From an optimization exercise on the open Yosys and OpenROAD flow, aimed at small area, a short achievable clock period and few clock cycles per item; shortcuts taken in it are not production practice.
Where RTL was checked, it was by simulation tests only, not by an equivalence proof against the original.
The series may have gaps, and a smaller design here may also do less where the tests do not look.
Function not checked in runs 7 to 10 and 15: the RTL went through the layout flow alone.

run_1/logic_types.png
Scale: 3 px per um.
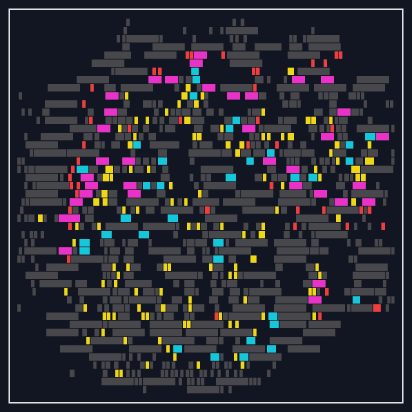
run_1/layout.png
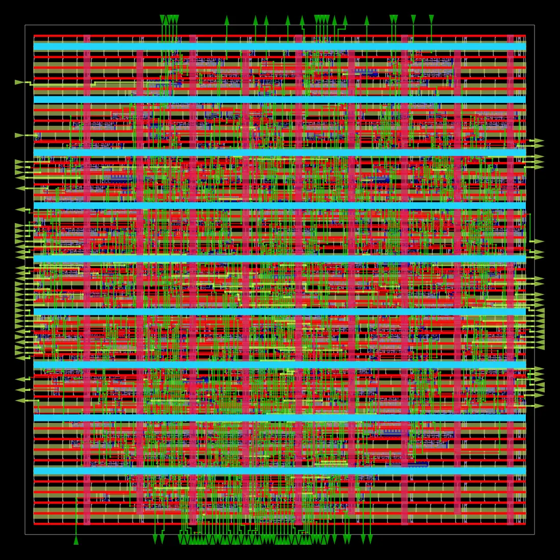
run_1/flops_by_reg.png
Scale: 3 px per um. Other sequential cells in the stronger grey, the rest of the logic in the fainter grey.
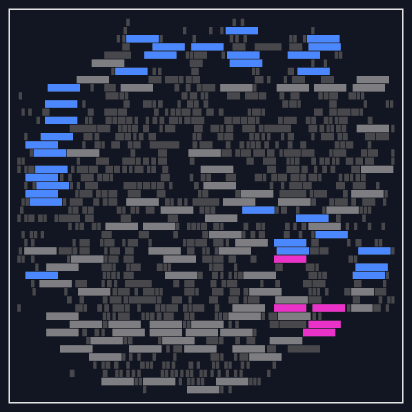
run_1/placement.png
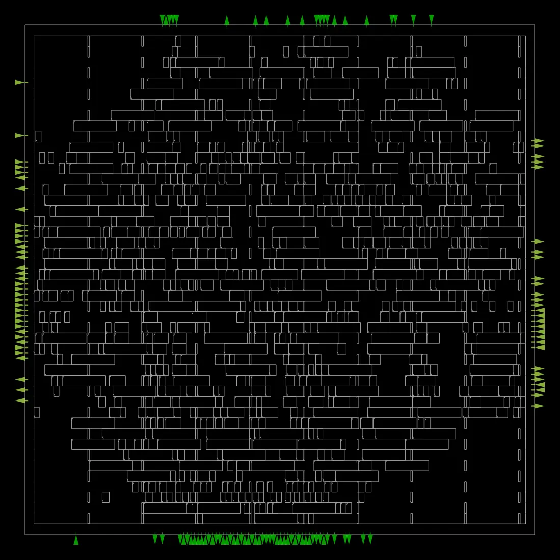
File: config.mk
export PLATFORM = sky130hd
export DESIGN_NAME = non_restoring_divider
export DESIGN_NICKNAME = non_restoring_divider
export VERILOG_FILES = /design/flow/design.v
export SDC_FILE = /design/flow/constraint.sdc
export NUM_CORES = 4
export LEC_CHECK = 0
export CAP_MARGIN = 20
export CORE_MARGIN = 2
export CORE_UTILIZATION = 40
export SETUP_SLACK_MARGIN = 2.5
export SLEW_MARGIN = 20
File: constraint.sdc
create_clock -name core_clock -period 6.0 [get_ports {clk_i}]
set_input_delay 1.2000 -clock core_clock [delete_from_list [all_inputs] [get_ports {clk_i}]]
set_output_delay 1.2000 -clock core_clock [all_outputs]
set_load 0.01 [all_outputs]
File: design.v
module non_restoring_divider #(
    parameter DATA_WIDTH = 32
) (
    input  logic                    clk_i,
    input  logic                    clk_en_i,
    input  logic                    rst_n_i,
    input  logic [DATA_WIDTH - 1:0] dividend_i,
    input  logic [DATA_WIDTH - 1:0] divisor_i,
    input  logic                    data_valid_i,
    output logic [DATA_WIDTH - 1:0] quotient_o,
    output logic [DATA_WIDTH - 1:0] remainder_o,
    output logic                    divide_by_zero_o,
    output logic                    data_valid_o,
    output logic                    idle_o
);
    logic [31:0] divisor_q, rem_q, quo_q;
    logic [4:0]  cnt_q;
    logic        busy_q, valid_q, dbz_q;
    logic [1:0] skip;
    always_comb begin
        if      (|divisor_i[31:24]) skip = 2'd3;
        else if (|divisor_i[23:16]) skip = 2'd2;
        else if (|divisor_i[15:8])  skip = 2'd1;
        else                        skip = 2'd0;
    end
    logic [63:0] init;
    assign init = {32'b0, dividend_i} << {skip, 3'b000};
    logic [32:0] trial;
    logic [32:0] diff;
    logic        borrow;
    assign trial = {rem_q, quo_q[31]};
    assign {borrow, diff} = {1'b0, trial} - {2'b00, divisor_q};
    logic start;
    assign start = !busy_q && data_valid_i;
    always_ff @(posedge clk_i) begin
        if (!rst_n_i) begin
            busy_q  <= 1'b0;
            valid_q <= 1'b0;
        end else if (clk_en_i) begin
            valid_q <= busy_q && (cnt_q == 5'd0);
            if (busy_q)
                busy_q <= (cnt_q != 5'd0);
            else
                busy_q <= data_valid_i;
        end
    end
    always_ff @(posedge clk_i) begin
        if (clk_en_i) begin
            if (!busy_q) begin
                divisor_q      <= divisor_i;
                {rem_q, quo_q} <= init;
                cnt_q          <= {~skip, 3'b111};
                dbz_q          <= (divisor_i == 32'b0);
            end else if (busy_q) begin
                rem_q <= borrow ? trial[31:0] : diff[31:0];
                quo_q <= {quo_q[30:0], !borrow};
                cnt_q <= cnt_q - 5'd1;
            end
        end
    end
    assign quotient_o       = quo_q;
    assign remainder_o      = rem_q;
    assign divide_by_zero_o = dbz_q;
    assign data_valid_o     = valid_q;
    assign idle_o           = !busy_q;
endmodule
File: flow/run.sh
#!/bin/bash
# Standard ORFS layout, but with small buffers on the ports instead of the
# default delay-cell buffers (repair may still upsize them).
set -euo pipefail
export BUFFER_PORTS_ARGS="-buffer_cell sky130_fd_sc_hd__buf_1"
bash standard.sh > standard.log 2>&1
File: standard.sh
#!/bin/bash
# synth_recipe.tcl (not shown) runs the flow's synth.tcl, then flattens the netlist and writes it again
# the make line also repeats each setting of config.mk as NAME=value (left out here)
make -C /OpenROAD-flow-scripts/flow DESIGN_CONFIG=/design/flow/config.mk WORK_HOME=/design/flow/orfs CLKGATE_MAP_FILE= SYNTH_SCRIPT=/design/flow/synth_recipe.tcl "${@:-finish}"
==> out/results.ini, run 1 <==
[outcome]
outcome = timing/DRC/antenna clean

[synth]
async_reset_ff_frac = 0
synth.top_cell.area_share = 0.478
ys_types = 58
synth_edf_count = 102
syn_area_sq_mm = 0.00641
yosys_warnings = 1

[global_route]
grt_max_degree = 93
grt_pass1_vias = 5301
track_usage = 0.216
grt_pass1_wl_um = 27800
overflow = 0

[route]
routedWlPerCell_um = 18.3
vias_per_cell = 5.44
post-route-drc-count = 0
vias = 5370
drt_iter0_markers = 348
routed_wl_um = 18100
ant_nets = 0

[cts]
clock_path_buffers = 2
clock_sinks = 104
cts_tree = done
htreeDepth = 3
cts.clk_slew.worst_paths_ns = 0.08
numCtsBuffers = 9

[die]
die_w_um = 131
dieHeight_um = 131

[worst_setup_path]
worst-setup-path-type = in2reg
critPathRequiredTime_ns = 6.23
arrival_ns = 3.52
worstSetupStartpointType = input pin

[timing]
drv_slew = 0
period_needed_ns = 3.29
period_share = 0.548
setup_viol = 0
setup_tns_ns = 0
clock.fmax_mhz = 304

[finish]
num_antenna_cells = 0

[place]
port_buffers = 134
hpwl_um = 13800

[flow_run]
drv_cap = 0

[hold_path]
worstHoldPathType = reg2reg

Testbench counts for the RTL of run 1, summed over its fixed seeds: cycles 167,768, divisions 8,000.
Back to the opening pictures, logic_types.png:
[adder and majority cells] magenta | cells: 35
[NAND gates] yellow | cells: 117
[inverters] red | cells: 44
[AND-OR and OR-AND gates] cyan | cells: 34

Back to the opening pictures, layout.png:
final instance area: 0.00750 sq mm
die area: 0.0171 sq mm
fin cells: 988

Back to the opening pictures, flops_by_reg.png:
[divisor_q] blue | flops: 32
[cnt_q] magenta | flops: 5 | where: bottom right
not coloured: 67

Back to the opening pictures, placement.png:
core area: 0.0158 sq mm
Cell Rows: 46

-- run 1: final timing paths --
path / slack (ns) / start / cells after the start / to
worst min register to register: 0.56 / quo_q[11] / 2 / quo_q[12]
worst min-delay path: 0.56 / quo_q[11] / 2 / quo_q[12]
worst max-delay path: 2.71 / divisor_i[25] / 8 / rem_q[0]
worst max register to register: 2.71 / rem_q[13] / 11 / rem_q[6]
-- run 1: layout by cell type (no fill, tap or decap), types with 11 or more instances in the layout --
| cell | synthesis | routed |
|---|---|---|
| a21oi_1 | 45 | 45 |
| buf_1 | 2 | 133 |
| edfxtp_1 | 102 | 102 |
| ha_1 | 34 | 34 |
| inv_1 | 43 | 42 |
| mux2_2 | 11 | 11 |
| mux2i_1 | 19 | 19 |
| nand2_1 | 90 | 88 |
| nand3_1 | 17 | 17 |
| nor2_1 | 40 | 38 |
| o21ai_0 | 60 | 59 |
| xnor2_1 | 15 | 15 |
| xor2_1 | 13 | 13 |
-- run 1: metrics by stage --
step / cell area [sq um] / hold slack, ns / util / instances / setup WS [ns]
2_1_floorplan: 6410 / 0.556 / - / 639 / 2.68
3_3_place_gp: 7110 / 0.531 / 0.451 / 970 / 1.63
3_5_place_dp: 7110 / 0.535 / 0.451 / 970 / 1.56
4_1_cts: 7460 / 0.555 / 0.473 / 987 / 2.51
5_1_grt: 7500 / 0.593 / 0.475 / 988 / 2.46
6_report: 7500 / 0.556 / 0.475 / 988 / 2.71
-- run 1: critical path: stages --
cell and delay [ns]:
buf_1 0.09, nor4_1 0.50, nand2_1 0.39, nor2_1 0.20, buf_4 0.26, nand2_1 0.14
nor2_1 0.49, a221o_1 0.26
-- run 1: layout make-up --
class | count | area [sq um] | share of cell area
clock buffer | 9 | 225 | 0.0300
clock inverter | 7 | 83.8 | 0.0112
inverter | 43 | 165 | 0.0220
multi-input combinational | 467 | 3080 | 0.411
sequential | 104 | 3100 | 0.414
tap | 216 | 270 | 0.0361
timing repair buffer | 141 | 561 | 0.0748
timing repair inverter | 1 | 5.00 | 0.000668
-- run 1: logic make-up after synthesis --
kind of cell | share of synthesized area
AOI/OAI and AO/OA | 0.180
xor gates and xnor gates | 0.0382
adders and majority gates | 0.0695
buffers and inverters | 0.0451
DFF | 0.484
muxes | 0.0490
and+or+nand+nor | 0.135
-- run 1: registers in the layout, summed over array words and instances, names as in the netlist --
register,flops
cnt_q,5
rem_q,32
dbz_q,1
busy_q,1
valid_q,1
divisor_q,32
quo_q,32
-- run 1: layer usage --
metal  share of wire  track usage  up-vias  routed length (um)
met1            0.44        0.279     2561                7940
met3           0.050       0.0334       31                 905
met5               0            0        -                   0
li1                -            -     2619                   -
met2            0.49        0.363      159                8770
met4           0.026       0.0895        0                 467
-- run 1: timing repair --
item,4_1_cts,5_1_grt
gates resized for setup,8,6
buffers inserted,1,0
gates cloned,0,1
setup endpoints to repair,56,14
pin swaps,1,1
## Run 2: what changed since run 1
--- a/config.mk
+++ b/config.mk
@@ -10,2 +10,3 @@
 export CORE_UTILIZATION = 40
+export CTS_BUF_LIST = sky130_fd_sc_hd__clkbuf_8
 export SETUP_SLACK_MARGIN = 2.5
run_2/cell_density.png
Scale: 3 px per um. The die is cut into 13 by 13 equal tiles; black is low, pale yellow is high, 0 to 100% covered.
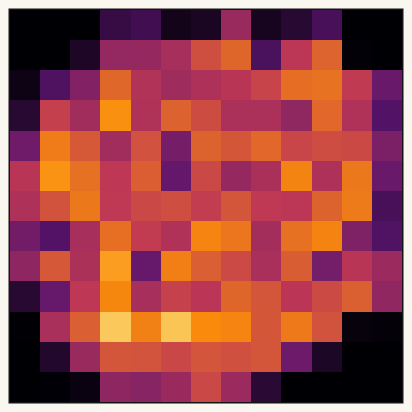
mean over tiles: 42%
fullest tile: 88%
tiles over 75% full: 3.0%
nearly empty tiles: 12%

run_2/flops_by_reg.png
Scale: 3 px per um. Other sequential cells in the stronger grey, the rest of the logic in the fainter grey.
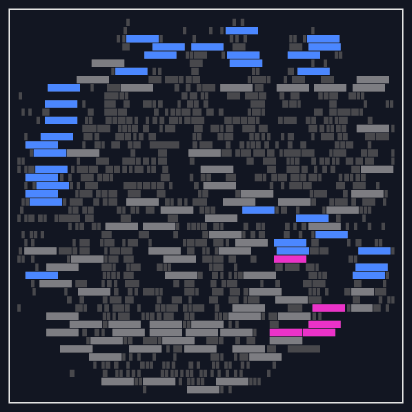
[cnt_q] magenta | flops: 5 | where: bottom right
[divisor_q] blue | flops: 32
not coloured: 67

==> run 2 against run 1 <==
Effect of this change: setup slack worse by 0.019 ns; via count fell by 0.58%; sequential share of layout area rose by 0.55 points; wire length rose by 0.14%; first-iteration DRC count is 0.86% lower; synthesized cell count did not move; cell area fell by 1.3%; area after synthesis did not move; critical path depth up 3; clock skew rose by 0.0035 ns.
==> out/results.ini, run 2 <==
[outcome]
outcome = timing/DRC/antenna clean  ; unchanged

[route]
vias = 5339  ; was 5370
routedWlPerCell_um = 18.3  ; about the same
routed_wl_um = 18100  ; about the same
ant_nets = 0  ; unchanged

[synth]
syn_area_sq_mm = 0.00641  ; unchanged
async_reset_ff_frac = 0  ; unchanged
synth.top_cell.area_share = 0.478  ; unchanged
yosys_warnings = 1  ; unchanged
synth_xor_area_frac = 0.0382  ; unchanged
ys_types = 58  ; unchanged
synthAdderAreaFrac = 0.0694  ; unchanged

[hold_path]
worstHoldPathType = reg2reg  ; unchanged

[finish]
seqCellArea_sq_mm = 0.00310  ; unchanged
num_antenna_cells = 0  ; unchanged
final_cell_mix = 133 x buf_1, 102 x edfxtp_1, 88 x nand2_1  ; unchanged
layout_commonest_cell = buf_1  ; unchanged
final_area_sq_mm = 0.00740  ; was 0.00750 sq mm
top_regs = divisor_q x32, quo_q x32, rem_q x32  ; unchanged
multi_input_area_sq_mm = 0.00309  ; was 0.00308 sq mm

[timing]
setup_viol = 0  ; unchanged
period_needed_ns = 3.31  ; was 3.29 ns
clock.fmax_mhz = 302  ; was 304 MHz

[global_route]
grt_pass1_wl_um = 27900  ; was 27800 um
grt_max_degree = 94  ; was 93
track_usage = 0.216  ; about the same

[cts]
cts.clk_slew.worst_paths_ns = 0.12  ; was 0.08 ns
numCtsBuffers = 9  ; unchanged
clock_sinks = 104  ; unchanged

[worst_setup_path]
crit_chain = ha_1, nand4_1, nor3_2, o2111ai_1, a31oi_2, o211ai_2, and2_1, buf_4, nand2_1, o21ai_1, a221o_1  ; was buf_1, nor4_1, nand2_1, nor2_1, buf_4, nand2_1, nor2_1, a221o_1
slowest_delay_ns = 0.50  ; about the same
path_depth = 11  ; was 8
worst-setup-path-type = reg2reg  ; was in2reg

[die]
dieArea_sq_mm = 0.0171  ; unchanged
die_w_um = 131  ; unchanged

[place]
port_buffers = 134  ; unchanged
hpwl_um = 13800  ; unchanged

run_2/logic_types.png
Scale: 3 px per um.
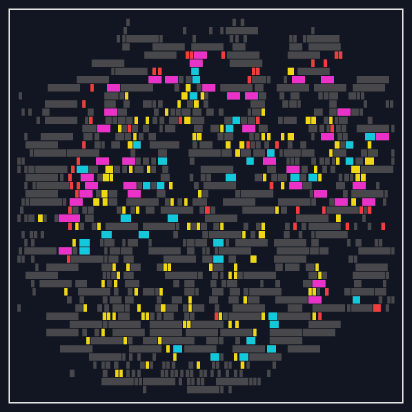
[adder and majority cells] magenta | cells: 35
[AND-OR and OR-AND gates] cyan | cells: 34
[NAND gates] yellow | cells: 117
[inverters] red | cells: 44

## run 2: kinds of logic after synthesis
logic type                 count (synthesis)
xor gates and xnor gates                  28
AOI/OAI and AO/OA                        182
muxes                                     30
buffers and inverters                     68
DFF                                      104
adders and majority gates                 35
and+or+nand+nor                          192
## run 2: worst paths after layout
kind | endpoint | from
setup / recovery | rem_q[6] | rem_q[13]
hold / removal | quo_q[12] | quo_q[11]
setup reg to reg | rem_q[6] | rem_q[13]
hold reg to reg | quo_q[12] | quo_q[11]
## run 2: what timing repair did
action | 4_1_cts | 5_1_grt
pin swaps | 0 | 2
buffers inserted | 0 | 1
gates cloned | 1 | 0
resized for setup | 7 | 8
endpoints found under the setup margin | 50 | 39
endpoints found under the hold margin | 0 | 0
## run 2: final cells by class
type | count | area share
repair inverters | 1 | 0.000676
repair buffers | 141 | 0.0758
flip-flops and latches | 104 | 0.420
inverters | 43 | 0.0223
clock buffers | 9 | 0.0167
clock inverters | 7 | 0.0113
multi-input cells | 467 | 0.417
well taps | 216 | 0.0365
## run 2: through the flow
stage | cells | util | setup slack (ns)
floorplan | 639 | - | 2.68
global placement | 970 | 0.451 | 1.63
detailed placement | 970 | 0.451 | 1.56
CTS | 987 | 0.466 | 2.47
global route | 988 | 0.469 | 2.51
finish | 988 | 0.469 | 2.69
## run 2: metal layers
| metal | routed length [um] | up-vias | share of wire | global-route usage |
|---|---|---|---|---|
| li1 | - | 2608 | - | - |
| met1 | 8130 | 2561 | 0.45 | 0.282 |
| met2 | 8760 | 144 | 0.48 | 0.363 |
| met3 | 827 | 26 | 0.046 | 0.0395 |
| met4 | 393 | 0 | 0.022 | 0.0726 |
| met5 | 0 | - | 0 | 0 |
## run 2: tightest hold or removal path, stage by stage, from the launching register on
cell	delay (ns)
edfxtp_1	0.36
nand2_1	0.06
nand2_1	0.05
## Run 3: what changed since run 2
--- a/config.mk
+++ b/config.mk
@@ -11,2 +11,3 @@
 export CTS_BUF_LIST = sky130_fd_sc_hd__clkbuf_8
+export CTS_CLUSTER_SIZE = 30
 export SETUP_SLACK_MARGIN = 2.5
==> run 3 against run 2 <==
Effect of this change: final cell count stayed put; sequential cell count stayed put; utilization stayed put; first-iteration DRC count stayed put; global-route usage stayed put; largest cell class unchanged.
==> out/results.ini, run 3 <==
[timing]
setup_tns_ns = 0  ; unchanged
hold_slack_ns = 0.565  ; unchanged
period_share = 0.552  ; unchanged
setup_viol = 0  ; unchanged
drv_slew = 0  ; unchanged

[global_route]
grt_pass1_vias = 5315  ; unchanged
grt_max_degree = 94  ; unchanged

[cts]
clock_sinks = 104  ; unchanged
numCtsBuffers = 9  ; unchanged

[worst_setup_path]
slowest_stage = edfxtp_1  ; unchanged
path_depth = 11  ; unchanged
rr_worst_depth = 11  ; unchanged
crit_chain = ha_1, nand4_1, nor3_2, o2111ai_1, a31oi_2, o211ai_2, and2_1, buf_4, nand2_1, o21ai_1, a221o_1  ; unchanged
cp_top_family = compound AO/OA/AOI/OAI gates  ; unchanged

[die]
rows = 46  ; unchanged
core_sq_mm = 0.0158  ; unchanged

[place]
hpwl_um = 13800  ; unchanged
port_buffers = 134  ; unchanged

[outcome]
outcome = timing/DRC/antenna clean  ; unchanged

[hold_path]
worstHoldPathType = reg2reg  ; unchanged

[synth]
syn_area_sq_mm = 0.00641  ; unchanged
async_reset_ff_frac = 0  ; unchanged
synth_edf_count = 102  ; unchanged
ys_types = 58  ; unchanged

[finish]
seqCellArea_sq_mm = 0.00310  ; unchanged

[run 3: tightest hold or removal path, cell delays in order (launching register included)]
cell      delay, ns
edfxtp_1       0.36
nand2_1        0.06
nand2_1        0.05
[run 3: area by class of cell]
cell class              count  share of cell area
flip-flops and latches    104               0.420
inverters                  43              0.0223
clock inverters             7              0.0113
multi-input cells         467               0.417
well taps                 216              0.0365
clock buffers               9              0.0167
repair buffers            141              0.0758
repair inverters            1            0.000676
[run 3: kinds of logic (layout without fill, tap and decap cells)]
family                   Yosys count  after routing  share of synthesized area
AO/OA/AOI/OAI                    182            182                      0.180
multiplexers                      30             30                     0.0490
buffers and inverters             68            201                     0.0451
AND/OR/NAND/NOR                  192            192                      0.135
flip-flops                       104            104                      0.484
adder cells (fa/ha/maj)           35             35                     0.0695
XOR/XNOR                          28             28                     0.0382
[run 3: worst paths after layout]
check                                from        end  slack, ns
worst max register to register  rem_q[13]   rem_q[6]       2.69
worst max-delay path            rem_q[13]   rem_q[6]       2.69
worst min register to register  quo_q[11]  quo_q[12]       0.57
worst min-delay path            quo_q[11]  quo_q[12]       0.57
[run 3: repair_timing]
item / 4_1_cts / 5_1_grt
buffers inserted: 0 / 1
resized for setup: 7 / 8
endpoints found under the setup margin: 50 / 39
cloned: 1 / 0
pin swaps: 0 / 2
[run 3: per-layer routing]
metal,GRT usage,part of all wire
met1,0.282,0.45
met3,0.0395,0.046
met5,0,0
met2,0.363,0.48
met4,0.0726,0.022
[run 3: through the flow]
stage | setup slack, ns | utilization | area (sq um) | instances
after global placement | 1.63 | 0.451 | 7110 | 970
final | 2.69 | 0.469 | 7400 | 988
after global routing | 2.51 | 0.469 | 7400 | 988
after CTS | 2.47 | 0.466 | 7350 | 987
after detailed placement | 1.56 | 0.451 | 7110 | 970
after floorplan | 2.68 | - | 6410 | 639
run_3/layout.png
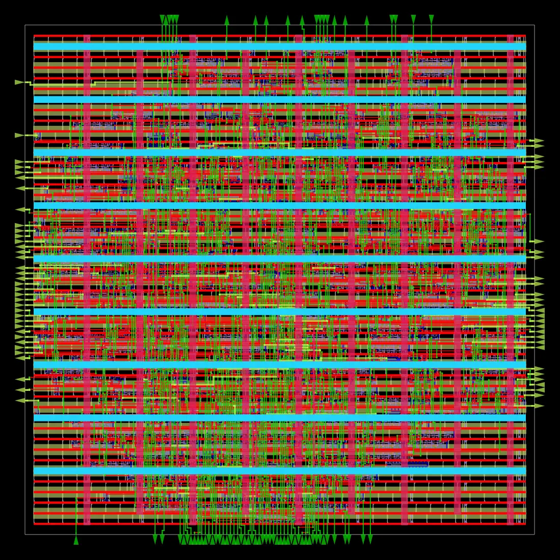
IO Pins: 135
height of the die: 131 um

run_3/placement.png
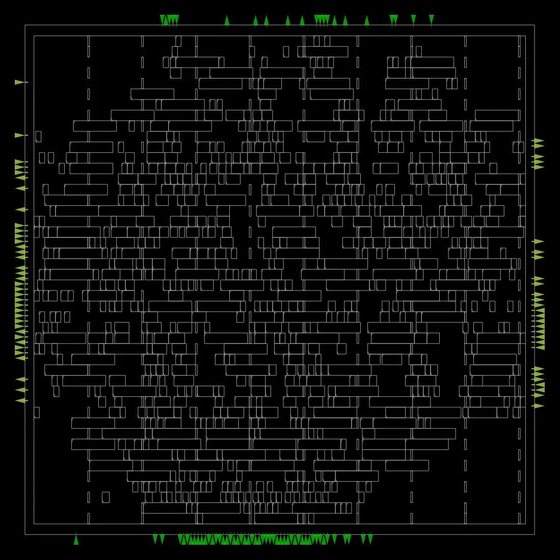
fill cell count: 1606
seq_cells: 104
Seq/total area: 0.420
final core occ: 0.469

run_3/wires.png
Scale: 3 px per um.
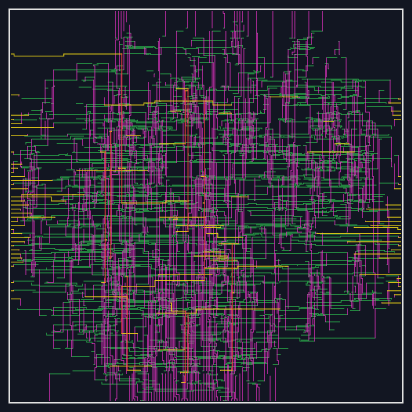
[metal 1] green | wire length: 8130 um
[metal 3] yellow | wire length: 827 um
[metal 4] red | wire length: 393 um
[metal 2] magenta | wire length: 8760 um

## Run 4: what changed since run 3
--- a/config.mk
+++ b/config.mk
@@ -11,4 +11,3 @@
 export CTS_BUF_LIST = sky130_fd_sc_hd__clkbuf_8
-export CTS_CLUSTER_SIZE = 30
-export SETUP_SLACK_MARGIN = 2.5
+export SETUP_SLACK_MARGIN = 2.7
 export SLEW_MARGIN = 20
run_4/cell_density.png
Scale: 3 px per um. The die is cut into 13 by 13 equal tiles; black is low, pale yellow is high, 0 to 100% covered.
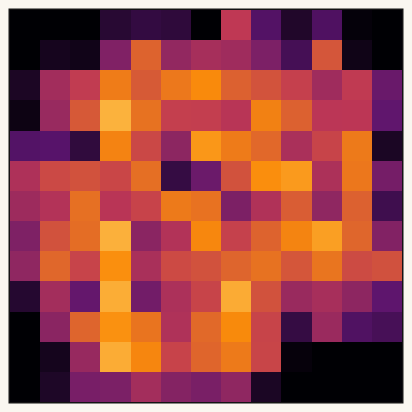
nearly empty tiles: 11%
fullest tile: 83%
mean over tiles: 42%
tiles over 75% full: 6.5%

run_4/layout.png
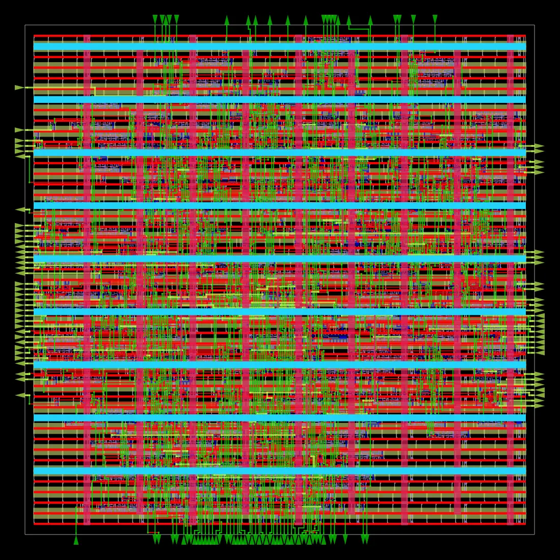
final instance area: 0.00749 sq mm
Routed Wire Length: 18000 um
fin cells: 994
final core occ: 0.475

==> run 4 against run 3 <==
Effect of this change: highest routed layer unchanged; utilization up 0.56 points; sequential share of layout area down 0.49 points; register-to-register slack better by 0.19 ns; still clean on timing, DRC and antenna.
==> out/results.ini, run 4 <==
[die]
dieArea_sq_mm = 0.0171  ; unchanged
dieHeight_um = 131  ; unchanged

[route]
drt_iter0_markers = 339  ; was 345
vias_per_cell = 5.50  ; was 5.40
ant_nets = 0  ; unchanged
routedWlPerCell_um = 18.1  ; was 18.3 um

[worst_setup_path]
reg2reg_slack_ns = 2.88  ; was 2.69 ns
rr_worst_depth = 11  ; unchanged
slowest_delay_ns = 0.61  ; was 0.50 ns
worst-path-buf-inv = 2  ; was 1
r2r-end = rem_q[27]  ; was rem_q[6]
arrival_ns = 3.35  ; was 3.47 ns

[hold_path]
whs_path_depth = 2  ; unchanged

[cts]
cts.clk_slew.worst_paths_ns = 0.12  ; about the same
cts_tree = done  ; unchanged
htreeDepth = 3  ; unchanged
clock_sinks = 104  ; unchanged

[place]
dpl_cell_area_sq_mm = 0.00711  ; unchanged
dp_cells = 970  ; unchanged
port_buffers = 134  ; unchanged

[global_route]
grt_max_degree = 94  ; unchanged
grt_pass1_vias = 5208  ; was 5315

[outcome]
outcome = timing/DRC/antenna clean  ; unchanged

[flow_run]
drv_cap = 0  ; unchanged

[timing]
layout_setup_ws_ns = 2.80  ; was 2.69 ns
hold_slack_ns = 0.568  ; was 0.565 ns

[synth]
ys_types = 58  ; unchanged
syn_area_sq_mm = 0.00641  ; unchanged
synth.top_cell.area_share = 0.478  ; unchanged
yosys_warnings = 1  ; unchanged

[finish]
top_regs = divisor_q x32, quo_q x32, rem_q x32  ; unchanged

run_4/placement.png
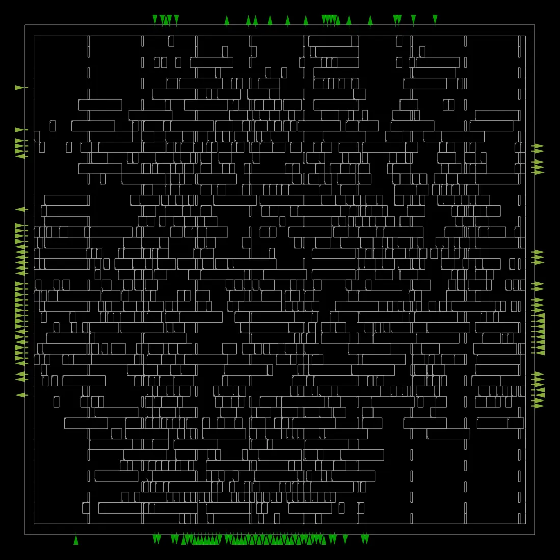
Seq/total area: 0.415
fill cell count: 1578
n_taps: 216

[run 4: cell counts after synthesis]
No cell type changed its count.
[run 4: repair_timing]
action / 4_1_cts / 5_1_grt
endpoints found under the setup margin: 63 / 39
buffers inserted: 1 / 6
pin swaps: 1 / 6
resized for setup: 13 / 17
hold buffers: 0 / 0
gates cloned: 1 / 0
[run 4: per-stage QoR]
stage	util
after floorplan	-
after global placement	0.451
after detailed placement	0.451
after CTS	0.466
after global routing	0.475
final	0.475
[run 4: worst max path at each step]
stage | start | to | slack, ns
6_report | divisor_i[13] | rem_q[6] | 2.80
5_1_grt | rem_q[13] | rem_q[27] | 2.68
4_1_cts | divisor_i[13] | rem_q[6] | 2.70
3_5_place_dp | divisor_i[29] | quo_q[7] | 1.92
3_3_place_gp | divisor_i[29] | quo_q[4] | 2.02
2_1_floorplan | divisor_i[13] | quo_q[16] | 2.79
[run 4: layout make-up]
| type | count | area (sq um) |
|---|---|---|
| Timing Repair Buffer | 147 | 626 |
| Sequential cell | 104 | 3100 |
| Clock buffer | 9 | 124 |
| Tap cell | 216 | 270 |
| Fill cell | 1578 | 8280 |
| Inverter | 43 | 165 |
| Clock inverter | 7 | 56.3 |
| Multi-Input combinational cell | 467 | 3140 |
| Timing Repair inverter | 1 | 5.00 |
[run 4: worst min-delay path: stages (launching register included)]
cell	delay, ns
edfxtp_1	0.36
nand2_1	0.05
o21ai_0	0.06
[run 4: routing by layer]
layer | wire length [um] | GRT usage | up-vias
li1 | - | - | 2632
met1 | 8120 | 0.283 | 2637
met2 | 8530 | 0.350 | 174
met3 | 964 | 0.0362 | 28
met4 | 409 | 0.0851 | 0
met5 | 0 | 0 | -
[run 4: logic make-up after synthesis]
family | count (synthesis) | share of synthesized area
simple gates | 192 | 0.135
compound gates | 182 | 0.180
flops | 104 | 0.484
buf+inv | 68 | 0.0451
fa+ha+maj | 35 | 0.0695
mux | 30 | 0.0490
xor+xnor | 28 | 0.0382
## Run 5: what changed since run 4
--- a/config.mk
+++ b/config.mk
@@ -10,4 +10,3 @@
 export CORE_UTILIZATION = 40
-export CTS_BUF_LIST = sky130_fd_sc_hd__clkbuf_8
-export SETUP_SLACK_MARGIN = 2.7
+export SETUP_SLACK_MARGIN = 2.0
 export SLEW_MARGIN = 20
run_5/placement.png
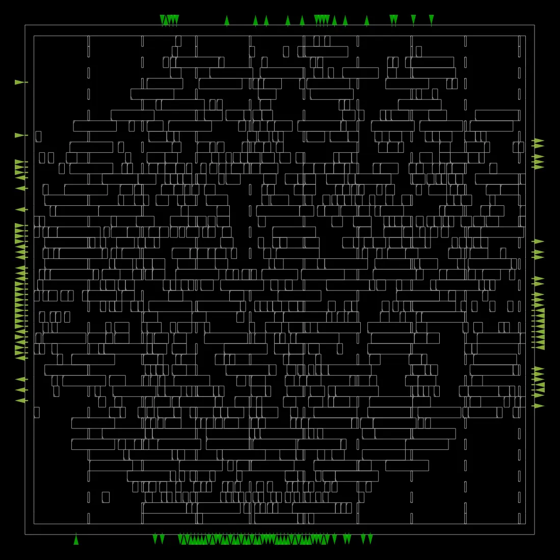
fin cells: 986
final core occ: 0.472
Seq/total area: 0.417
fill cell count: 1601

run_5/cell_density.png
Scale: 3 px per um. The die is cut into 13 by 13 equal tiles; black is low, pale yellow is high, 0 to 100% covered.
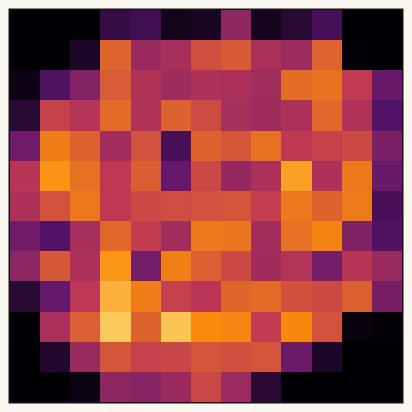
mean over tiles: 42%
tiles over 75% full: 3.6%
nearly empty tiles: 12%
fullest tile: 88%

run_5/flops_by_reg.png
Scale: 3 px per um. Other sequential cells in the stronger grey, the rest of the logic in the fainter grey.
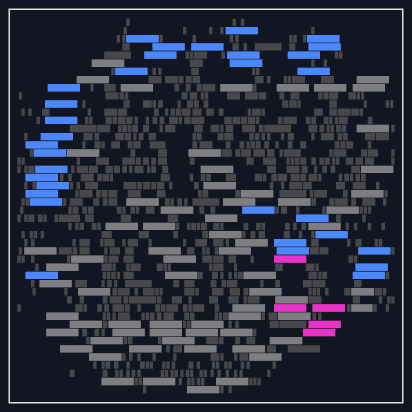
[cnt_q] magenta | flops: 5 | where: bottom right
[divisor_q] blue | flops: 32
not coloured: 67

==> run 5 against run 4 <==
Effect of this change: wire length is 0.43% lower; still clean on timing, DRC and antenna; worst hold slack worse by 0.0066 ns; utilization is 0.31 points lower; sequential share of layout area is 0.27 points higher; first-iteration DRC count is 0.59% higher; via count is 1.8% lower; critical path depth is 1 lower.
==> out/results.ini, run 5 <==
[outcome]
outcome = timing/DRC/antenna clean  ; unchanged

[synth]
syn_area_sq_mm = 0.00641  ; unchanged
yosys_warnings = 1  ; unchanged

[die]
dieHeight_um = 131  ; unchanged
dieArea_sq_mm = 0.0171  ; unchanged
core_sq_mm = 0.0158  ; unchanged
rows = 46  ; unchanged
top_level_ports = 135  ; unchanged

[route]
wl_met2_um = 8660  ; was 8530 um
dr.max_layer_used = met4  ; unchanged
post-route-drc-count = 0  ; unchanged
dr_wl_met3_um = 841  ; was 964 um
ant_nets = 0  ; unchanged
routed_wl_um = 17900  ; was 18000 um

[worst_setup_path]
worst-path-buf-inv = 2  ; unchanged
crit_chain = buf_1, nor4_1, nand2_1, nor2_4, buf_4, mux2_2, nor2b_1, a221o_1  ; was buf_1, or4_1, nor2_4, nor2_1, nor2_2, buf_12, mux2_2, nor2b_1, a221o_1
worstSetupStartpointType = input pin  ; unchanged
r2r_start = rem_q[13]  ; was rem_q[7]
slowest_delay_ns = 0.59  ; was 0.61 ns
worst-setup-path-type = in2reg  ; unchanged
r2r-end = rem_q[15]  ; was rem_q[27]
critPathRequiredTime_ns = 6.12  ; was 6.15 ns
reg2reg_slack_ns = 2.44  ; was 2.88 ns
arrival_ns = 3.90  ; was 3.35 ns
slowest_stage = nor4_1  ; was or4_1

[cts]
numCtsBuffers = 9  ; unchanged
clock_sinks = 104  ; unchanged
clock_path_buffers = 2  ; unchanged
cts.clk_slew.worst_paths_ns = 0.08  ; was 0.12 ns
postCtsHoldBufs = 0  ; unchanged

[place]
hpwl_um = 13800  ; was 13400 um
port_buffers = 134  ; unchanged

[timing]
period_share = 0.629  ; was 0.533
clock.fmax_mhz = 265  ; was 313 MHz
setup_viol = 0  ; unchanged
period_needed_ns = 3.77  ; was 3.20 ns
drv_slew = 0  ; unchanged

[global_route]
grt_max_degree = 93  ; was 94
grt_pass1_wl_um = 27800  ; was 27600 um
track_usage = 0.216  ; was 0.213

[finish]
num_antenna_cells = 0  ; unchanged

[hold_path]
hold_end = quo_q[12]  ; was quo_q[29]

## run 5: worst max path at each step
stage / endpoint / slack [ns] / cells past startpoint
finish: rem_q[6] / 2.23 / 8
global route: rem_q[6] / 2.02 / 8
CTS: quo_q[7] / 2.18 / 8
detailed placement: rem_q[6] / 1.56 / 8
global placement: rem_q[6] / 1.63 / 8
floorplan: quo_q[16] / 2.68 / 8
## run 5: per-stage QoR
stage | hold WS [ns] | std cells | setup WS, ns | area [sq um] | util
after CTS | 0.555 | 986 | 2.18 | 7430 | 0.471
final | 0.561 | 986 | 2.23 | 7440 | 0.472
after floorplan | 0.556 | 639 | 2.68 | 6410 | -
after detailed placement | 0.535 | 970 | 1.56 | 7110 | 0.451
after global placement | 0.531 | 970 | 1.63 | 7110 | 0.451
after global routing | 0.593 | 986 | 2.02 | 7440 | 0.472
## run 5: worst register-to-register path: stages, from the launching register on
cell and delay [ns]:
edfxtp_1 0.48, ha_1 0.45, nand4_1 0.18, nor3_2 0.28, o2111ai_1 0.22, a31oi_2 0.36
o211ai_2 0.14, nand2_1 0.66, nand2_1 0.37, o21ai_0 0.27
## run 5: kinds of logic (layout without fill, tap and decap cells)
| kind of cell | count (synthesis) | count (layout) | share of synthesized area |
|---|---|---|---|
| compound gates | 182 | 182 | 0.180 |
| xor+xnor | 28 | 28 | 0.0382 |
| fa+ha+maj | 35 | 35 | 0.0695 |
| buf+inv | 68 | 199 | 0.0451 |
| flops | 104 | 104 | 0.484 |
| mux | 30 | 30 | 0.0490 |
| simple gates | 192 | 192 | 0.135 |
## run 5: layout make-up
cell class                 instances  area share
sequential                       104       0.417
multi-input combinational        467       0.409
timing repair buffer             140      0.0739
tap                              216      0.0363
clock buffer                       9      0.0303
inverter                          43      0.0217
clock inverter                     7      0.0113
## run 5: repair_timing
action | 4_1_cts | 5_1_grt
gates resized for setup | 1 | 3
pin swaps | 0 | 0
setup endpoints to repair | 1 | 9
setup buffers | 0 | 0
## run 5: metal layers
layer,vias up,global-route usage
met1,2575,0.280
met4,0,0.0876
met3,33,0.0326
met2,150,0.364
li1,2612,-
met5,-,0
## Run 6: what changed since run 5
--- a/config.mk
+++ b/config.mk
@@ -9,4 +9,4 @@
 export CORE_MARGIN = 2
-export CORE_UTILIZATION = 40
-export SETUP_SLACK_MARGIN = 2.0
+export CORE_UTILIZATION = 60
+export SETUP_SLACK_MARGIN = 2.5
 export SLEW_MARGIN = 20
run_6/layout.png
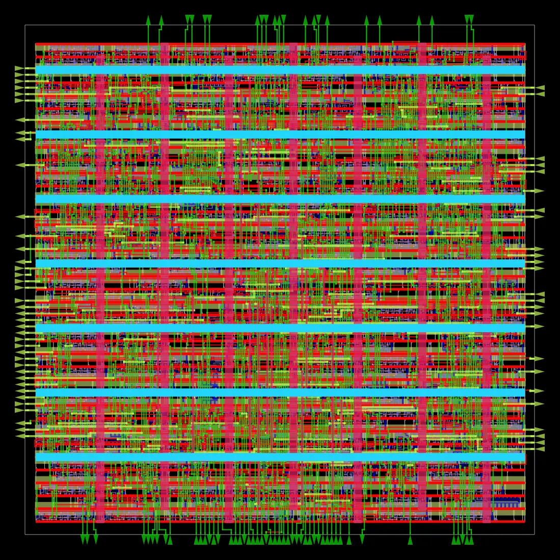
die area: 0.0115 sq mm
final core occ: 0.708
fin cells: 913
final instance area: 0.00734 sq mm

run_6/placement.png
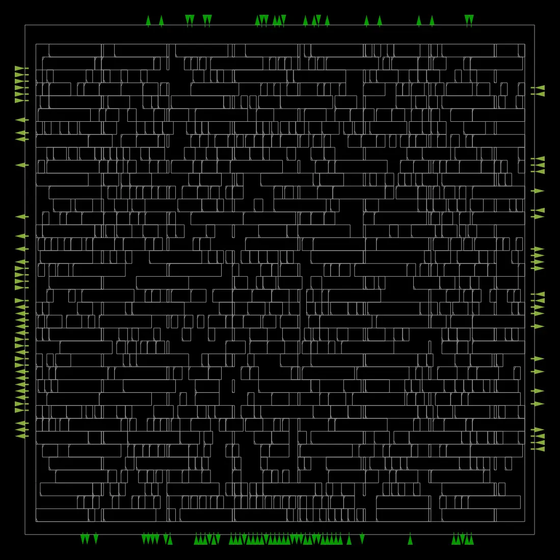
fill cell count: 833
n_taps: 136
Cell Rows: 37

run_6/cell_density.png
Scale: 3 px per um. The die is cut into 11 by 11 equal tiles; black is low, pale yellow is high, 0 to 100% covered.
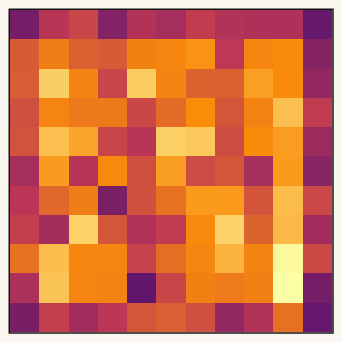
mean over tiles: 62%
fullest tile: 100%
tiles over 75% full: 21%

==> run 6 against run 5 <==
Effect of this change: cell area is 1.3% lower; critical path depth is 2 higher; fmax is 13% higher; critical path type unchanged; critical endpoint is now quo_q[19]; largest cell class is now multi-input gates; highest routed layer unchanged.
==> out/results.ini, run 6 <==
[outcome]
outcome = timing/DRC/antenna clean  ; unchanged

[timing]
period_share = 0.558  ; was 0.629
period_needed_ns = 3.35  ; was 3.77 ns
clock.fmax_mhz = 299  ; was 265 MHz

[cts]
htreeDepth = 3  ; unchanged
cts_tree = done  ; unchanged
cts.clk_slew.worst_paths_ns = 0.10  ; was 0.08 ns
clock_sinks = 104  ; unchanged
numCtsBuffers = 9  ; unchanged

[global_route]
track_usage = 0.316  ; was 0.216
grt_max_degree = 71  ; was 93
grt_pass1_vias = 5300  ; was 5283
grt_pass1_wl_um = 27700  ; was 27800 um

[finish]
num_antenna_cells = 0  ; unchanged
multi_input_area_sq_mm = 0.00311  ; was 0.00304 sq mm
layout_commonest_cell = buf_1  ; unchanged
final_cell_mix = 133 x buf_1, 102 x edfxtp_1, 88 x nand2_1  ; was 133 x buf_1, 102 x edfxtp_1, 90 x nand2_1
seqCellArea_sq_mm = 0.00310  ; unchanged
top_regs = divisor_q x32, quo_q x32, rem_q x32  ; unchanged

[route]
vias_per_cell = 6.15  ; was 5.45
drt_iter0_markers = 456  ; was 341
vias = 5612  ; was 5370
post-route-drc-count = 0  ; unchanged
routed_wl_um = 17700  ; was 17900 um
ant_nets = 0  ; unchanged

[die]
dieHeight_um = 107  ; was 131 um
top_level_ports = 135  ; unchanged
die_w_um = 107  ; was 131 um
core_sq_mm = 0.0104  ; was 0.0158 sq mm

[hold_path]
whs_path_depth = 2  ; unchanged
worstHoldPathType = reg2reg  ; unchanged

[place]
hpwl_um = 13100  ; was 13800 um
dp_cells = 891  ; was 970
port_buffers = 134  ; unchanged

[flow_run]
drv_cap = 0  ; unchanged

[synth]
yosysSeqAreaShare = 0.484  ; unchanged
yosys_warnings = 1  ; unchanged
synth_edf_count = 102  ; unchanged
ys_types = 58  ; unchanged
async_reset_ff_frac = 0  ; unchanged

[worst_setup_path]
worstSetupStartpointType = input pin  ; unchanged
arrival_ns = 3.50  ; was 3.90 ns
rr_worst_depth = 12  ; was 9
worst-setup-path-type = in2reg  ; unchanged

==> run 6: changes by cell type in the layout (fill, tap and decap cells not counted), moves of 3 or more <==
cell / before / now
clkbuf_16: 9 / 0
clkbuf_8: 0 / 10
inv_6: 3 / 0
clkbuf_1: 0 / 3
buf_4: 6 / 12
==> run 6: metal layers <==
layer,GRT usage,share of wire
met1,0.433,0.42
met2,0.514,0.47
met3,0.0623,0.080
met4,0.0934,0.025
met5,0,0
==> run 6: area by class of cell <==
type | instances | share of cell area
multi-input combinational | 467 | 0.423
tap | 136 | 0.0232
timing repair buffer | 147 | 0.0825
sequential | 104 | 0.423
clock inverter | 3 | 0.00579
clock buffer | 13 | 0.0203
inverter | 43 | 0.0220
==> run 6: path summary, 6_finish.rpt <==
path                                    start        end  slack, ns
worst max-delay path            divisor_i[17]  quo_q[19]       2.65
worst min-delay path                quo_q[11]  quo_q[12]       0.56
worst max register to register      quo_q[31]  rem_q[30]       2.66
worst min register to register      quo_q[11]  quo_q[12]       0.56
==> run 6: timing repair <==
action,in CTS,in global routing
setup buffers,5,1
setup endpoints to repair,58,39
resized for setup,4,14
pin swaps,1,2
==> run 6: cell families after synthesis <==
group / Yosys count / share of synthesized area
multiplexers: 30 / 0.0490
adder cells (fa/ha/maj): 35 / 0.0695
buffers and inverters: 68 / 0.0451
flip-flops: 104 / 0.484
AND/OR/NAND/NOR: 192 / 0.135
XOR/XNOR: 28 / 0.0382
AO/OA/AOI/OAI: 182 / 0.180
==> run 6: through the flow <==
| step | setup slack, ns | instance area, sq um | hold slack (ns) | util |
|---|---|---|---|---|
| after global placement | 1.73 | 7020 | 0.522 | 0.677 |
| after CTS | 2.51 | 7260 | 0.566 | 0.700 |
| after global routing | 2.44 | 7340 | 0.598 | 0.708 |
| final | 2.65 | 7340 | 0.561 | 0.708 |
| after floorplan | 2.68 | 6410 | 0.556 | - |
| after detailed placement | 1.64 | 7020 | 0.543 | 0.677 |
==> run 6: critical path: stages <==
cell and delay [ns]:
buf_1 0.09, nor4_1 0.67, nand2_1 0.17, nor2_1 0.36, nor2_4 0.07, buf_4 0.18
buf_4 0.16, mux2i_1 0.21, o21ai_0 0.11, mux2_2 0.29
## Run 7: what changed since run 6
--- a/design.v
+++ b/design.v
@@ -48,3 +48,3 @@
         if (clk_en_i) begin
-            if (!busy_q) begin
+            if (start) begin
                 divisor_q      <= divisor_i;
==> run.sh (new file) <==
#!/bin/bash
# synth_recipe.tcl (not shown) runs the flow's synth.tcl, then flattens the netlist and writes it again
# the make line also repeats each setting of config.mk as NAME=value (left out here)
make -C /OpenROAD-flow-scripts/flow DESIGN_CONFIG=/design/flow/config.mk WORK_HOME=/design/flow/orfs CLKGATE_MAP_FILE= SYNTH_SCRIPT=/design/flow/synth_recipe.tcl finish
--- a/config.mk
+++ b/config.mk
@@ -9,4 +9,3 @@
 export CORE_MARGIN = 2
-export CORE_UTILIZATION = 60
-export SETUP_SLACK_MARGIN = 2.5
+export CORE_UTILIZATION = 40
 export SLEW_MARGIN = 20
removed: flow/run.sh
removed: standard.sh
run_7/flops_by_reg.png
Scale: 3 px per um. Other sequential cells in the stronger grey, the rest of the logic in the fainter grey.
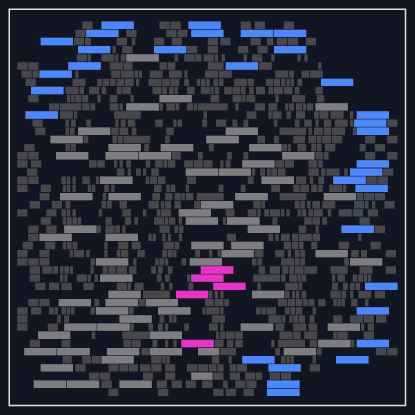
[divisor_q] blue | flops: 32 | where: widely spread
[cnt_q] magenta | flops: 5
not coloured: 67

run_7/wires.png
Scale: 3 px per um.
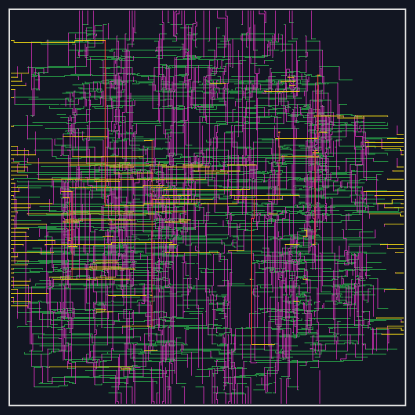
[metal 1] green | wire length: 8870 um
[metal 2] magenta | wire length: 9030 um
[metal 3] yellow | wire length: 1290 um
[metal 4] red | wire length: 285 um

==> run 7 against run 6 <==
Effect of this change: still clean on timing, DRC and antenna; via count rose by 0.69%; fmax is 18% lower; sequential share of layout area is 5.3 points lower; critical path depth down 1; area after synthesis rose by 1.5%; register-to-register slack got worse by 0.42 ns; sequential cell count did not move; non-clock buffer count shrank 4.
==> out/results.ini, run 7 <==
[route]
routed_wl_um = 19500  ; was 17700 um
post-route-drc-count = 0  ; unchanged
vias = 5651  ; was 5612
first_pass_iters = 7  ; was 5
drt_iter0_markers = 543  ; was 456
vias_per_cell = 5.58  ; was 6.15
ant_nets = 0  ; unchanged

[worst_setup_path]
reg2reg_slack_ns = 2.24  ; was 2.66 ns
worstSetupStartpointType = input pin  ; unchanged
r2r_start = rem_q[21]  ; was quo_q[31]
worst-setup-path-type = in2reg  ; unchanged
rr_worst_depth = 11  ; was 12
arrival_ns = 4.20  ; was 3.50 ns
r2r-end = rem_q[8]  ; was rem_q[30]

[global_route]
grt_pass1_vias = 5422  ; was 5300
track_usage = 0.223  ; was 0.316
grt_max_degree = 45  ; was 71
grt_pass1_wl_um = 30200  ; was 27700 um
overflow = 0  ; unchanged

[cts]
clock_sinks = 104  ; unchanged
numCtsBuffers = 9  ; unchanged
cts_tree = done  ; unchanged
cts.clk_slew.worst_paths_ns = 0.08  ; was 0.10 ns
cts_setup_buffers = 0  ; was 5
clock_path_buffers = 2  ; unchanged
cts_resized = 0  ; was 4
postCtsHoldBufs = 0  ; unchanged
htreeDepth = 3  ; unchanged

[place]
hpwl_um = 14700  ; was 13100 um
dpl_cell_area_sq_mm = 0.00809  ; was 0.00702 sq mm
port_buffers = 134  ; unchanged
pre_cts_ws_ns = 1.61  ; was 1.64 ns

[finish]
final_cell_mix = 134 x clkdlybuf4s50_1, 102 x edfxtp_1, 95 x nand2_1  ; was 133 x buf_1, 102 x edfxtp_1, 88 x nand2_1
top_regs = divisor_q x32, quo_q x32, rem_q x32  ; unchanged
final_area_sq_mm = 0.00838  ; was 0.00734 sq mm
layout_commonest_cell = clkdlybuf4s50_1  ; was buf_1

[die]
top_level_ports = 135  ; unchanged
dieHeight_um = 132  ; was 107 um
die_w_um = 132  ; was 107 um
dieArea_sq_mm = 0.0173  ; was 0.0115 sq mm
rows = 46  ; was 37
core_sq_mm = 0.0159  ; was 0.0104 sq mm

[timing]
drv_slew = 0  ; unchanged
setup_tns_ns = 0  ; unchanged
period_share = 0.681  ; was 0.558
clock.fmax_mhz = 245  ; was 299 MHz

[synth]
ys_types = 56  ; was 58
synth_edf_count = 102  ; unchanged
yosysSeqAreaShare = 0.477  ; was 0.484
syn_area_sq_mm = 0.00651  ; was 0.00641 sq mm
synth_fp_nets = 766  ; was 742
yosysTopAreaCell = edfxtp_1  ; unchanged
async_reset_ff_frac = 0  ; unchanged
synth.top_cell.area_share = 0.471  ; was 0.478

[hold_path]
min_from = quo_q[4]  ; was quo_q[11]
hold_end = quo_q[5]  ; was quo_q[12]
whs_path_depth = 1  ; was 2

[flow_run]
drv_cap = 0  ; unchanged

[outcome]
outcome = timing/DRC/antenna clean  ; unchanged

run_7/cell_density.png
Scale: 3 px per um. The die is cut into 13 by 13 equal tiles; black is low, pale yellow is high, 0 to 100% covered.
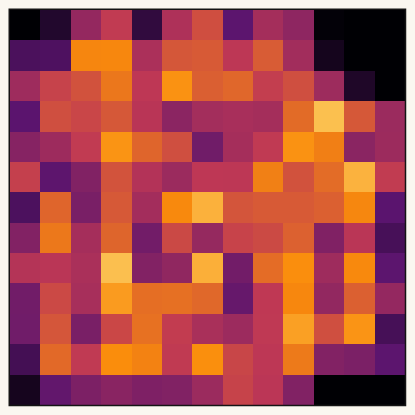
nearly empty tiles: 5.9%
fullest tile: 86%
mean over tiles: 47%
emptiest ninth of the die: top right
tiles over 75% full: 8.3%

run 7: cell types whose count changed after synthesis, moves of 8 or more:
cell and change:
a211oi_1 +8, a21oi_1 +25, a221o_1 -8, a22oi_1 +12, mux2_2 -11, o21ai_0 -35
o21ai_1 +23
run 7: through the flow:
| stage | utilization | cells | hold WS (ns) |
|---|---|---|---|
| floorplan | - | 663 | 0.526 |
| finish | 0.528 | 1013 | 0.584 |
| CTS | 0.527 | 1013 | 0.584 |
| global route | 0.528 | 1013 | 0.608 |
| global placement | 0.509 | 997 | 0.551 |
| detailed placement | 0.509 | 997 | 0.558 |
run 7: logic make-up (layout without fill, tap and decap cells):
logic type               after synthesis  after routing  share of synthesized area
flip-flops                           104            104                      0.477
adder cells (fa/ha/maj)               35             35                     0.0684
buffers and inverters                 67            201                     0.0419
AO/OA/AOI/OAI                        212            212                      0.209
XOR/XNOR                              28             28                     0.0377
multiplexers                          21             21                     0.0323
AND/OR/NAND/NOR                      196            196                      0.134
run 7: layout make-up:
type	count	area (sq um)
clock inverters	7	63.8
inverters	42	158
clock buffers	9	225
multi-input cells	492	3150
fillers	1506	7500
well taps	216	270
flip-flops and latches	104	3100
repair buffers	143	1410
run 7: metal layers:
metal | GRT usage | part of all wire
met5 | 0 | 0
met4 | 0.0616 | 0.015
met3 | 0.0316 | 0.066
met2 | 0.353 | 0.46
met1 | 0.319 | 0.46
run 7: how the worst max path moves through the flow:
stage,from,to,cells after the start
after CTS,divisor_i[29],quo_q[24],9
after global placement,divisor_i[28],quo_q[7],9
after global routing,divisor_i[28],quo_q[7],9
after floorplan,divisor_i[25],quo_q[27],7
after detailed placement,divisor_i[29],quo_q[24],9
final,divisor_i[29],quo_q[24],9
run 7: critical path, stage by stage:
cell             delay (ns)
clkdlybuf4s50_1        0.43
nor4_1                 0.82
nand2_1                0.11
buf_4                  0.26
nor2_2                 0.44
buf_4                  0.33
mux2i_1                0.28
nand2_1                0.08
a31o_2                 0.24
run_7/layout.png
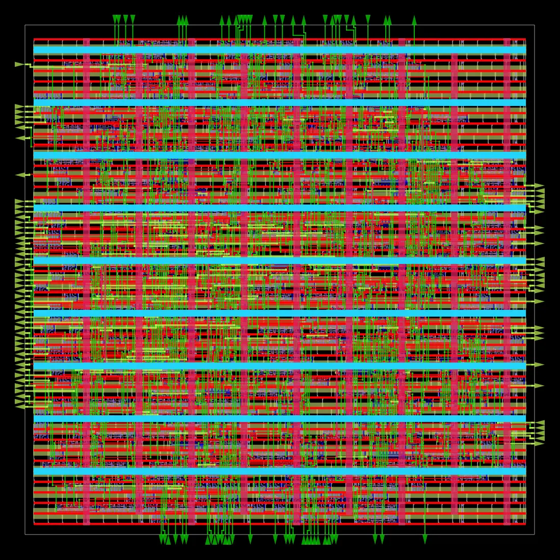

## Run 8: what changed since run 7
--- a/config.mk
+++ b/config.mk
@@ -10,2 +10,3 @@
 export CORE_UTILIZATION = 40
+export SETUP_SLACK_MARGIN = 2.5
 export SLEW_MARGIN = 20
run_8/layout.png
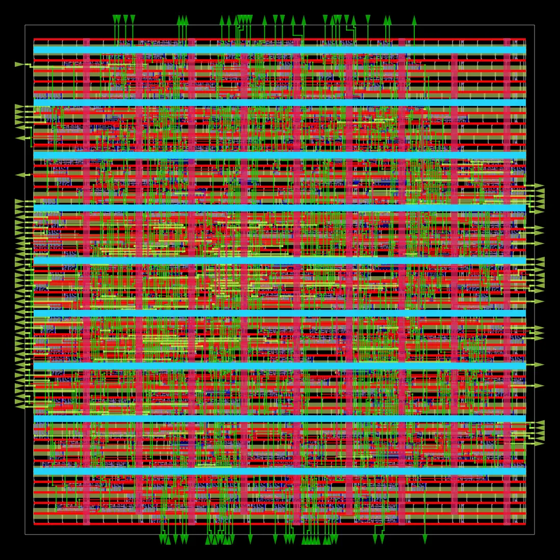
height of the die: 132 um
Routed Wire Length: 19700 um
die area: 0.0173 sq mm
final instance area: 0.00856 sq mm
fin cells: 1022

run_8/flops_by_reg.png
Scale: 3 px per um. Other sequential cells in the stronger grey, the rest of the logic in the fainter grey.
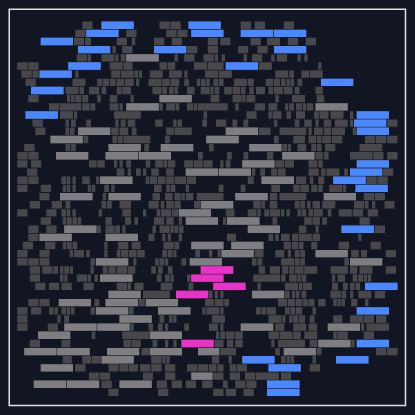
[divisor_q] blue | flops: 32 | where: widely spread
[cnt_q] magenta | flops: 5
not coloured: 67

run_8/wires.png
Scale: 3 px per um.
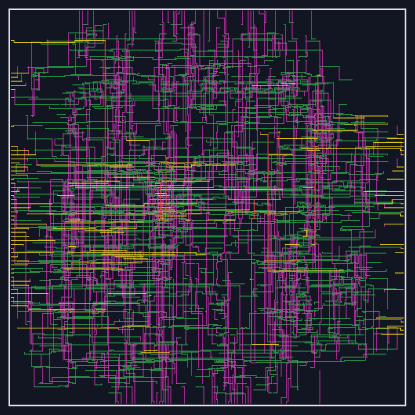
[metal 3] yellow | wire length: 1390 um
[metal 2] magenta | wire length: 9110 um
[metal 4] red | wire length: 341 um
[metal 1] green | wire length: 8860 um

==> run 8 against run 7 <==
Effect of this change: still clean; critical path type unchanged; first-iteration DRC count up 18%; critical path depth unchanged; clock skew hardly changed.
==> out/results.ini, run 8 <==
[timing]
setup_tns_ns = 0  ; unchanged
setup_viol = 0  ; unchanged
clock.fmax_mhz = 298  ; was 245 MHz
hold_slack_ns = 0.582  ; was 0.584 ns
period_needed_ns = 3.35  ; was 4.08 ns

[finish]
multi_input_area_sq_mm = 0.00326  ; was 0.00315 sq mm
layout_commonest_cell = clkdlybuf4s50_1  ; unchanged
num_antenna_cells = 0  ; unchanged
final_cell_mix = 134 x clkdlybuf4s50_1, 102 x edfxtp_1, 93 x nand2_1  ; was 134 x clkdlybuf4s50_1, 102 x edfxtp_1, 95 x nand2_1
fill_cells = 1489  ; was 1506
seqCellArea_sq_mm = 0.00310  ; unchanged

[route]
drt_iter0_markers = 643  ; was 543
vias = 5651  ; unchanged
routedWlPerCell_um = 19.3  ; was 19.2 um
ant_nets = 0  ; unchanged
vias_per_cell = 5.53  ; was 5.58
post-route-drc-count = 0  ; unchanged

[global_route]
grt_pass1_wl_um = 30600  ; was 30200 um
overflow = 0  ; unchanged
grt_max_degree = 45  ; unchanged

[synth]
yosysSeqAreaShare = 0.477  ; unchanged
ys_types = 56  ; unchanged
synth_fp_nets = 766  ; unchanged
synth_edf_count = 102  ; unchanged
synth.top_cell.area_share = 0.471  ; unchanged
async_reset_ff_frac = 0  ; unchanged
yosysTopAreaCell = edfxtp_1  ; unchanged

[flow_run]
drv_cap = 0  ; unchanged

[cts]
clock_path_buffers = 2  ; unchanged
htreeDepth = 3  ; unchanged
postCtsHoldBufs = 0  ; unchanged
clock_sinks = 104  ; unchanged
cts_tree = done  ; unchanged

[outcome]
outcome = timing/DRC/antenna clean  ; unchanged

[place]
dpl_cell_area_sq_mm = 0.00809  ; unchanged
hpwl_um = 14700  ; unchanged
port_buffers = 134  ; unchanged

[die]
core_sq_mm = 0.0159  ; unchanged
rows = 46  ; unchanged

[worst_setup_path]
worst-setup-path-type = in2reg  ; unchanged
critPathRequiredTime_ns = 6.11  ; was 6.12 ns
arrival_ns = 3.47  ; was 4.20 ns
worstSetupStartpointType = input pin  ; unchanged

[hold_path]
worstHoldPathType = reg2reg  ; unchanged

## run 8: cell counts after synthesis
No cell type changed its count.
## run 8: final cells by class
type | count | area share
tap | 216 | 0.0316
timing repair buffer | 151 | 0.173
clock inverter | 7 | 0.00746
clock buffer | 9 | 0.0263
sequential | 104 | 0.363
inverter | 42 | 0.0184
multi-input combinational | 493 | 0.381
## run 8: logic make-up (layout without fill, tap and decap cells)
| kind of cell | count (synthesis) | after routing | synth area share |
|---|---|---|---|
| compound gates | 212 | 213 | 0.209 |
| simple gates | 196 | 196 | 0.134 |
| flops | 104 | 104 | 0.477 |
| buf+inv | 67 | 209 | 0.0419 |
| fa+ha+maj | 35 | 35 | 0.0684 |
| xor+xnor | 28 | 28 | 0.0377 |
| mux | 21 | 21 | 0.0323 |
## run 8: what timing repair did
| item | in CTS | in global routing |
|---|---|---|
| resized for setup | 12 | 6 |
| gates cloned | 1 | 0 |
| setup endpoints to repair | 48 | 18 |
| setup buffers | 1 | 7 |
| pin swaps | 1 | 3 |
## run 8: metal layers
metal	vias to the layer above	wire [um]	GRT usage
met5	-	0	0
met4	0	340	0.0616
met3	26	1390	0.0316
met2	225	9110	0.358
met1	2679	8860	0.323
li1	2721	-	-
## run 8: worst max-delay path, cell delays in order
cell and delay (ns):
clkdlybuf4s50_1 0.46, nor4_4 0.44, nand2_1 0.09, buf_4 0.23
nor2_4 0.22, buf_6 0.22, mux2i_1 0.27, nand2_1 0.08
a31o_2 0.24
## run 8: stage by stage
stage          setup slack, ns   util  instances
3_5_place_dp              1.61  0.509        997
4_1_cts                   2.49  0.533       1015
5_1_grt                   2.50  0.539       1022
6_report                  2.65  0.539       1022
2_1_floorplan             2.77      -        663
3_3_place_gp              1.59  0.509        997
## run 8: path summary, 6_finish.rpt
kind                                     from   endpoint  slack, ns  cells after the start
worst max-delay path            divisor_i[30]  quo_q[24]       2.65                      9
worst min-delay path                 quo_q[5]   quo_q[6]       0.58                      1
worst max register to register       rem_q[3]  rem_q[11]       2.67                     10
worst min register to register       quo_q[5]   quo_q[6]       0.58                      1
## Run 9: what changed since run 8
--- a/config.mk
+++ b/config.mk
@@ -7,2 +7,3 @@
 export LEC_CHECK = 0
+export ABC_CLOCK_PERIOD_IN_PS = 3000
 export CAP_MARGIN = 20
run_9/logic_types.png
Scale: 3 px per um.
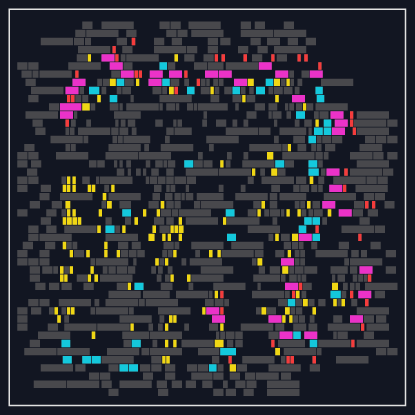
[AND-OR and OR-AND gates] cyan | cells: 42
[inverters] red | cells: 42 | where: widely spread
[adder and majority cells] magenta | cells: 35 | where: widely spread
[NAND gates] yellow | cells: 116

run_9/placement.png
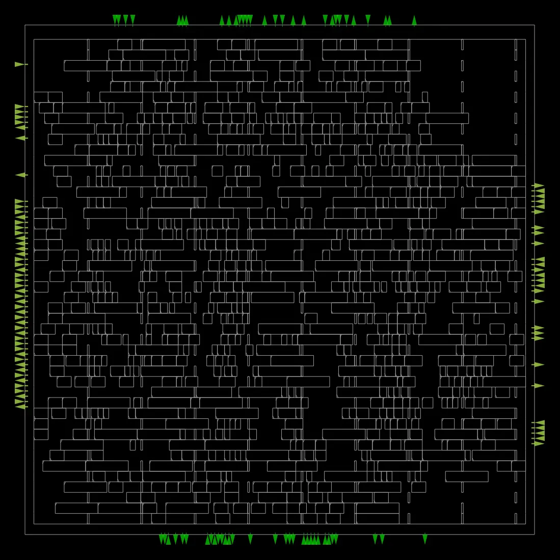
core area: 0.0159 sq mm
Cell Rows: 46
final core occ: 0.539
Seq/total area: 0.363
fill cell count: 1489

run_9/cell_density.png
Scale: 3 px per um. The die is cut into 13 by 13 equal tiles; black is low, pale yellow is high, 0 to 100% covered.
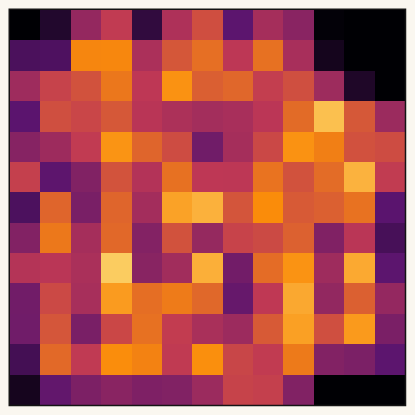
tiles over 75% full: 11%
mean over tiles: 48%
emptiest ninth of the die: top right
nearly empty tiles: 5.9%
fullest tile: 89%

==> run 9 against run 8 <==
Effect of this change: critical path depth unchanged; cell area unchanged; clock skew unchanged; synthesized cell count unchanged; fmax unchanged; area after synthesis unchanged; setup slack unchanged; wire length unchanged; largest cell class unchanged.
==> out/results.ini, run 9 <==
[outcome]
outcome = timing/DRC/antenna clean  ; unchanged

[worst_setup_path]
worstSetupStartpointType = input pin  ; unchanged
worst-setup-path-type = in2reg  ; unchanged
slowest_stage = clkdlybuf4s50_1  ; unchanged
rr_worst_depth = 10  ; unchanged
slowest_delay_ns = 0.46  ; about the same
r2r-end = rem_q[11]  ; unchanged
arrival_ns = 3.47  ; about the same
crit_chain = clkdlybuf4s50_1, nor4_4, nand2_1, buf_4, nor2_4, buf_6, mux2i_1, nand2_1, a31o_2  ; unchanged
r2r_start = rem_q[3]  ; unchanged
reg2reg_slack_ns = 2.67  ; about the same

[finish]
top_regs = divisor_q x32, quo_q x32, rem_q x32  ; unchanged
final_area_sq_mm = 0.00856  ; unchanged
final_cell_mix = 134 x clkdlybuf4s50_1, 102 x edfxtp_1, 93 x nand2_1  ; unchanged
layout_commonest_cell = clkdlybuf4s50_1  ; unchanged

[route]
ant_nets = 0  ; unchanged
routedWlPerCell_um = 19.3  ; unchanged
routed_wl_um = 19700  ; unchanged
first_pass_iters = 6  ; unchanged
vias_per_cell = 5.53  ; unchanged
vias = 5651  ; unchanged
drt_iter0_markers = 643  ; unchanged

[flow_run]
drv_cap = 0  ; unchanged

[place]
dpl_cell_area_sq_mm = 0.00809  ; unchanged
port_buffers = 134  ; unchanged

[global_route]
grt_max_degree = 45  ; unchanged
grt_pass1_wl_um = 30600  ; unchanged
overflow = 0  ; unchanged
track_usage = 0.226  ; unchanged
grt_pass1_vias = 5455  ; unchanged

[timing]
clock.fmax_mhz = 298  ; unchanged
drv_slew = 0  ; unchanged
period_needed_ns = 3.35  ; unchanged
setup_tns_ns = 0  ; unchanged

[synth]
synth_edf_count = 102  ; unchanged
yosysTopAreaCell = edfxtp_1  ; unchanged
async_reset_ff_frac = 0  ; unchanged
synth.top_cell.area_share = 0.471  ; unchanged
yosys_warnings = 1  ; unchanged
yosysSeqAreaShare = 0.477  ; unchanged
ys_types = 56  ; unchanged
synth_fp_nets = 766  ; unchanged

[hold_path]
worstHoldPathType = reg2reg  ; unchanged
hold_end = quo_q[6]  ; unchanged
min_from = quo_q[5]  ; unchanged

[cts]
cts.clk_slew.worst_paths_ns = 0.08  ; about the same
cts_tree = done  ; unchanged
clock_sinks = 104  ; unchanged
htreeDepth = 3  ; unchanged
postCtsHoldBufs = 0  ; unchanged
clock_path_buffers = 2  ; unchanged
numCtsBuffers = 9  ; unchanged

[die]
top_level_ports = 135  ; unchanged
dieArea_sq_mm = 0.0173  ; unchanged
dieHeight_um = 132  ; unchanged

==> run 9: logic make-up (layout without fill, tap and decap cells) <==
kind of cell,after synthesis,count (layout),synth area share
XOR/XNOR,28,28,0.0377
AND/OR/NAND/NOR,196,196,0.134
buffers and inverters,67,209,0.0419
adder cells (fa/ha/maj),35,35,0.0684
AO/OA/AOI/OAI,212,213,0.209
multiplexers,21,21,0.0323
flip-flops,104,104,0.477
==> run 9: layout make-up <==
| cell class | count | area [sq um] | area share |
|---|---|---|---|
| multi-input combinational | 493 | 3260 | 0.381 |
| sequential | 104 | 3100 | 0.363 |
| timing repair buffer | 151 | 1480 | 0.173 |
| tap | 216 | 270 | 0.0316 |
| clock buffer | 9 | 225 | 0.0263 |
| inverter | 42 | 158 | 0.0184 |
| clock inverter | 7 | 63.8 | 0.00746 |
==> run 9: metal layers <==
layer / share of wire / routed length, um / vias to the layer above / global-route usage
met2: 0.46 / 9110 / 225 / 0.358
met4: 0.017 / 340 / 0 / 0.0616
li1: - / - / 2721 / -
met1: 0.45 / 8860 / 2679 / 0.323
met3: 0.070 / 1390 / 26 / 0.0316
met5: 0 / 0 / - / 0
==> run 9: worst max-delay path by stage <==
| stage | cells after the start | slack (ns) | startpoint | to |
|---|---|---|---|---|
| final | 9 | 2.65 | divisor_i[30] | quo_q[24] |
| after floorplan | 7 | 2.77 | divisor_i[25] | quo_q[27] |
| after global placement | 9 | 1.59 | divisor_i[28] | quo_q[7] |
| after detailed placement | 9 | 1.61 | divisor_i[29] | quo_q[24] |
| after global routing | 11 | 2.50 | rem_q[21] | rem_q[11] |
| after CTS | 9 | 2.49 | divisor_i[29] | quo_q[24] |
==> run 9: worst max-delay path, delay by kind of cell <==
kind,cells,cell delay [ns]
mux,1,0.27
simple gates,4,0.83
buf+inv,3,0.91
compound gates,1,0.24
==> run 9: repair_timing <==
action	4_1_cts	5_1_grt
resized for setup	12	6
setup buffers	1	7
endpoints found under the hold margin	0	0
pin swaps	1	3
setup endpoints to repair	48	18
cloned	1	0
==> run 9: through the flow <==
stage	cells	utilization	hold WS (ns)	setup slack, ns
final	1022	0.539	0.582	2.65
after global routing	1022	0.539	0.608	2.50
after CTS	1015	0.533	0.584	2.49
after detailed placement	997	0.509	0.558	1.61
after global placement	997	0.509	0.551	1.59
after floorplan	663	-	0.526	2.77
## Run 10: what changed since run 9
--- a/config.mk
+++ b/config.mk
@@ -7,3 +7,2 @@
 export LEC_CHECK = 0
-export ABC_CLOCK_PERIOD_IN_PS = 3000
 export CAP_MARGIN = 20
@@ -11,3 +10,3 @@
 export CORE_UTILIZATION = 40
-export SETUP_SLACK_MARGIN = 2.5
+export SETUP_SLACK_MARGIN = 3.5
 export SLEW_MARGIN = 20
run_10/cell_density.png
Scale: 3 px per um. The die is cut into 13 by 13 equal tiles; black is low, pale yellow is high, 0 to 100% covered.
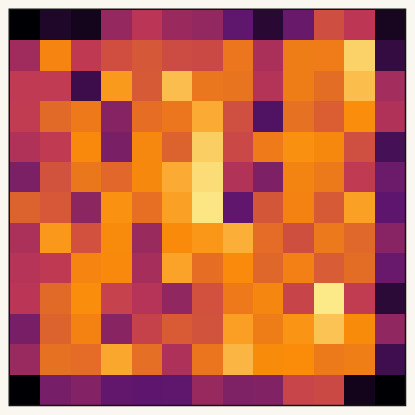
densest ninth of the die: middle
fullest tile: 96%
mean over tiles: 56%
nearly empty tiles: 1.8%
tiles over 75% full: 15%

run_10/placement.png
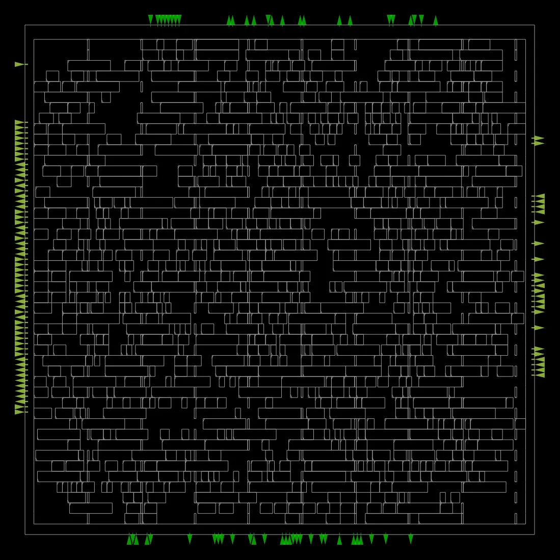
n_taps: 216
fill cell count: 1390
Seq/total area: 0.314
final core occ: 0.623

run_10/layout.png
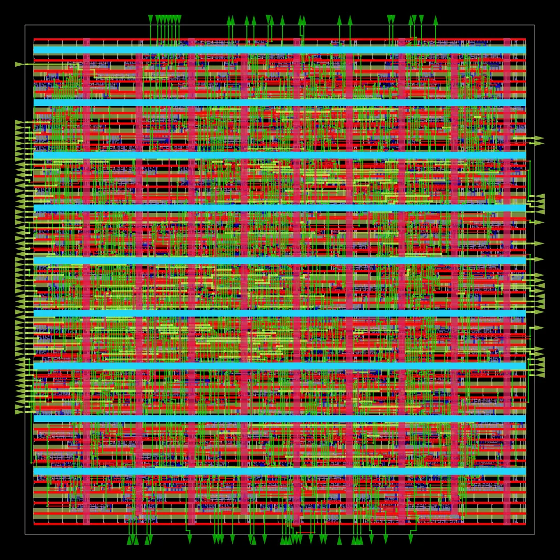
Die X: 132 um
Routed Wire Length: 23900 um
final instance area: 0.00989 sq mm
fin cells: 1097

==> run 10 against run 9 <==
Effect of this change: via count grew 12%; cell area rose by 16%; area after synthesis stayed put; worst hold slack worse by 0.014 ns; critical path type is now reg2reg; still clean on timing, DRC and antenna; fmax is 11% higher; sequential cell count is the same; sequential share of layout area fell by 4.9 points; setup slack gained 0.33 ns; final cell count rose by 7.3%.
==> out/results.ini, run 10 <==
[worst_setup_path]
worstSetupStartpointType = register  ; was input pin
r2r_start = rem_q[4]  ; was rem_q[3]
reg2reg_slack_ns = 2.98  ; was 2.67 ns
r2r-end = rem_q[23]  ; was rem_q[11]
cp-startpoint = rem_q[4]  ; was divisor_i[30]
worst-setup-path-type = reg2reg  ; was in2reg
arrival_ns = 3.13  ; was 3.47 ns

[finish]
final_cell_mix = 102 x edfxtp_1, 86 x nand2_1, 54 x buf_4  ; was 134 x clkdlybuf4s50_1, 102 x edfxtp_1, 93 x nand2_1
top_regs = divisor_q x32, quo_q x32, rem_q x32  ; unchanged
num_antenna_cells = 0  ; unchanged

[timing]
drv_slew = 0  ; unchanged
setup_viol = 0  ; unchanged
period_share = 0.503  ; was 0.559
clock.fmax_mhz = 331  ; was 298 MHz
period_needed_ns = 3.02  ; was 3.35 ns
hold_slack_ns = 0.569  ; was 0.582 ns

[cts]
clock_path_buffers = 2  ; unchanged
cts_tree = done  ; unchanged
cts.clk_slew.worst_paths_ns = 0.07  ; was 0.08 ns
htreeDepth = 3  ; unchanged
clock_sinks = 104  ; unchanged
numCtsBuffers = 9  ; unchanged

[global_route]
grt_max_degree = 48  ; was 45
overflow = 0  ; unchanged
track_usage = 0.270  ; was 0.226
grt_pass1_wl_um = 35800  ; was 30600 um

[route]
post-route-drc-count = 0  ; unchanged
first_pass_iters = 6  ; unchanged
routedWlPerCell_um = 21.8  ; was 19.3 um
vias_per_cell = 5.77  ; was 5.53
drt_iter0_markers = 612  ; was 643
ant_nets = 0  ; unchanged

[die]
rows = 46  ; unchanged
core_sq_mm = 0.0159  ; unchanged
dieArea_sq_mm = 0.0173  ; unchanged
top_level_ports = 135  ; unchanged

[synth]
yosysSeqAreaShare = 0.477  ; unchanged
synth_fp_nets = 766  ; unchanged
async_reset_ff_frac = 0  ; unchanged
synth_edf_count = 102  ; unchanged
yosys_warnings = 1  ; unchanged
synth.top_cell.area_share = 0.471  ; unchanged
yosysTopAreaCell = edfxtp_1  ; unchanged

[place]
port_buffers = 134  ; unchanged
hpwl_um = 15100  ; was 14700 um

[outcome]
outcome = timing/DRC/antenna clean  ; unchanged

[hold_path]
min_from = quo_q[30]  ; was quo_q[5]

==> run 10: cell families after synthesis <==
group	after synthesis	synth area share
and+or+nand+nor	196	0.134
muxes	21	0.0323
adders and majority gates	35	0.0684
xor gates and xnor gates	28	0.0377
buffers and inverters	67	0.0419
DFF	104	0.477
AOI/OAI and AO/OA	212	0.209
==> run 10: area by class of cell <==
| cell class | count | area [sq um] | share of cell area |
|---|---|---|---|
| flip-flops and latches | 104 | 3110 | 0.314 |
| clock inverters | 7 | 57.6 | 0.00582 |
| multi-input cells | 500 | 3920 | 0.396 |
| inverters | 42 | 158 | 0.0159 |
| well taps | 216 | 270 | 0.0273 |
| clock buffers | 9 | 225 | 0.0228 |
| repair buffers | 219 | 2160 | 0.218 |
==> run 10: worst max-delay path: stages, from the launching register on <==
cell and delay (ns):
edfxtp_1 0.46, ha_4 0.30, and3_4 0.18, a21bo_4 0.23, a2111oi_4 0.38, nor2_1 0.16
a21oi_2 0.21, o21ai_1 0.16, xor2_1 0.34, o21ai_4 0.10, a22o_1 0.24
==> run 10: worst min path at each step <==
stage | endpoint | cells after the start | slack, ns
after CTS | quo_q[30] | 2 | 0.58
final | quo_q[31] | 2 | 0.57
after global placement | quo_q[10] | 2 | 0.55
after floorplan | busy_q | 2 | 0.54
after detailed placement | quo_q[30] | 2 | 0.56
after global routing | quo_q[25] | 2 | 0.62
==> run 10: layer usage <==
metal | wire length (um) | track usage
met1 | 10400 | 0.378
met2 | 11000 | 0.419
met3 | 2090 | 0.0598
met4 | 486 | 0.0791
met5 | 0 | 0
==> run 10: what timing repair did <==
action	4_1_cts	5_1_grt
endpoints found under the hold margin	0	0
buffers inserted	67	10
gates cloned	10	1
setup endpoints to repair	221	116
pin swaps	40	33
gates resized for setup	239	66
==> run 10: metrics by stage <==
stage | util | instances | setup WS [ns]
2_1_floorplan | - | 663 | 3.14
3_3_place_gp | 0.520 | 993 | 1.74
3_5_place_dp | 0.520 | 993 | 1.75
4_1_cts | 0.600 | 1086 | 3.01
5_1_grt | 0.623 | 1097 | 2.92
6_report | 0.623 | 1097 | 2.98
## Run 11: what changed since run 10
--- a/design.v
+++ b/design.v
@@ -48,3 +48,3 @@
         if (clk_en_i) begin
-            if (start) begin
+            if (!busy_q) begin
                 divisor_q      <= divisor_i;
--- a/config.mk
+++ b/config.mk
@@ -10,3 +10,3 @@
 export CORE_UTILIZATION = 40
-export SETUP_SLACK_MARGIN = 3.5
+export SETUP_SLACK_MARGIN = 2.5
 export SLEW_MARGIN = 20
run_11/wires.png
Scale: 3 px per um.
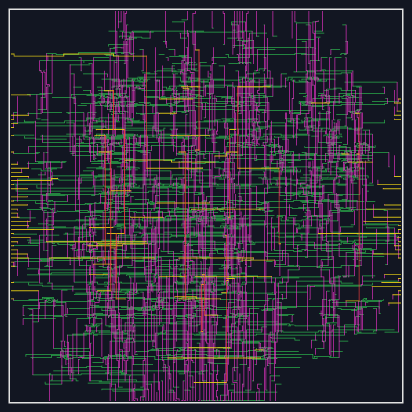
[metal 4] red | wire length: 500 um
[metal 3] yellow | wire length: 833 um
[metal 1] green | wire length: 8620 um
[metal 2] magenta | wire length: 8910 um

run_11/layout.png
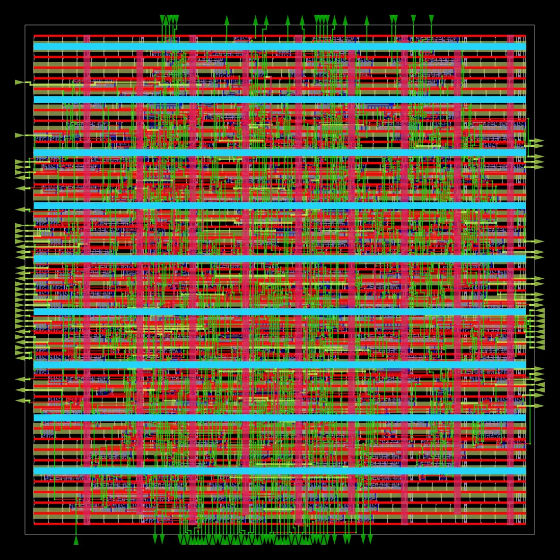
Die X: 131 um
final core occ: 0.542
die area: 0.0171 sq mm
final instance area: 0.00854 sq mm
fin cells: 993

==> run 11 against run 10 <==
Effect of this change: still clean; area after synthesis shrank 1.4%; worst hold slack lost 0.0065 ns; cell area down 14%; die area down 1.4%; critical path depth shrank 1; utilization is 8.1 points lower; synthesized cell count shrank 3.6%; clock skew about the same; sequential cell count unchanged; non-clock buffer count is 72 lower; highest routed layer unchanged.
==> out/results.ini, run 11 <==
[synth]
yosysTopAreaCell = edfxtp_1  ; unchanged
synth.top_cell.area_share = 0.478  ; was 0.471
syn_area_sq_mm = 0.00641  ; was 0.00651 sq mm
yosysSeqAreaShare = 0.484  ; was 0.477
synth_fp_nets = 742  ; was 766
ys_types = 58  ; was 56

[route]
drt_iter0_markers = 315  ; was 612
post-route-drc-count = 0  ; unchanged
vias_per_cell = 5.48  ; was 5.77
ant_nets = 0  ; unchanged
first_pass_iters = 4  ; was 6
vias = 5444  ; was 6335

[hold_path]
worstHoldPathType = reg2reg  ; unchanged

[place]
dp_cells = 970  ; was 993
port_buffers = 134  ; unchanged
dpl_cell_area_sq_mm = 0.00794  ; was 0.00827 sq mm

[flow_run]
drv_cap = 0  ; unchanged

[die]
core_sq_mm = 0.0158  ; was 0.0159 sq mm
top_level_ports = 135  ; unchanged

[finish]
top_regs = divisor_q x32, quo_q x32, rem_q x32  ; unchanged
layout_commonest_cell = clkdlybuf4s50_1  ; was edfxtp_1
num_antenna_cells = 0  ; unchanged
final_cell_mix = 133 x clkdlybuf4s50_1, 102 x edfxtp_1, 87 x nand2_1  ; was 102 x edfxtp_1, 86 x nand2_1, 54 x buf_4

[global_route]
grt_pass1_wl_um = 28700  ; was 35800 um
grt_pass1_vias = 5313  ; was 6128

[cts]
htreeDepth = 3  ; unchanged
cts.clk_slew.worst_paths_ns = 0.08  ; was 0.07 ns
clock_sinks = 104  ; unchanged
cts_tree = done  ; unchanged

[timing]
period_share = 0.577  ; was 0.503
clock.fmax_mhz = 289  ; was 331 MHz
period_needed_ns = 3.46  ; was 3.02 ns

[worst_setup_path]
cp_top_family = simple AND/OR/NAND/NOR gates  ; was compound AO/OA/AOI/OAI gates
crit_chain = clkdlybuf4s50_1, or4_4, nor2_4, nor2_4, nor2_4, bufbuf_16, mux2_2, o21ai_0, o21ai_0  ; was ha_4, and3_4, a21bo_4, a2111oi_4, nor2_1, a21oi_2, o21ai_1, xor2_1, o21ai_4, a22o_1
slowest_stage = or4_4  ; was edfxtp_1
worst-path-buf-inv = 2  ; was 0
worst-setup-path-type = in2reg  ; was reg2reg

[outcome]
outcome = timing/DRC/antenna clean  ; unchanged

Testbench counts for the RTL of run 11, summed over its fixed seeds: cycles 167,768, divisions 8,000.
run_11/flops_by_reg.png
Scale: 3 px per um. Other sequential cells in the stronger grey, the rest of the logic in the fainter grey.
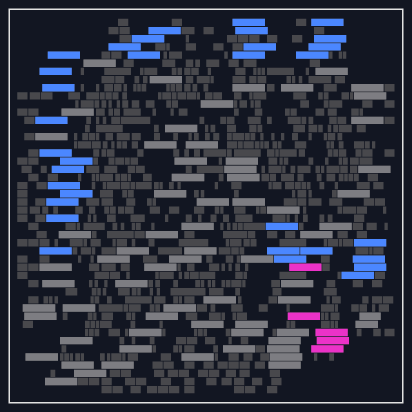
[divisor_q] blue | flops: 32
[cnt_q] magenta | flops: 5 | where: bottom right

-- run 11: changes by cell type in the layout (fill, tap and decap cells not counted), moves of 10 or more --
cell	before	now
dlymetal6s2s_1	15	0
buf_4	54	8
o21ai_0	12	58
nand3_1	6	17
ha_1	24	34
clkdlybuf4s50_1	46	133
a21oi_2	17	0
o21ai_2	11	0
buf_6	24	2
o21ai_1	27	6
mux2_2	0	10
dlygate4sd2_1	50	0
-- run 11: worst min-delay path, delay by kind of cell, from the launching register on --
family           cells  cell delay, ns
AND/OR/NAND/NOR      2            0.11
flip-flops           1            0.35
-- run 11: through the flow --
stage	hold WS [ns]
floorplan	0.556
global route	0.588
finish	0.562
global placement	0.535
CTS	0.558
detailed placement	0.539
-- run 11: final cells by class --
type	instances	area, sq um	area share
well taps	216	270	0.0316
clock inverters	7	53.8	0.00630
clock buffers	9	225	0.0264
repair buffers	147	1500	0.175
inverters	43	161	0.0189
flip-flops and latches	104	3100	0.363
multi-input cells	467	3230	0.378
-- run 11: final timing paths --
kind	start	to	cells after the start	slack [ns]
min reg2reg	quo_q[11]	quo_q[12]	2	0.56
max	divisor_i[14]	quo_q[29]	9	2.54
min	quo_q[11]	quo_q[12]	2	0.56
max reg2reg	rem_q[9]	rem_q[27]	11	2.73
-- run 11: repair_timing --
action,in CTS,in global routing
cloned,2,0
pin swaps,4,5
endpoints found under the setup margin,60,50
gates resized for setup,20,28
buffers inserted,4,1
hold buffers,0,0
-- run 11: per-layer routing --
layer,wire (um),vias up,GRT usage
met5,0,-,0
met4,499,0,0.0695
met3,833,37,0.0314
met2,8910,161,0.367
met1,8620,2622,0.305
li1,-,2624,-
-- run 11: kinds of logic after synthesis --
group,after synthesis,share of synthesized area
compound gates,182,0.180
xor+xnor,28,0.0382
fa+ha+maj,35,0.0695
buf+inv,68,0.0451
flops,104,0.484
mux,30,0.0490
simple gates,192,0.135
run_11/placement.png
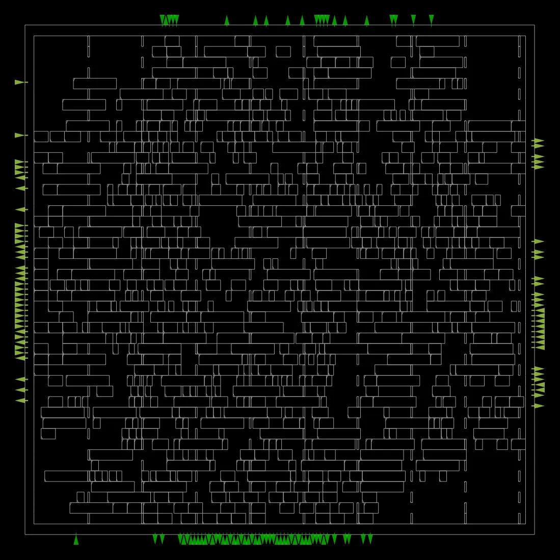

## Run 12: what changed since run 11
--- a/config.mk
+++ b/config.mk
@@ -9,3 +9,3 @@
 export CORE_MARGIN = 2
-export CORE_UTILIZATION = 40
+export CORE_UTILIZATION = 65
 export SETUP_SLACK_MARGIN = 2.5
run_12/placement.png
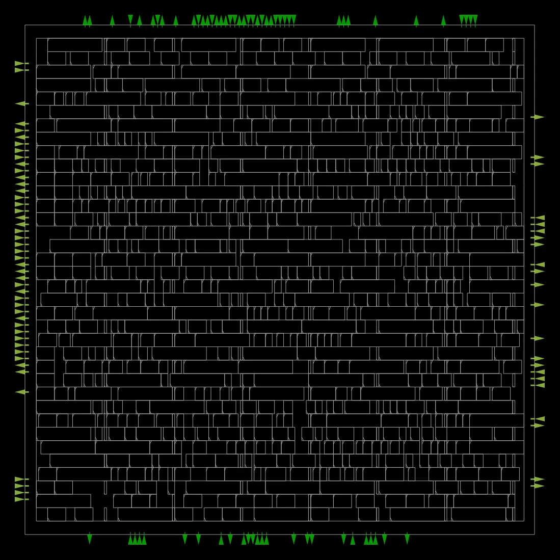
fill cell count: 552
n_taps: 133
fin cells: 913

run_12/cell_density.png
Scale: 4 px per um. The die is cut into 10 by 10 equal tiles; black is low, pale yellow is high, 0 to 100% covered.
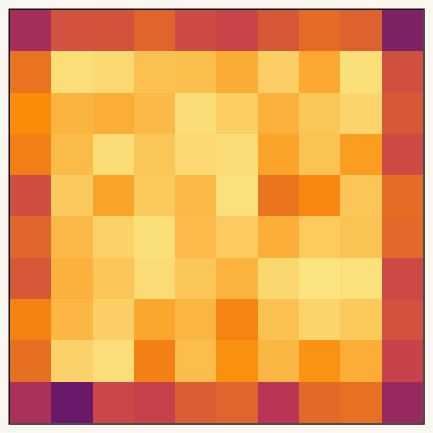
mean over tiles: 76%
densest ninth of the die: middle
fullest tile: 94%
tiles over 75% full: 60%

run_12/layout.png
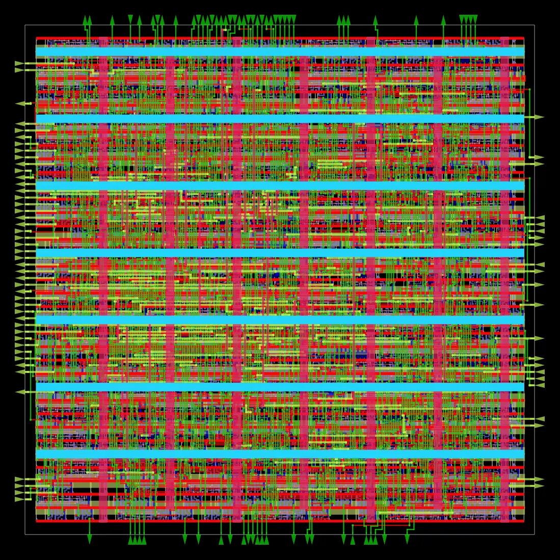
Cell Rows: 36
final instance area: 0.00827 sq mm
die area: 0.0107 sq mm
Routed Wire Length: 19100 um

==> run 12 against run 11 <==
Effect of this change: still clean on timing, DRC and antenna; count of clock-buffer cells in the layout grew 1; sequential cell count did not move; global-route usage rose by 12 points; highest routed layer unchanged.
==> out/results.ini, run 12 <==
[hold_path]
hold_end = quo_q[18]  ; was quo_q[12]
min_from = quo_q[17]  ; was quo_q[11]
worstHoldPathType = reg2reg  ; unchanged

[route]
first_pass_iters = 7  ; was 4
vias_per_cell = 6.46  ; was 5.48
ant_nets = 0  ; unchanged
post-route-drc-count = 0  ; unchanged
routedWlPerCell_um = 20.9  ; was 19.0 um
drt_iter0_markers = 542  ; was 315

[synth]
async_reset_ff_frac = 0  ; unchanged
ys_types = 58  ; unchanged
yosys_warnings = 1  ; unchanged
synth.top_cell.area_share = 0.478  ; unchanged
synth_edf_count = 102  ; unchanged
syn_area_sq_mm = 0.00641  ; unchanged
yosysSeqAreaShare = 0.484  ; unchanged
synth_fp_nets = 742  ; unchanged

[cts]
htreeDepth = 3  ; unchanged
clock_sinks = 104  ; unchanged
cts_tree = done  ; unchanged
clock_path_buffers = 2  ; unchanged

[finish]
multi_input_area_sq_mm = 0.00313  ; was 0.00323 sq mm

[worst_setup_path]
path_common_cell = nor2_4  ; unchanged
r2r_start = rem_q[14]  ; was rem_q[9]
r2r-end = rem_q[3]  ; was rem_q[27]
critPathRequiredTime_ns = 6.14  ; was 6.08 ns
slowest_stage = or4_4  ; unchanged
arrival_ns = 3.72  ; was 3.54 ns
worst-setup-path-type = in2reg  ; unchanged
cp-startpoint = divisor_i[14]  ; unchanged
worst-path-buf-inv = 2  ; unchanged
slowest_delay_ns = 0.57  ; about the same
reg2reg_slack_ns = 2.63  ; was 2.73 ns
worstSetupStartpointType = input pin  ; unchanged

[die]
top_level_ports = 135  ; unchanged
dieHeight_um = 103  ; was 131 um
core_sq_mm = 0.00968  ; was 0.0158 sq mm

[timing]
period_needed_ns = 3.58  ; was 3.46 ns
period_share = 0.597  ; was 0.577
setup_tns_ns = 0  ; unchanged

[outcome]
outcome = timing/DRC/antenna clean  ; unchanged

[place]
dp_cells = 888  ; was 970
dpl_cell_area_sq_mm = 0.00785  ; was 0.00794 sq mm
port_buffers = 134  ; unchanged

[global_route]
grt_pass1_wl_um = 27600  ; was 28700 um

==> run 12: cell counts after synthesis <==
Identical to the previous run, type by type.
==> run 12: worst max-delay path by stage <==
| stage | to | slack, ns | cells after the start |
|---|---|---|---|
| final | quo_q[23] | 2.42 | 9 |
| after global routing | quo_q[29] | 2.39 | 10 |
| after CTS | rem_q[6] | 2.50 | 9 |
| after detailed placement | quo_q[4] | 1.65 | 8 |
| after global placement | quo_q[1] | 1.80 | 8 |
| after floorplan | quo_q[16] | 2.68 | 8 |
==> run 12: cell families after synthesis <==
family,Yosys count,synth area share
AOI/OAI and AO/OA,182,0.180
xor gates and xnor gates,28,0.0382
adders and majority gates,35,0.0695
buffers and inverters,68,0.0451
DFF,104,0.484
muxes,30,0.0490
and+or+nand+nor,192,0.135
==> run 12: routing by layer <==
| layer | vias to the layer above | GRT usage | wire length, um |
|---|---|---|---|
| met5 | - | 0 | 0 |
| met4 | 0 | 0.114 | 561 |
| met1 | 2826 | 0.443 | 7130 |
| met3 | 67 | 0.0571 | 1920 |
| met2 | 376 | 0.592 | 9440 |
| li1 | 2633 | - | - |
==> run 12: tightest hold or removal path, cell delays in order, from the launching register on <==
cell	delay [ns]
edfxtp_1	0.36
nand2_1	0.05
o21ai_0	0.06
==> run 12: final cells by class <==
cell class / instances / area share
inverter: 43 / 0.0195
tap: 133 / 0.0201
timing repair buffer: 150 / 0.182
clock inverter: 6 / 0.0101
sequential: 104 / 0.375
multi-input combinational: 467 / 0.378
clock buffer: 10 / 0.0154
==> run 12: repair_timing <==
action / CTS / global route
endpoints found under the setup margin: 60 / 43
cloned: 0 / 2
resized for setup: 13 / 12
hold buffers: 0 / 0
hold endpoints to repair: 0 / 0
pin swaps: 2 / 6
buffers inserted: 1 / 6
==> run 12: through the flow <==
step	utilization	setup WS (ns)
floorplan	-	2.68
global placement	0.810	1.80
detailed placement	0.810	1.65
CTS	0.838	2.50
global route	0.854	2.39
finish	0.854	2.42
## Run 13: what changed since run 12
==> flow/run.sh (new file) <==
#!/bin/bash
# Standard ORFS layout, but with small buffers on the ports instead of the
# default delay-cell buffers (repair may still upsize them).
set -euo pipefail
export BUFFER_PORTS_ARGS="-buffer_cell sky130_fd_sc_hd__buf_2"
bash standard.sh > standard.log 2>&1
==> standard.sh (new file) <==
#!/bin/bash
# synth_recipe.tcl (not shown) runs the flow's synth.tcl, then flattens the netlist and writes it again
# the make line also repeats each setting of config.mk as NAME=value (left out here)
make -C /OpenROAD-flow-scripts/flow DESIGN_CONFIG=/design/flow/config.mk WORK_HOME=/design/flow/orfs CLKGATE_MAP_FILE= SYNTH_SCRIPT=/design/flow/synth_recipe.tcl "${@:-finish}"
--- a/config.mk
+++ b/config.mk
@@ -9,3 +9,3 @@
 export CORE_MARGIN = 2
-export CORE_UTILIZATION = 65
+export CORE_UTILIZATION = 40
 export SETUP_SLACK_MARGIN = 2.5
removed: run.sh
run_13/layout.png
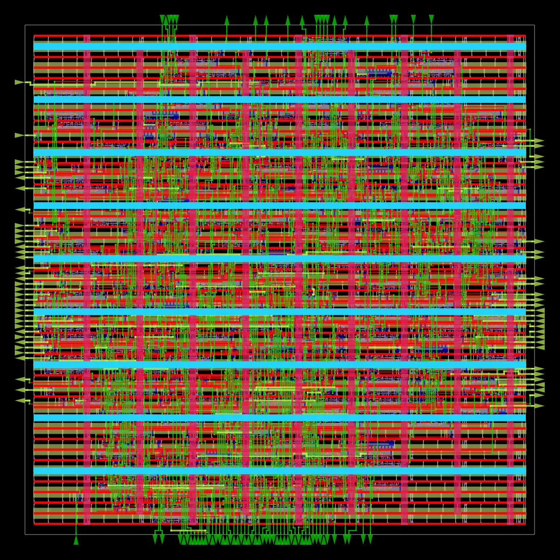
final instance area: 0.00768 sq mm
die area: 0.0171 sq mm

run_13/placement.png
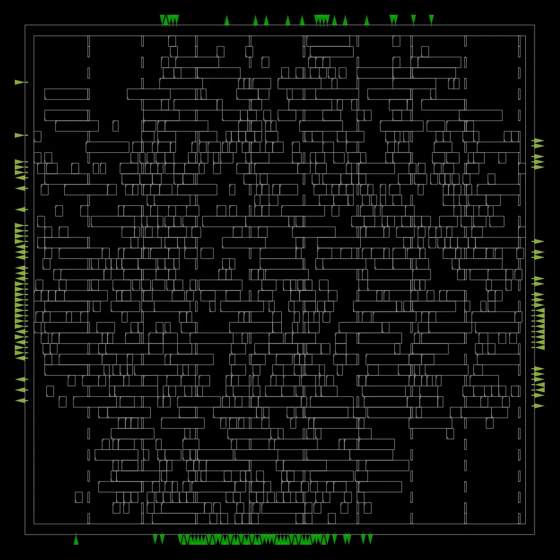
final core occ: 0.487
n_taps: 216
fill cell count: 1572

run_13/cell_density.png
Scale: 3 px per um. The die is cut into 13 by 13 equal tiles; black is low, pale yellow is high, 0 to 100% covered.
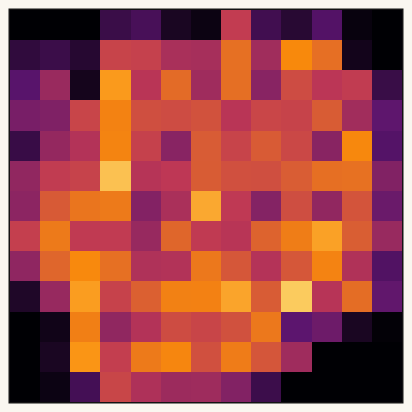
emptiest ninth of the die: bottom right
fullest tile: 89%
tiles over 75% full: 4.7%

==> run 13 against run 12 <==
Effect of this change: still clean on timing, DRC and antenna; non-clock buffer count fell by 3; setup slack better by 0.22 ns; sequential cell count is the same; die area rose by 60%; critical path type unchanged; critical endpoint is now quo_q[31]; largest cell class is now flip-flops and latches.
==> out/results.ini, run 13 <==
[die]
top_level_ports = 135  ; unchanged
core_sq_mm = 0.0158  ; was 0.00968 sq mm
rows = 46  ; was 36
die_w_um = 131  ; was 103 um

[worst_setup_path]
worst-path-buf-inv = 2  ; unchanged
slowest_delay_ns = 0.56  ; was 0.57 ns
worstSetupStartpointType = input pin  ; unchanged
cp_top_family = simple AND/OR/NAND/NOR gates  ; unchanged
worst-setup-path-type = in2reg  ; unchanged
path_common_cell = nand2_1  ; was nor2_4

[route]
routedWlPerCell_um = 18.4  ; was 20.9 um
drt_iter0_markers = 338  ; was 542
ant_nets = 0  ; unchanged
post-route-drc-count = 0  ; unchanged
vias = 5445  ; was 5902

[synth]
syn_area_sq_mm = 0.00641  ; unchanged
yosysSeqAreaShare = 0.484  ; unchanged
synth_edf_count = 102  ; unchanged
synth_fp_nets = 742  ; unchanged
synth.top_cell.area_share = 0.478  ; unchanged

[global_route]
grt_max_degree = 93  ; was 92
grt_pass1_vias = 5216  ; was 5448

[outcome]
outcome = timing/DRC/antenna clean  ; unchanged

[timing]
setup_viol = 0  ; unchanged

[hold_path]
worstHoldPathType = reg2reg  ; unchanged

[cts]
numCtsBuffers = 9  ; unchanged
clock_sinks = 104  ; unchanged

==> run 13: worst reg2reg max path: stages (launching register included) <==
cell and delay (ns):
edfxtp_1 0.45, ha_2 0.43, nand4_1 0.18, nor3_2 0.31, o2111ai_1 0.24, a31oi_2 0.33
o211ai_2 0.14, nand2_2 0.42, nand2_1 0.34, o21ai_0 0.28
==> run 13: path summary, 6_finish.rpt <==
| check | from | endpoint | slack, ns | depth (start not counted) |
|---|---|---|---|---|
| worst max-delay path | divisor_i[13] | quo_q[31] | 2.64 | 10 |
| worst max register to register | rem_q[13] | rem_q[16] | 2.70 | 9 |
| worst min register to register | quo_q[11] | quo_q[12] | 0.56 | 2 |
| worst min-delay path | quo_q[11] | quo_q[12] | 0.56 | 2 |
==> run 13: stage by stage <==
| step | util | hold WS (ns) |
|---|---|---|
| 2_1_floorplan | - | 0.556 |
| 3_3_place_gp | 0.462 | 0.528 |
| 3_5_place_dp | 0.462 | 0.537 |
| 4_1_cts | 0.483 | 0.555 |
| 5_1_grt | 0.487 | 0.584 |
| 6_report | 0.487 | 0.564 |
==> run 13: cell type report <==
type                       instances  area [sq um]
fill                            1572          8090
sequential                       104          3100
multi-input combinational        467          3090
timing repair buffer             147           785
tap                              216           270
clock buffer                      10           229
inverter                          43           165
clock inverter                     5          35.0
timing repair inverter             1          5.00
==> run 13: cell families (layout without fill, tap and decap cells) <==
group	after synthesis	after routing	share of synthesized area
and+or+nand+nor	192	192	0.135
adders and majority gates	35	35	0.0695
AOI/OAI and AO/OA	182	182	0.180
muxes	30	30	0.0490
buffers and inverters	68	206	0.0451
xor gates and xnor gates	28	28	0.0382
DFF	104	104	0.484
==> run 13: timing repair <==
item                                    CTS  global route
cloned                                    0             1
hold endpoints to repair                  0             0
pin swaps                                 1             2
endpoints found under the setup margin   60            40
setup buffers                             3             3
resized for setup                         6            10
==> run 13: layer usage <==
metal | vias up | routed length (um) | global-route usage
met1 | 2644 | 8180 | 0.285
met3 | 16 | 1010 | 0.0383
met4 | 0 | 227 | 0.0626
met2 | 155 | 8810 | 0.371
met5 | - | 0 | 0
li1 | 2630 | - | -
run_13/wires.png
Scale: 3 px per um.
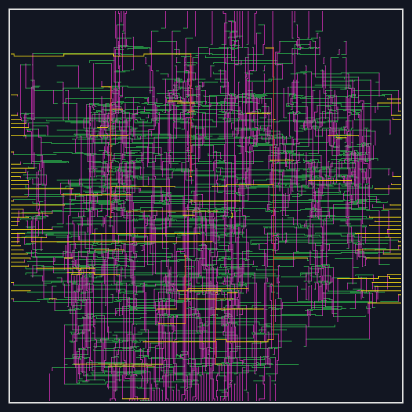

## Run 14: what changed since run 13
--- a/config.mk
+++ b/config.mk
@@ -10,3 +10,3 @@
 export CORE_UTILIZATION = 40
-export SETUP_SLACK_MARGIN = 2.5
+export SETUP_SLACK_MARGIN = 3.0
 export SLEW_MARGIN = 20
run_14/wires.png
Scale: 3 px per um.
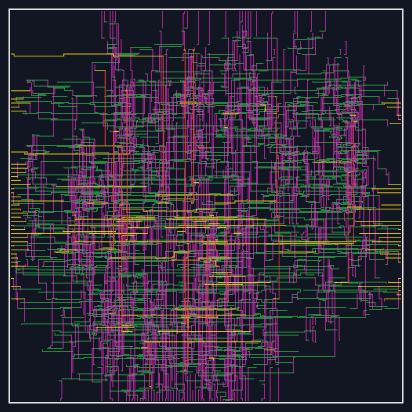
[metal 2] magenta | wire length: 9870 um
[metal 3] yellow | wire length: 1290 um
[metal 1] green | wire length: 8310 um
[metal 4] red | wire length: 625 um

run_14/layout.png
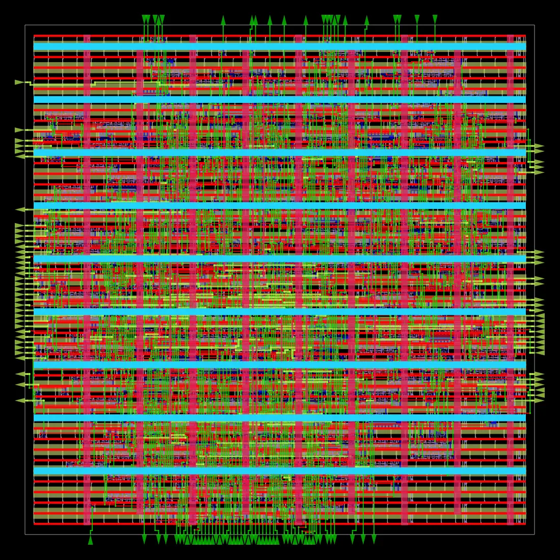
final instance area: 0.00851 sq mm
fin cells: 1022
height of the die: 131 um
Cell Rows: 46

==> run 14 against run 13 <==
Effect of this change: final cell count rose by 2.9%; cell area grew 11%; worst hold slack worse by 0.0092 ns; first-iteration DRC count up 31%; utilization grew 5.3 points; die area unchanged; sequential cell count unchanged; largest cell class is now multi-input gates.
==> out/results.ini, run 14 <==
[outcome]
outcome = timing/DRC/antenna clean  ; unchanged

[route]
routed_wl_um = 20100  ; was 18200 um
ant_nets = 0  ; unchanged
routedWlPerCell_um = 19.7  ; was 18.4 um
vias_per_cell = 5.66  ; was 5.48
first_pass_iters = 5  ; was 7
post-route-drc-count = 0  ; unchanged

[synth]
yosysTopAreaCell = edfxtp_1  ; unchanged
yosysSeqAreaShare = 0.484  ; unchanged
yosys_warnings = 1  ; unchanged
synthMuxAreaShare = 0.0490  ; unchanged
syn_area_sq_mm = 0.00641  ; unchanged
synth_edf_count = 102  ; unchanged
yosys.area_share.simple = 0.135  ; unchanged
synth_top_family_by_area = compound AO/OA/AOI/OAI gates  ; unchanged
synthAdderAreaFrac = 0.0694  ; unchanged
ys_types = 58  ; unchanged
synth_xor_area_frac = 0.0382  ; unchanged
async_reset_ff_frac = 0  ; unchanged

[finish]
final_cell_mix = 131 x buf_2, 102 x edfxtp_1, 86 x nand2_1  ; was 134 x buf_2, 102 x edfxtp_1, 87 x nand2_1
num_antenna_cells = 0  ; unchanged
layout_commonest_cell = buf_2  ; unchanged

[place]
port_buffers = 134  ; unchanged
hpwl_um = 13900  ; was 13700 um

[worst_setup_path]
arrival_ns = 3.18  ; was 3.39 ns
critPathRequiredTime_ns = 6.12  ; was 6.03 ns
worstSetupStartpointType = input pin  ; unchanged
worst-setup-path-type = in2reg  ; unchanged

[timing]
layout_setup_ws_ns = 2.94  ; was 2.64 ns
clock.fmax_mhz = 327  ; was 298 MHz
setup_tns_ns = 0  ; unchanged
setup_viol = 0  ; unchanged
drv_slew = 0  ; unchanged

[die]
die_w_um = 131  ; unchanged
dieArea_sq_mm = 0.0171  ; unchanged
top_level_ports = 135  ; unchanged
core_sq_mm = 0.0158  ; unchanged

[cts]
clock_path_buffers = 2  ; unchanged
cts_tree = done  ; unchanged
postCtsHoldBufs = 0  ; unchanged
numCtsBuffers = 9  ; unchanged
htreeDepth = 3  ; unchanged

[hold_path]
worstHoldPathType = reg2reg  ; unchanged

[global_route]
grt_pass1_wl_um = 29600  ; was 28100 um
grt_pass1_vias = 5599  ; was 5216

[flow_run]
drv_cap = 0  ; unchanged

run_14/cell_density.png
Scale: 3 px per um. The die is cut into 13 by 13 equal tiles; black is low, pale yellow is high, 0 to 100% covered.
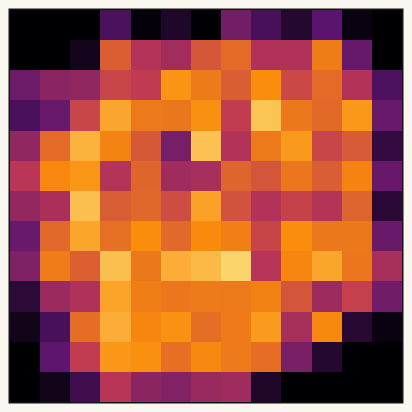
fullest tile: 91%
tiles over 75% full: 15%
mean over tiles: 48%
nearly empty tiles: 10%

[run 14: repair_timing]
action                                  CTS  global route
endpoints found under the setup margin   66            53
resized for setup                        37            80
cloned                                    3             2
pin swaps                                11            32
setup buffers                            14            18
[run 14: logic make-up after synthesis]
| logic type | Yosys count |
|---|---|
| simple gates | 192 |
| fa+ha+maj | 35 |
| mux | 30 |
| compound gates | 182 |
| buf+inv | 68 |
| xor+xnor | 28 |
| flops | 104 |
[run 14: through the flow]
stage / utilization / std cells / hold slack, ns / area, sq um
after global placement: 0.463 / 969 / 0.536 / 7300
after detailed placement: 0.463 / 969 / 0.539 / 7300
final: 0.540 / 1022 / 0.555 / 8510
after floorplan: - / 639 / 0.556 / 6450
after global routing: 0.540 / 1022 / 0.588 / 8510
after CTS: 0.505 / 1002 / 0.557 / 7970
[run 14: final cells by class]
type | instances | area [sq um] | share of cell area
clock inverter | 6 | 73.8 | 0.00867
timing repair buffer | 174 | 1080 | 0.127
tap | 216 | 270 | 0.0317
clock buffer | 10 | 229 | 0.0269
multi-input combinational | 468 | 3580 | 0.421
timing repair inverter | 1 | 5.00 | 0.000588
inverter | 43 | 165 | 0.0194
sequential | 104 | 3100 | 0.365
[run 14: final timing paths]
check,start,end,slack (ns),depth (start not counted)
worst max register to register,rem_q[0],rem_q[27],3.04,10
worst min register to register,quo_q[20],quo_q[21],0.55,2
worst min-delay path,quo_q[20],quo_q[21],0.55,2
worst max-delay path,divisor_i[10],rem_q[6],2.94,9
[run 14: metal layers]
layer  track usage  part of all wire  vias to the layer above
met4         0.104             0.031                        0
li1              -                 -                     2689
met2         0.383              0.49                      215
met1         0.297              0.41                     2844
met3        0.0428             0.064                       40
met5             0                 0                        -
[run 14: worst max-delay path, stage by stage]
cell and delay (ns):
buf_6 0.09, or4_4 0.53, nor2_4 0.21, nor2_4 0.08
nor2_4 0.18, buf_12 0.17, mux2_4 0.32, nor2b_4 0.13
a221o_1 0.26
## Run 15: what changed since run 14
--- a/design.v
+++ b/design.v
@@ -17,3 +17,3 @@
     logic [4:0]  cnt_q;
-    logic        busy_q, valid_q, dbz_q;
+    logic        busy_q, idle_q, valid_q, dbz_q;
     logic [1:0] skip;
@@ -32,4 +32,2 @@
     assign {borrow, diff} = {1'b0, trial} - {2'b00, divisor_q};
-    logic start;
-    assign start = !busy_q && data_valid_i;
     always_ff @(posedge clk_i) begin
@@ -37,2 +35,3 @@
             busy_q  <= 1'b0;
+            idle_q  <= 1'b1;
             valid_q <= 1'b0;
@@ -40,6 +39,9 @@
             valid_q <= busy_q && (cnt_q == 5'd0);
-            if (busy_q)
+            if (busy_q) begin
                 busy_q <= (cnt_q != 5'd0);
-            else
+                idle_q <= (cnt_q == 5'd0);
+            end else begin
                 busy_q <= data_valid_i;
+                idle_q <= !data_valid_i;
+            end
         end
@@ -64,3 +66,3 @@
     assign data_valid_o     = valid_q;
-    assign idle_o           = !busy_q;
+    assign idle_o           = idle_q;   
 endmodule
--- a/flow/run.sh
+++ b/flow/run.sh
@@ -4,3 +4,3 @@
 set -euo pipefail
-export BUFFER_PORTS_ARGS="-buffer_cell sky130_fd_sc_hd__buf_2"
+export BUFFER_PORTS_ARGS="-buffer_cell sky130_fd_sc_hd__buf_1"
 bash standard.sh > standard.log 2>&1
--- a/config.mk
+++ b/config.mk
@@ -10,3 +10,3 @@
 export CORE_UTILIZATION = 40
-export SETUP_SLACK_MARGIN = 3.0
+export SETUP_SLACK_MARGIN = 2.5
 export SLEW_MARGIN = 20
run_15/layout.png
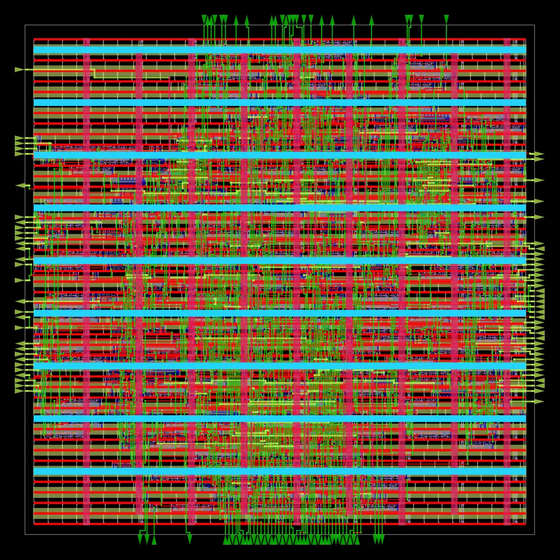
Routed Wire Length: 18800 um
final core occ: 0.480
Die X: 132 um

run_15/placement.png
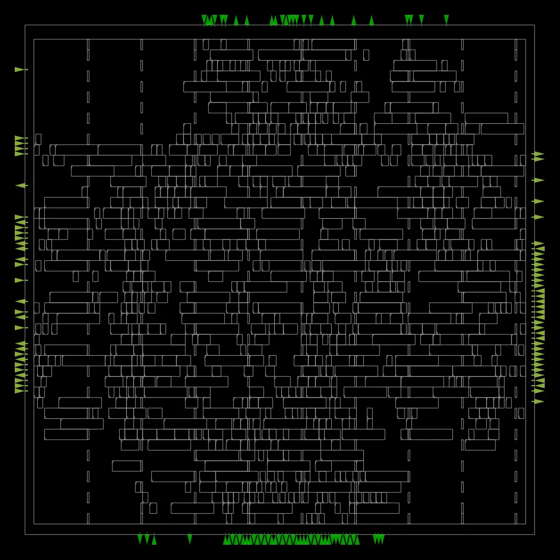
Seq/total area: 0.410
fin cells: 987

==> run 15 against run 14 <==
Effect of this change: sequential share of layout area rose by 4.5 points; final cell count decreased by 3.4%; register-to-register slack got worse by 0.43 ns; die area rose by 1.4%; setup slack lost 0.32 ns; utilization fell by 6.0 points; clock skew grew 0.0058 ns; sequential cell count up 1.
==> out/results.ini, run 15 <==
[worst_setup_path]
r2r_start = rem_q[10]  ; was rem_q[0]
critPathRequiredTime_ns = 6.08  ; was 6.12 ns
arrival_ns = 3.46  ; was 3.18 ns
worst-setup-path-type = reg2reg  ; was in2reg
worstSetupStartpointType = register  ; was input pin

[global_route]
grt_pass1_vias = 5495  ; was 5599
grt_max_degree = 70  ; was 94
track_usage = 0.218  ; was 0.231

[route]
post-route-drc-count = 0  ; unchanged
vias_per_cell = 5.58  ; was 5.66
vias = 5509  ; was 5788
drt_iter0_markers = 414  ; was 442
routedWlPerCell_um = 19.0  ; was 19.7 um
first_pass_iters = 4  ; was 5

[finish]
final_cell_mix = 133 x buf_1, 102 x edfxtp_1, 75 x nand2_1  ; was 131 x buf_2, 102 x edfxtp_1, 86 x nand2_1
top_regs = divisor_q x32, quo_q x32, rem_q x32  ; unchanged
num_antenna_cells = 0  ; unchanged
layout_commonest_cell = buf_1  ; was buf_2

[cts]
numCtsBuffers = 9  ; unchanged
postCtsHoldBufs = 0  ; unchanged
clock_sinks = 105  ; was 104
cts.clk_slew.worst_paths_ns = 0.08  ; about the same
htreeDepth = 3  ; unchanged
clock_path_buffers = 2  ; unchanged

[synth]
yosys_warnings = 1  ; unchanged
synth.top_cell.area_share = 0.471  ; was 0.478
ys_types = 66  ; was 58
synth_fp_nets = 735  ; was 742
yosysTopAreaCell = edfxtp_1  ; unchanged
async_reset_ff_frac = 0  ; unchanged

[die]
top_level_ports = 135  ; unchanged
rows = 46  ; unchanged

[outcome]
outcome = timing/DRC/antenna clean  ; unchanged

[place]
hpwl_um = 13900  ; about the same
port_buffers = 134  ; unchanged
dp_cells = 963  ; was 969

[flow_run]
drv_cap = 0  ; unchanged

[timing]
drv_slew = 0  ; unchanged
setup_tns_ns = 0  ; unchanged
period_needed_ns = 3.39  ; was 3.06 ns
clock.fmax_mhz = 295  ; was 327 MHz

[hold_path]
worstHoldPathType = reg2reg  ; unchanged
min_from = quo_q[22]  ; was quo_q[20]

run_15/logic_types.png
Scale: 3 px per um.
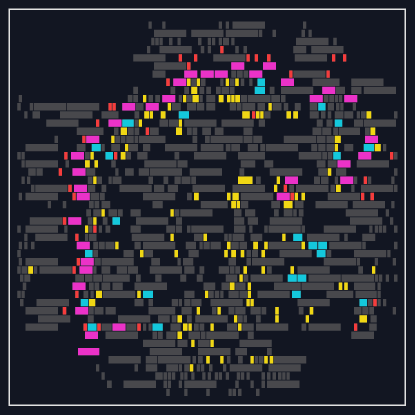
[adder and majority cells] magenta | cells: 35
[AND-OR and OR-AND gates] cyan | cells: 24
[NAND gates] yellow | cells: 108
[inverters] red | cells: 41 | where: widely spread

run 15: worst max-delay path: stages (launching register included):
cell	delay, ns
edfxtp_1	0.48
ha_1	0.39
nand2_1	0.16
or4_1	0.57
a21oi_2	0.23
o21ai_4	0.12
o211ai_4	0.32
a31oi_4	0.15
buf_12	0.18
mux2i_1	0.30
o22ai_1	0.17
run 15: per-layer routing:
metal / global-route usage / up-vias / part of all wire
li1: - / 2626 / -
met2: 0.357 / 206 / 0.47
met5: 0 / - / 0
met3: 0.0467 / 39 / 0.058
met1: 0.284 / 2638 / 0.44
met4: 0.0821 / 0 / 0.028
run 15: cells by family (layout without fill, tap and decap cells):
logic type      Yosys count  in the layout  synth area share
compound gates          164            165             0.162
xor+xnor                 30             30            0.0404
fa+ha+maj                35             35            0.0685
buf+inv                  65            202            0.0410
flops                   105            105             0.480
mux                      48             48            0.0760
simple gates            185            186             0.132
run 15: layout make-up:
| class | instances | area [sq um] |
|---|---|---|
| fill | 1524 | 8260 |
| multi-input combinational | 464 | 3200 |
| inverter | 41 | 154 |
| timing repair buffer | 145 | 599 |
| tap | 216 | 270 |
| clock buffer | 9 | 225 |
| sequential | 105 | 3120 |
| clock inverter | 7 | 51.3 |
run 15: worst paths after layout:
path         cells after the start        end  slack (ns)
min reg2reg                      2  quo_q[23]        0.58
min                              2  quo_q[23]        0.58
max reg2reg                     10  rem_q[13]        2.61
max                             10  rem_q[13]        2.61
run 15: through the flow:
step / utilization / setup WS, ns / instance area, sq um
2_1_floorplan: - / 2.66 / 6510
3_3_place_gp: 0.455 / 1.78 / 7220
3_5_place_dp: 0.455 / 1.70 / 7220
4_1_cts: 0.478 / 2.56 / 7600
5_1_grt: 0.480 / 2.47 / 7630
6_report: 0.480 / 2.61 / 7630
run 15: repair_timing:
action                                  CTS  global route
setup buffers                             6             0
pin swaps                                 2             0
gates resized for setup                   4             6
endpoints found under the setup margin   63            29
cloned                                    2             0

==> notes/layouts.md <==
Pictures saved along the way, in no particular order.

Routed metal, one colour a layer.
panel A
Scale: 3 px per um.
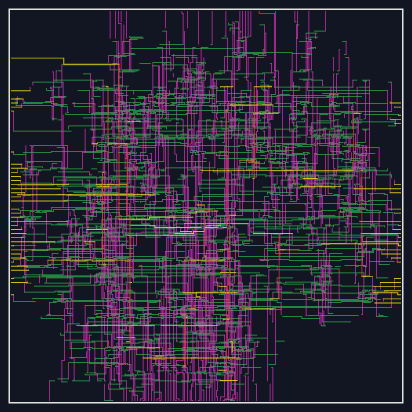
panel B
Scale: 3 px per um.
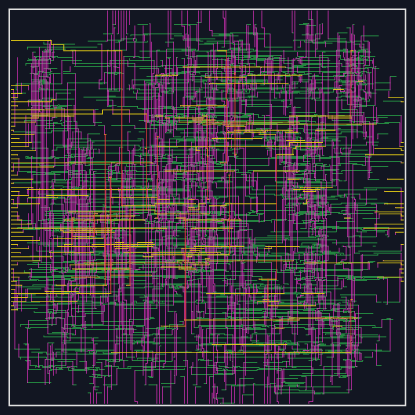
panel C
Scale: 4 px per um.
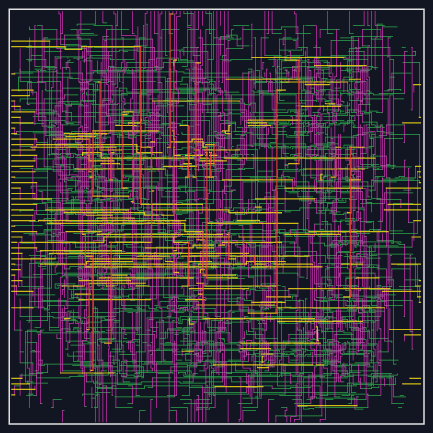
panel D
Scale: 3 px per um.
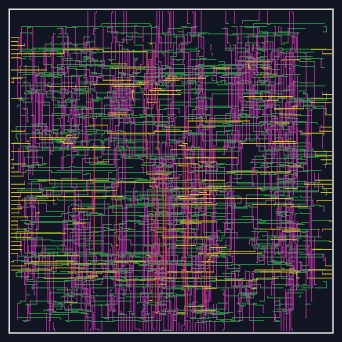
The one with the most wire is panel B.
For run 12, see panel C.
For run 6, see panel D.
For run 10, see panel B.
For run 4, see panel A.


## Gallery

Gate families picked out.
(a)
Scale: 3 px per um.
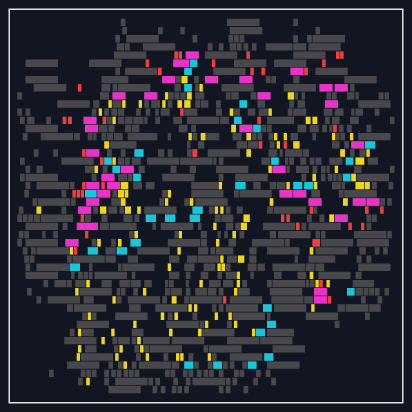
(b)
Scale: 3 px per um.
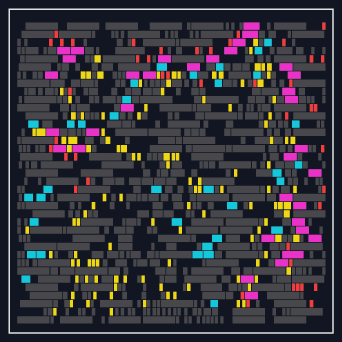
(c)
Scale: 3 px per um.
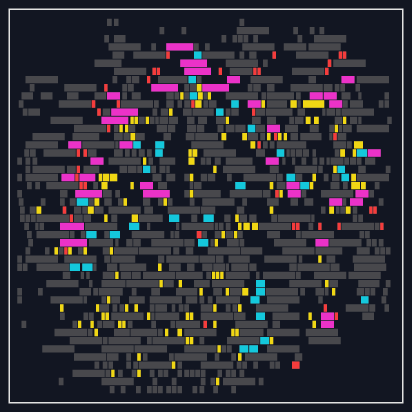
(d)
Scale: 3 px per um.
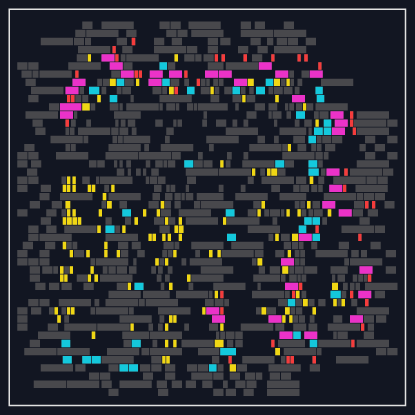
(e)
Scale: 3 px per um.
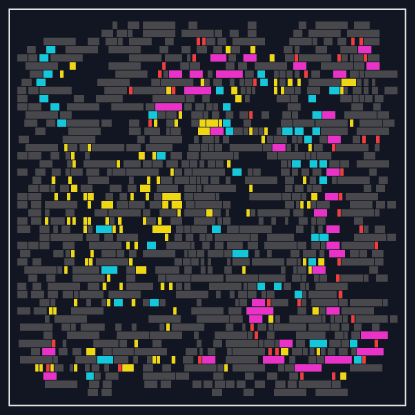
(f)
Scale: 4 px per um.
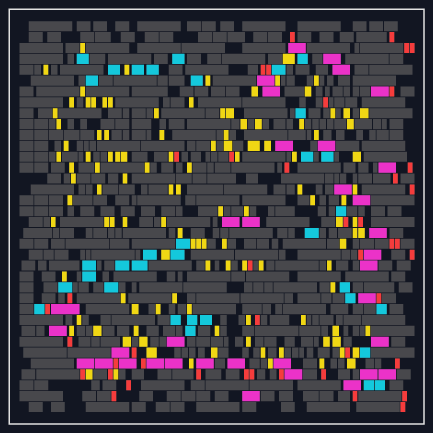
(b) -> run 6
(f) -> run 12
(a) -> run 13
(c) -> run 14
(d) -> run 7
(e) -> run 10

what the ideal ports hide:
The results above use ideal ports. As a check the final layouts listed here were re-extracted and re-timed, cells and wires unchanged. Step 1, drivers: a clkbuf_16 drives clk_i and a buf_2 each remaining input, both assumed. Step 2 adds t to the input delays and takes it off the output delays; t is the mean of the earliest and latest rising clock arrival at the registers after step 1. Input paths then give back, and output paths get back, about the clock's delay inside the block. Three values: ideal, step 1, step 2; two values: the first two.
run | t (ns) | setup WS [ns] | latest minus earliest clock arrival (ns) | worst register clock-pin slew, ns | pins driven straight from the clock port
run 1 | 0.400 | 2.709 / 2.710 / 2.321 | 0.017 / 0.016 | 0.08 / 0.08 | 1
run 2 | 0.424 | 2.690 / 2.690 / 2.279 | 0.021 / 0.021 | 0.12 / 0.12 | 1
run 3 | 0.424 | 2.690 / 2.690 / 2.279 | 0.021 / 0.021 | 0.12 / 0.12 | 1
run 4 | 0.430 | 2.800 / 2.770 / 2.389 | 0.024 / 0.024 | 0.12 / 0.12 | 1
run 5 | 0.399 | 2.226 / 2.245 / 1.845 | 0.015 / 0.015 | 0.08 / 0.08 | 1
run 6 | 0.425 | 2.651 / 2.664 / 2.240 | 0.011 / 0.011 | 0.10 / 0.10 | 1
run 7 | 0.401 | 1.917 / 1.934 / 1.533 | 0.009 / 0.009 | 0.08 / 0.08 | 1
run 8 | 0.399 | 2.649 / 2.666 / 2.267 | 0.008 / 0.008 | 0.08 / 0.08 | 1
run 9 | 0.399 | 2.649 / 2.666 / 2.267 | 0.008 / 0.008 | 0.08 / 0.08 | 1
run 10 | 0.404 | 2.980 / 2.980 / 2.850 | 0.010 / 0.010 | 0.08 / 0.08 | 1
run 11 | 0.393 | 2.541 / 2.560 / 2.168 | 0.011 / 0.011 | 0.08 / 0.08 | 1
run 12 | 0.404 | 2.417 / 2.415 / 2.011 | 0.011 / 0.012 | 0.10 / 0.10 | 1
run 13 | 0.397 | 2.641 / 2.660 / 2.263 | 0.014 / 0.014 | 0.08 / 0.08 | 1
run 14 | 0.401 | 2.938 / 2.949 / 2.549 | 0.011 / 0.011 | 0.08 / 0.08 | 1
run 15 | 0.405 | 2.614 / 2.614 / 2.310 | 0.016 / 0.017 | 0.08 / 0.08 | 1
After both steps setup and hold are still met in every run listed.
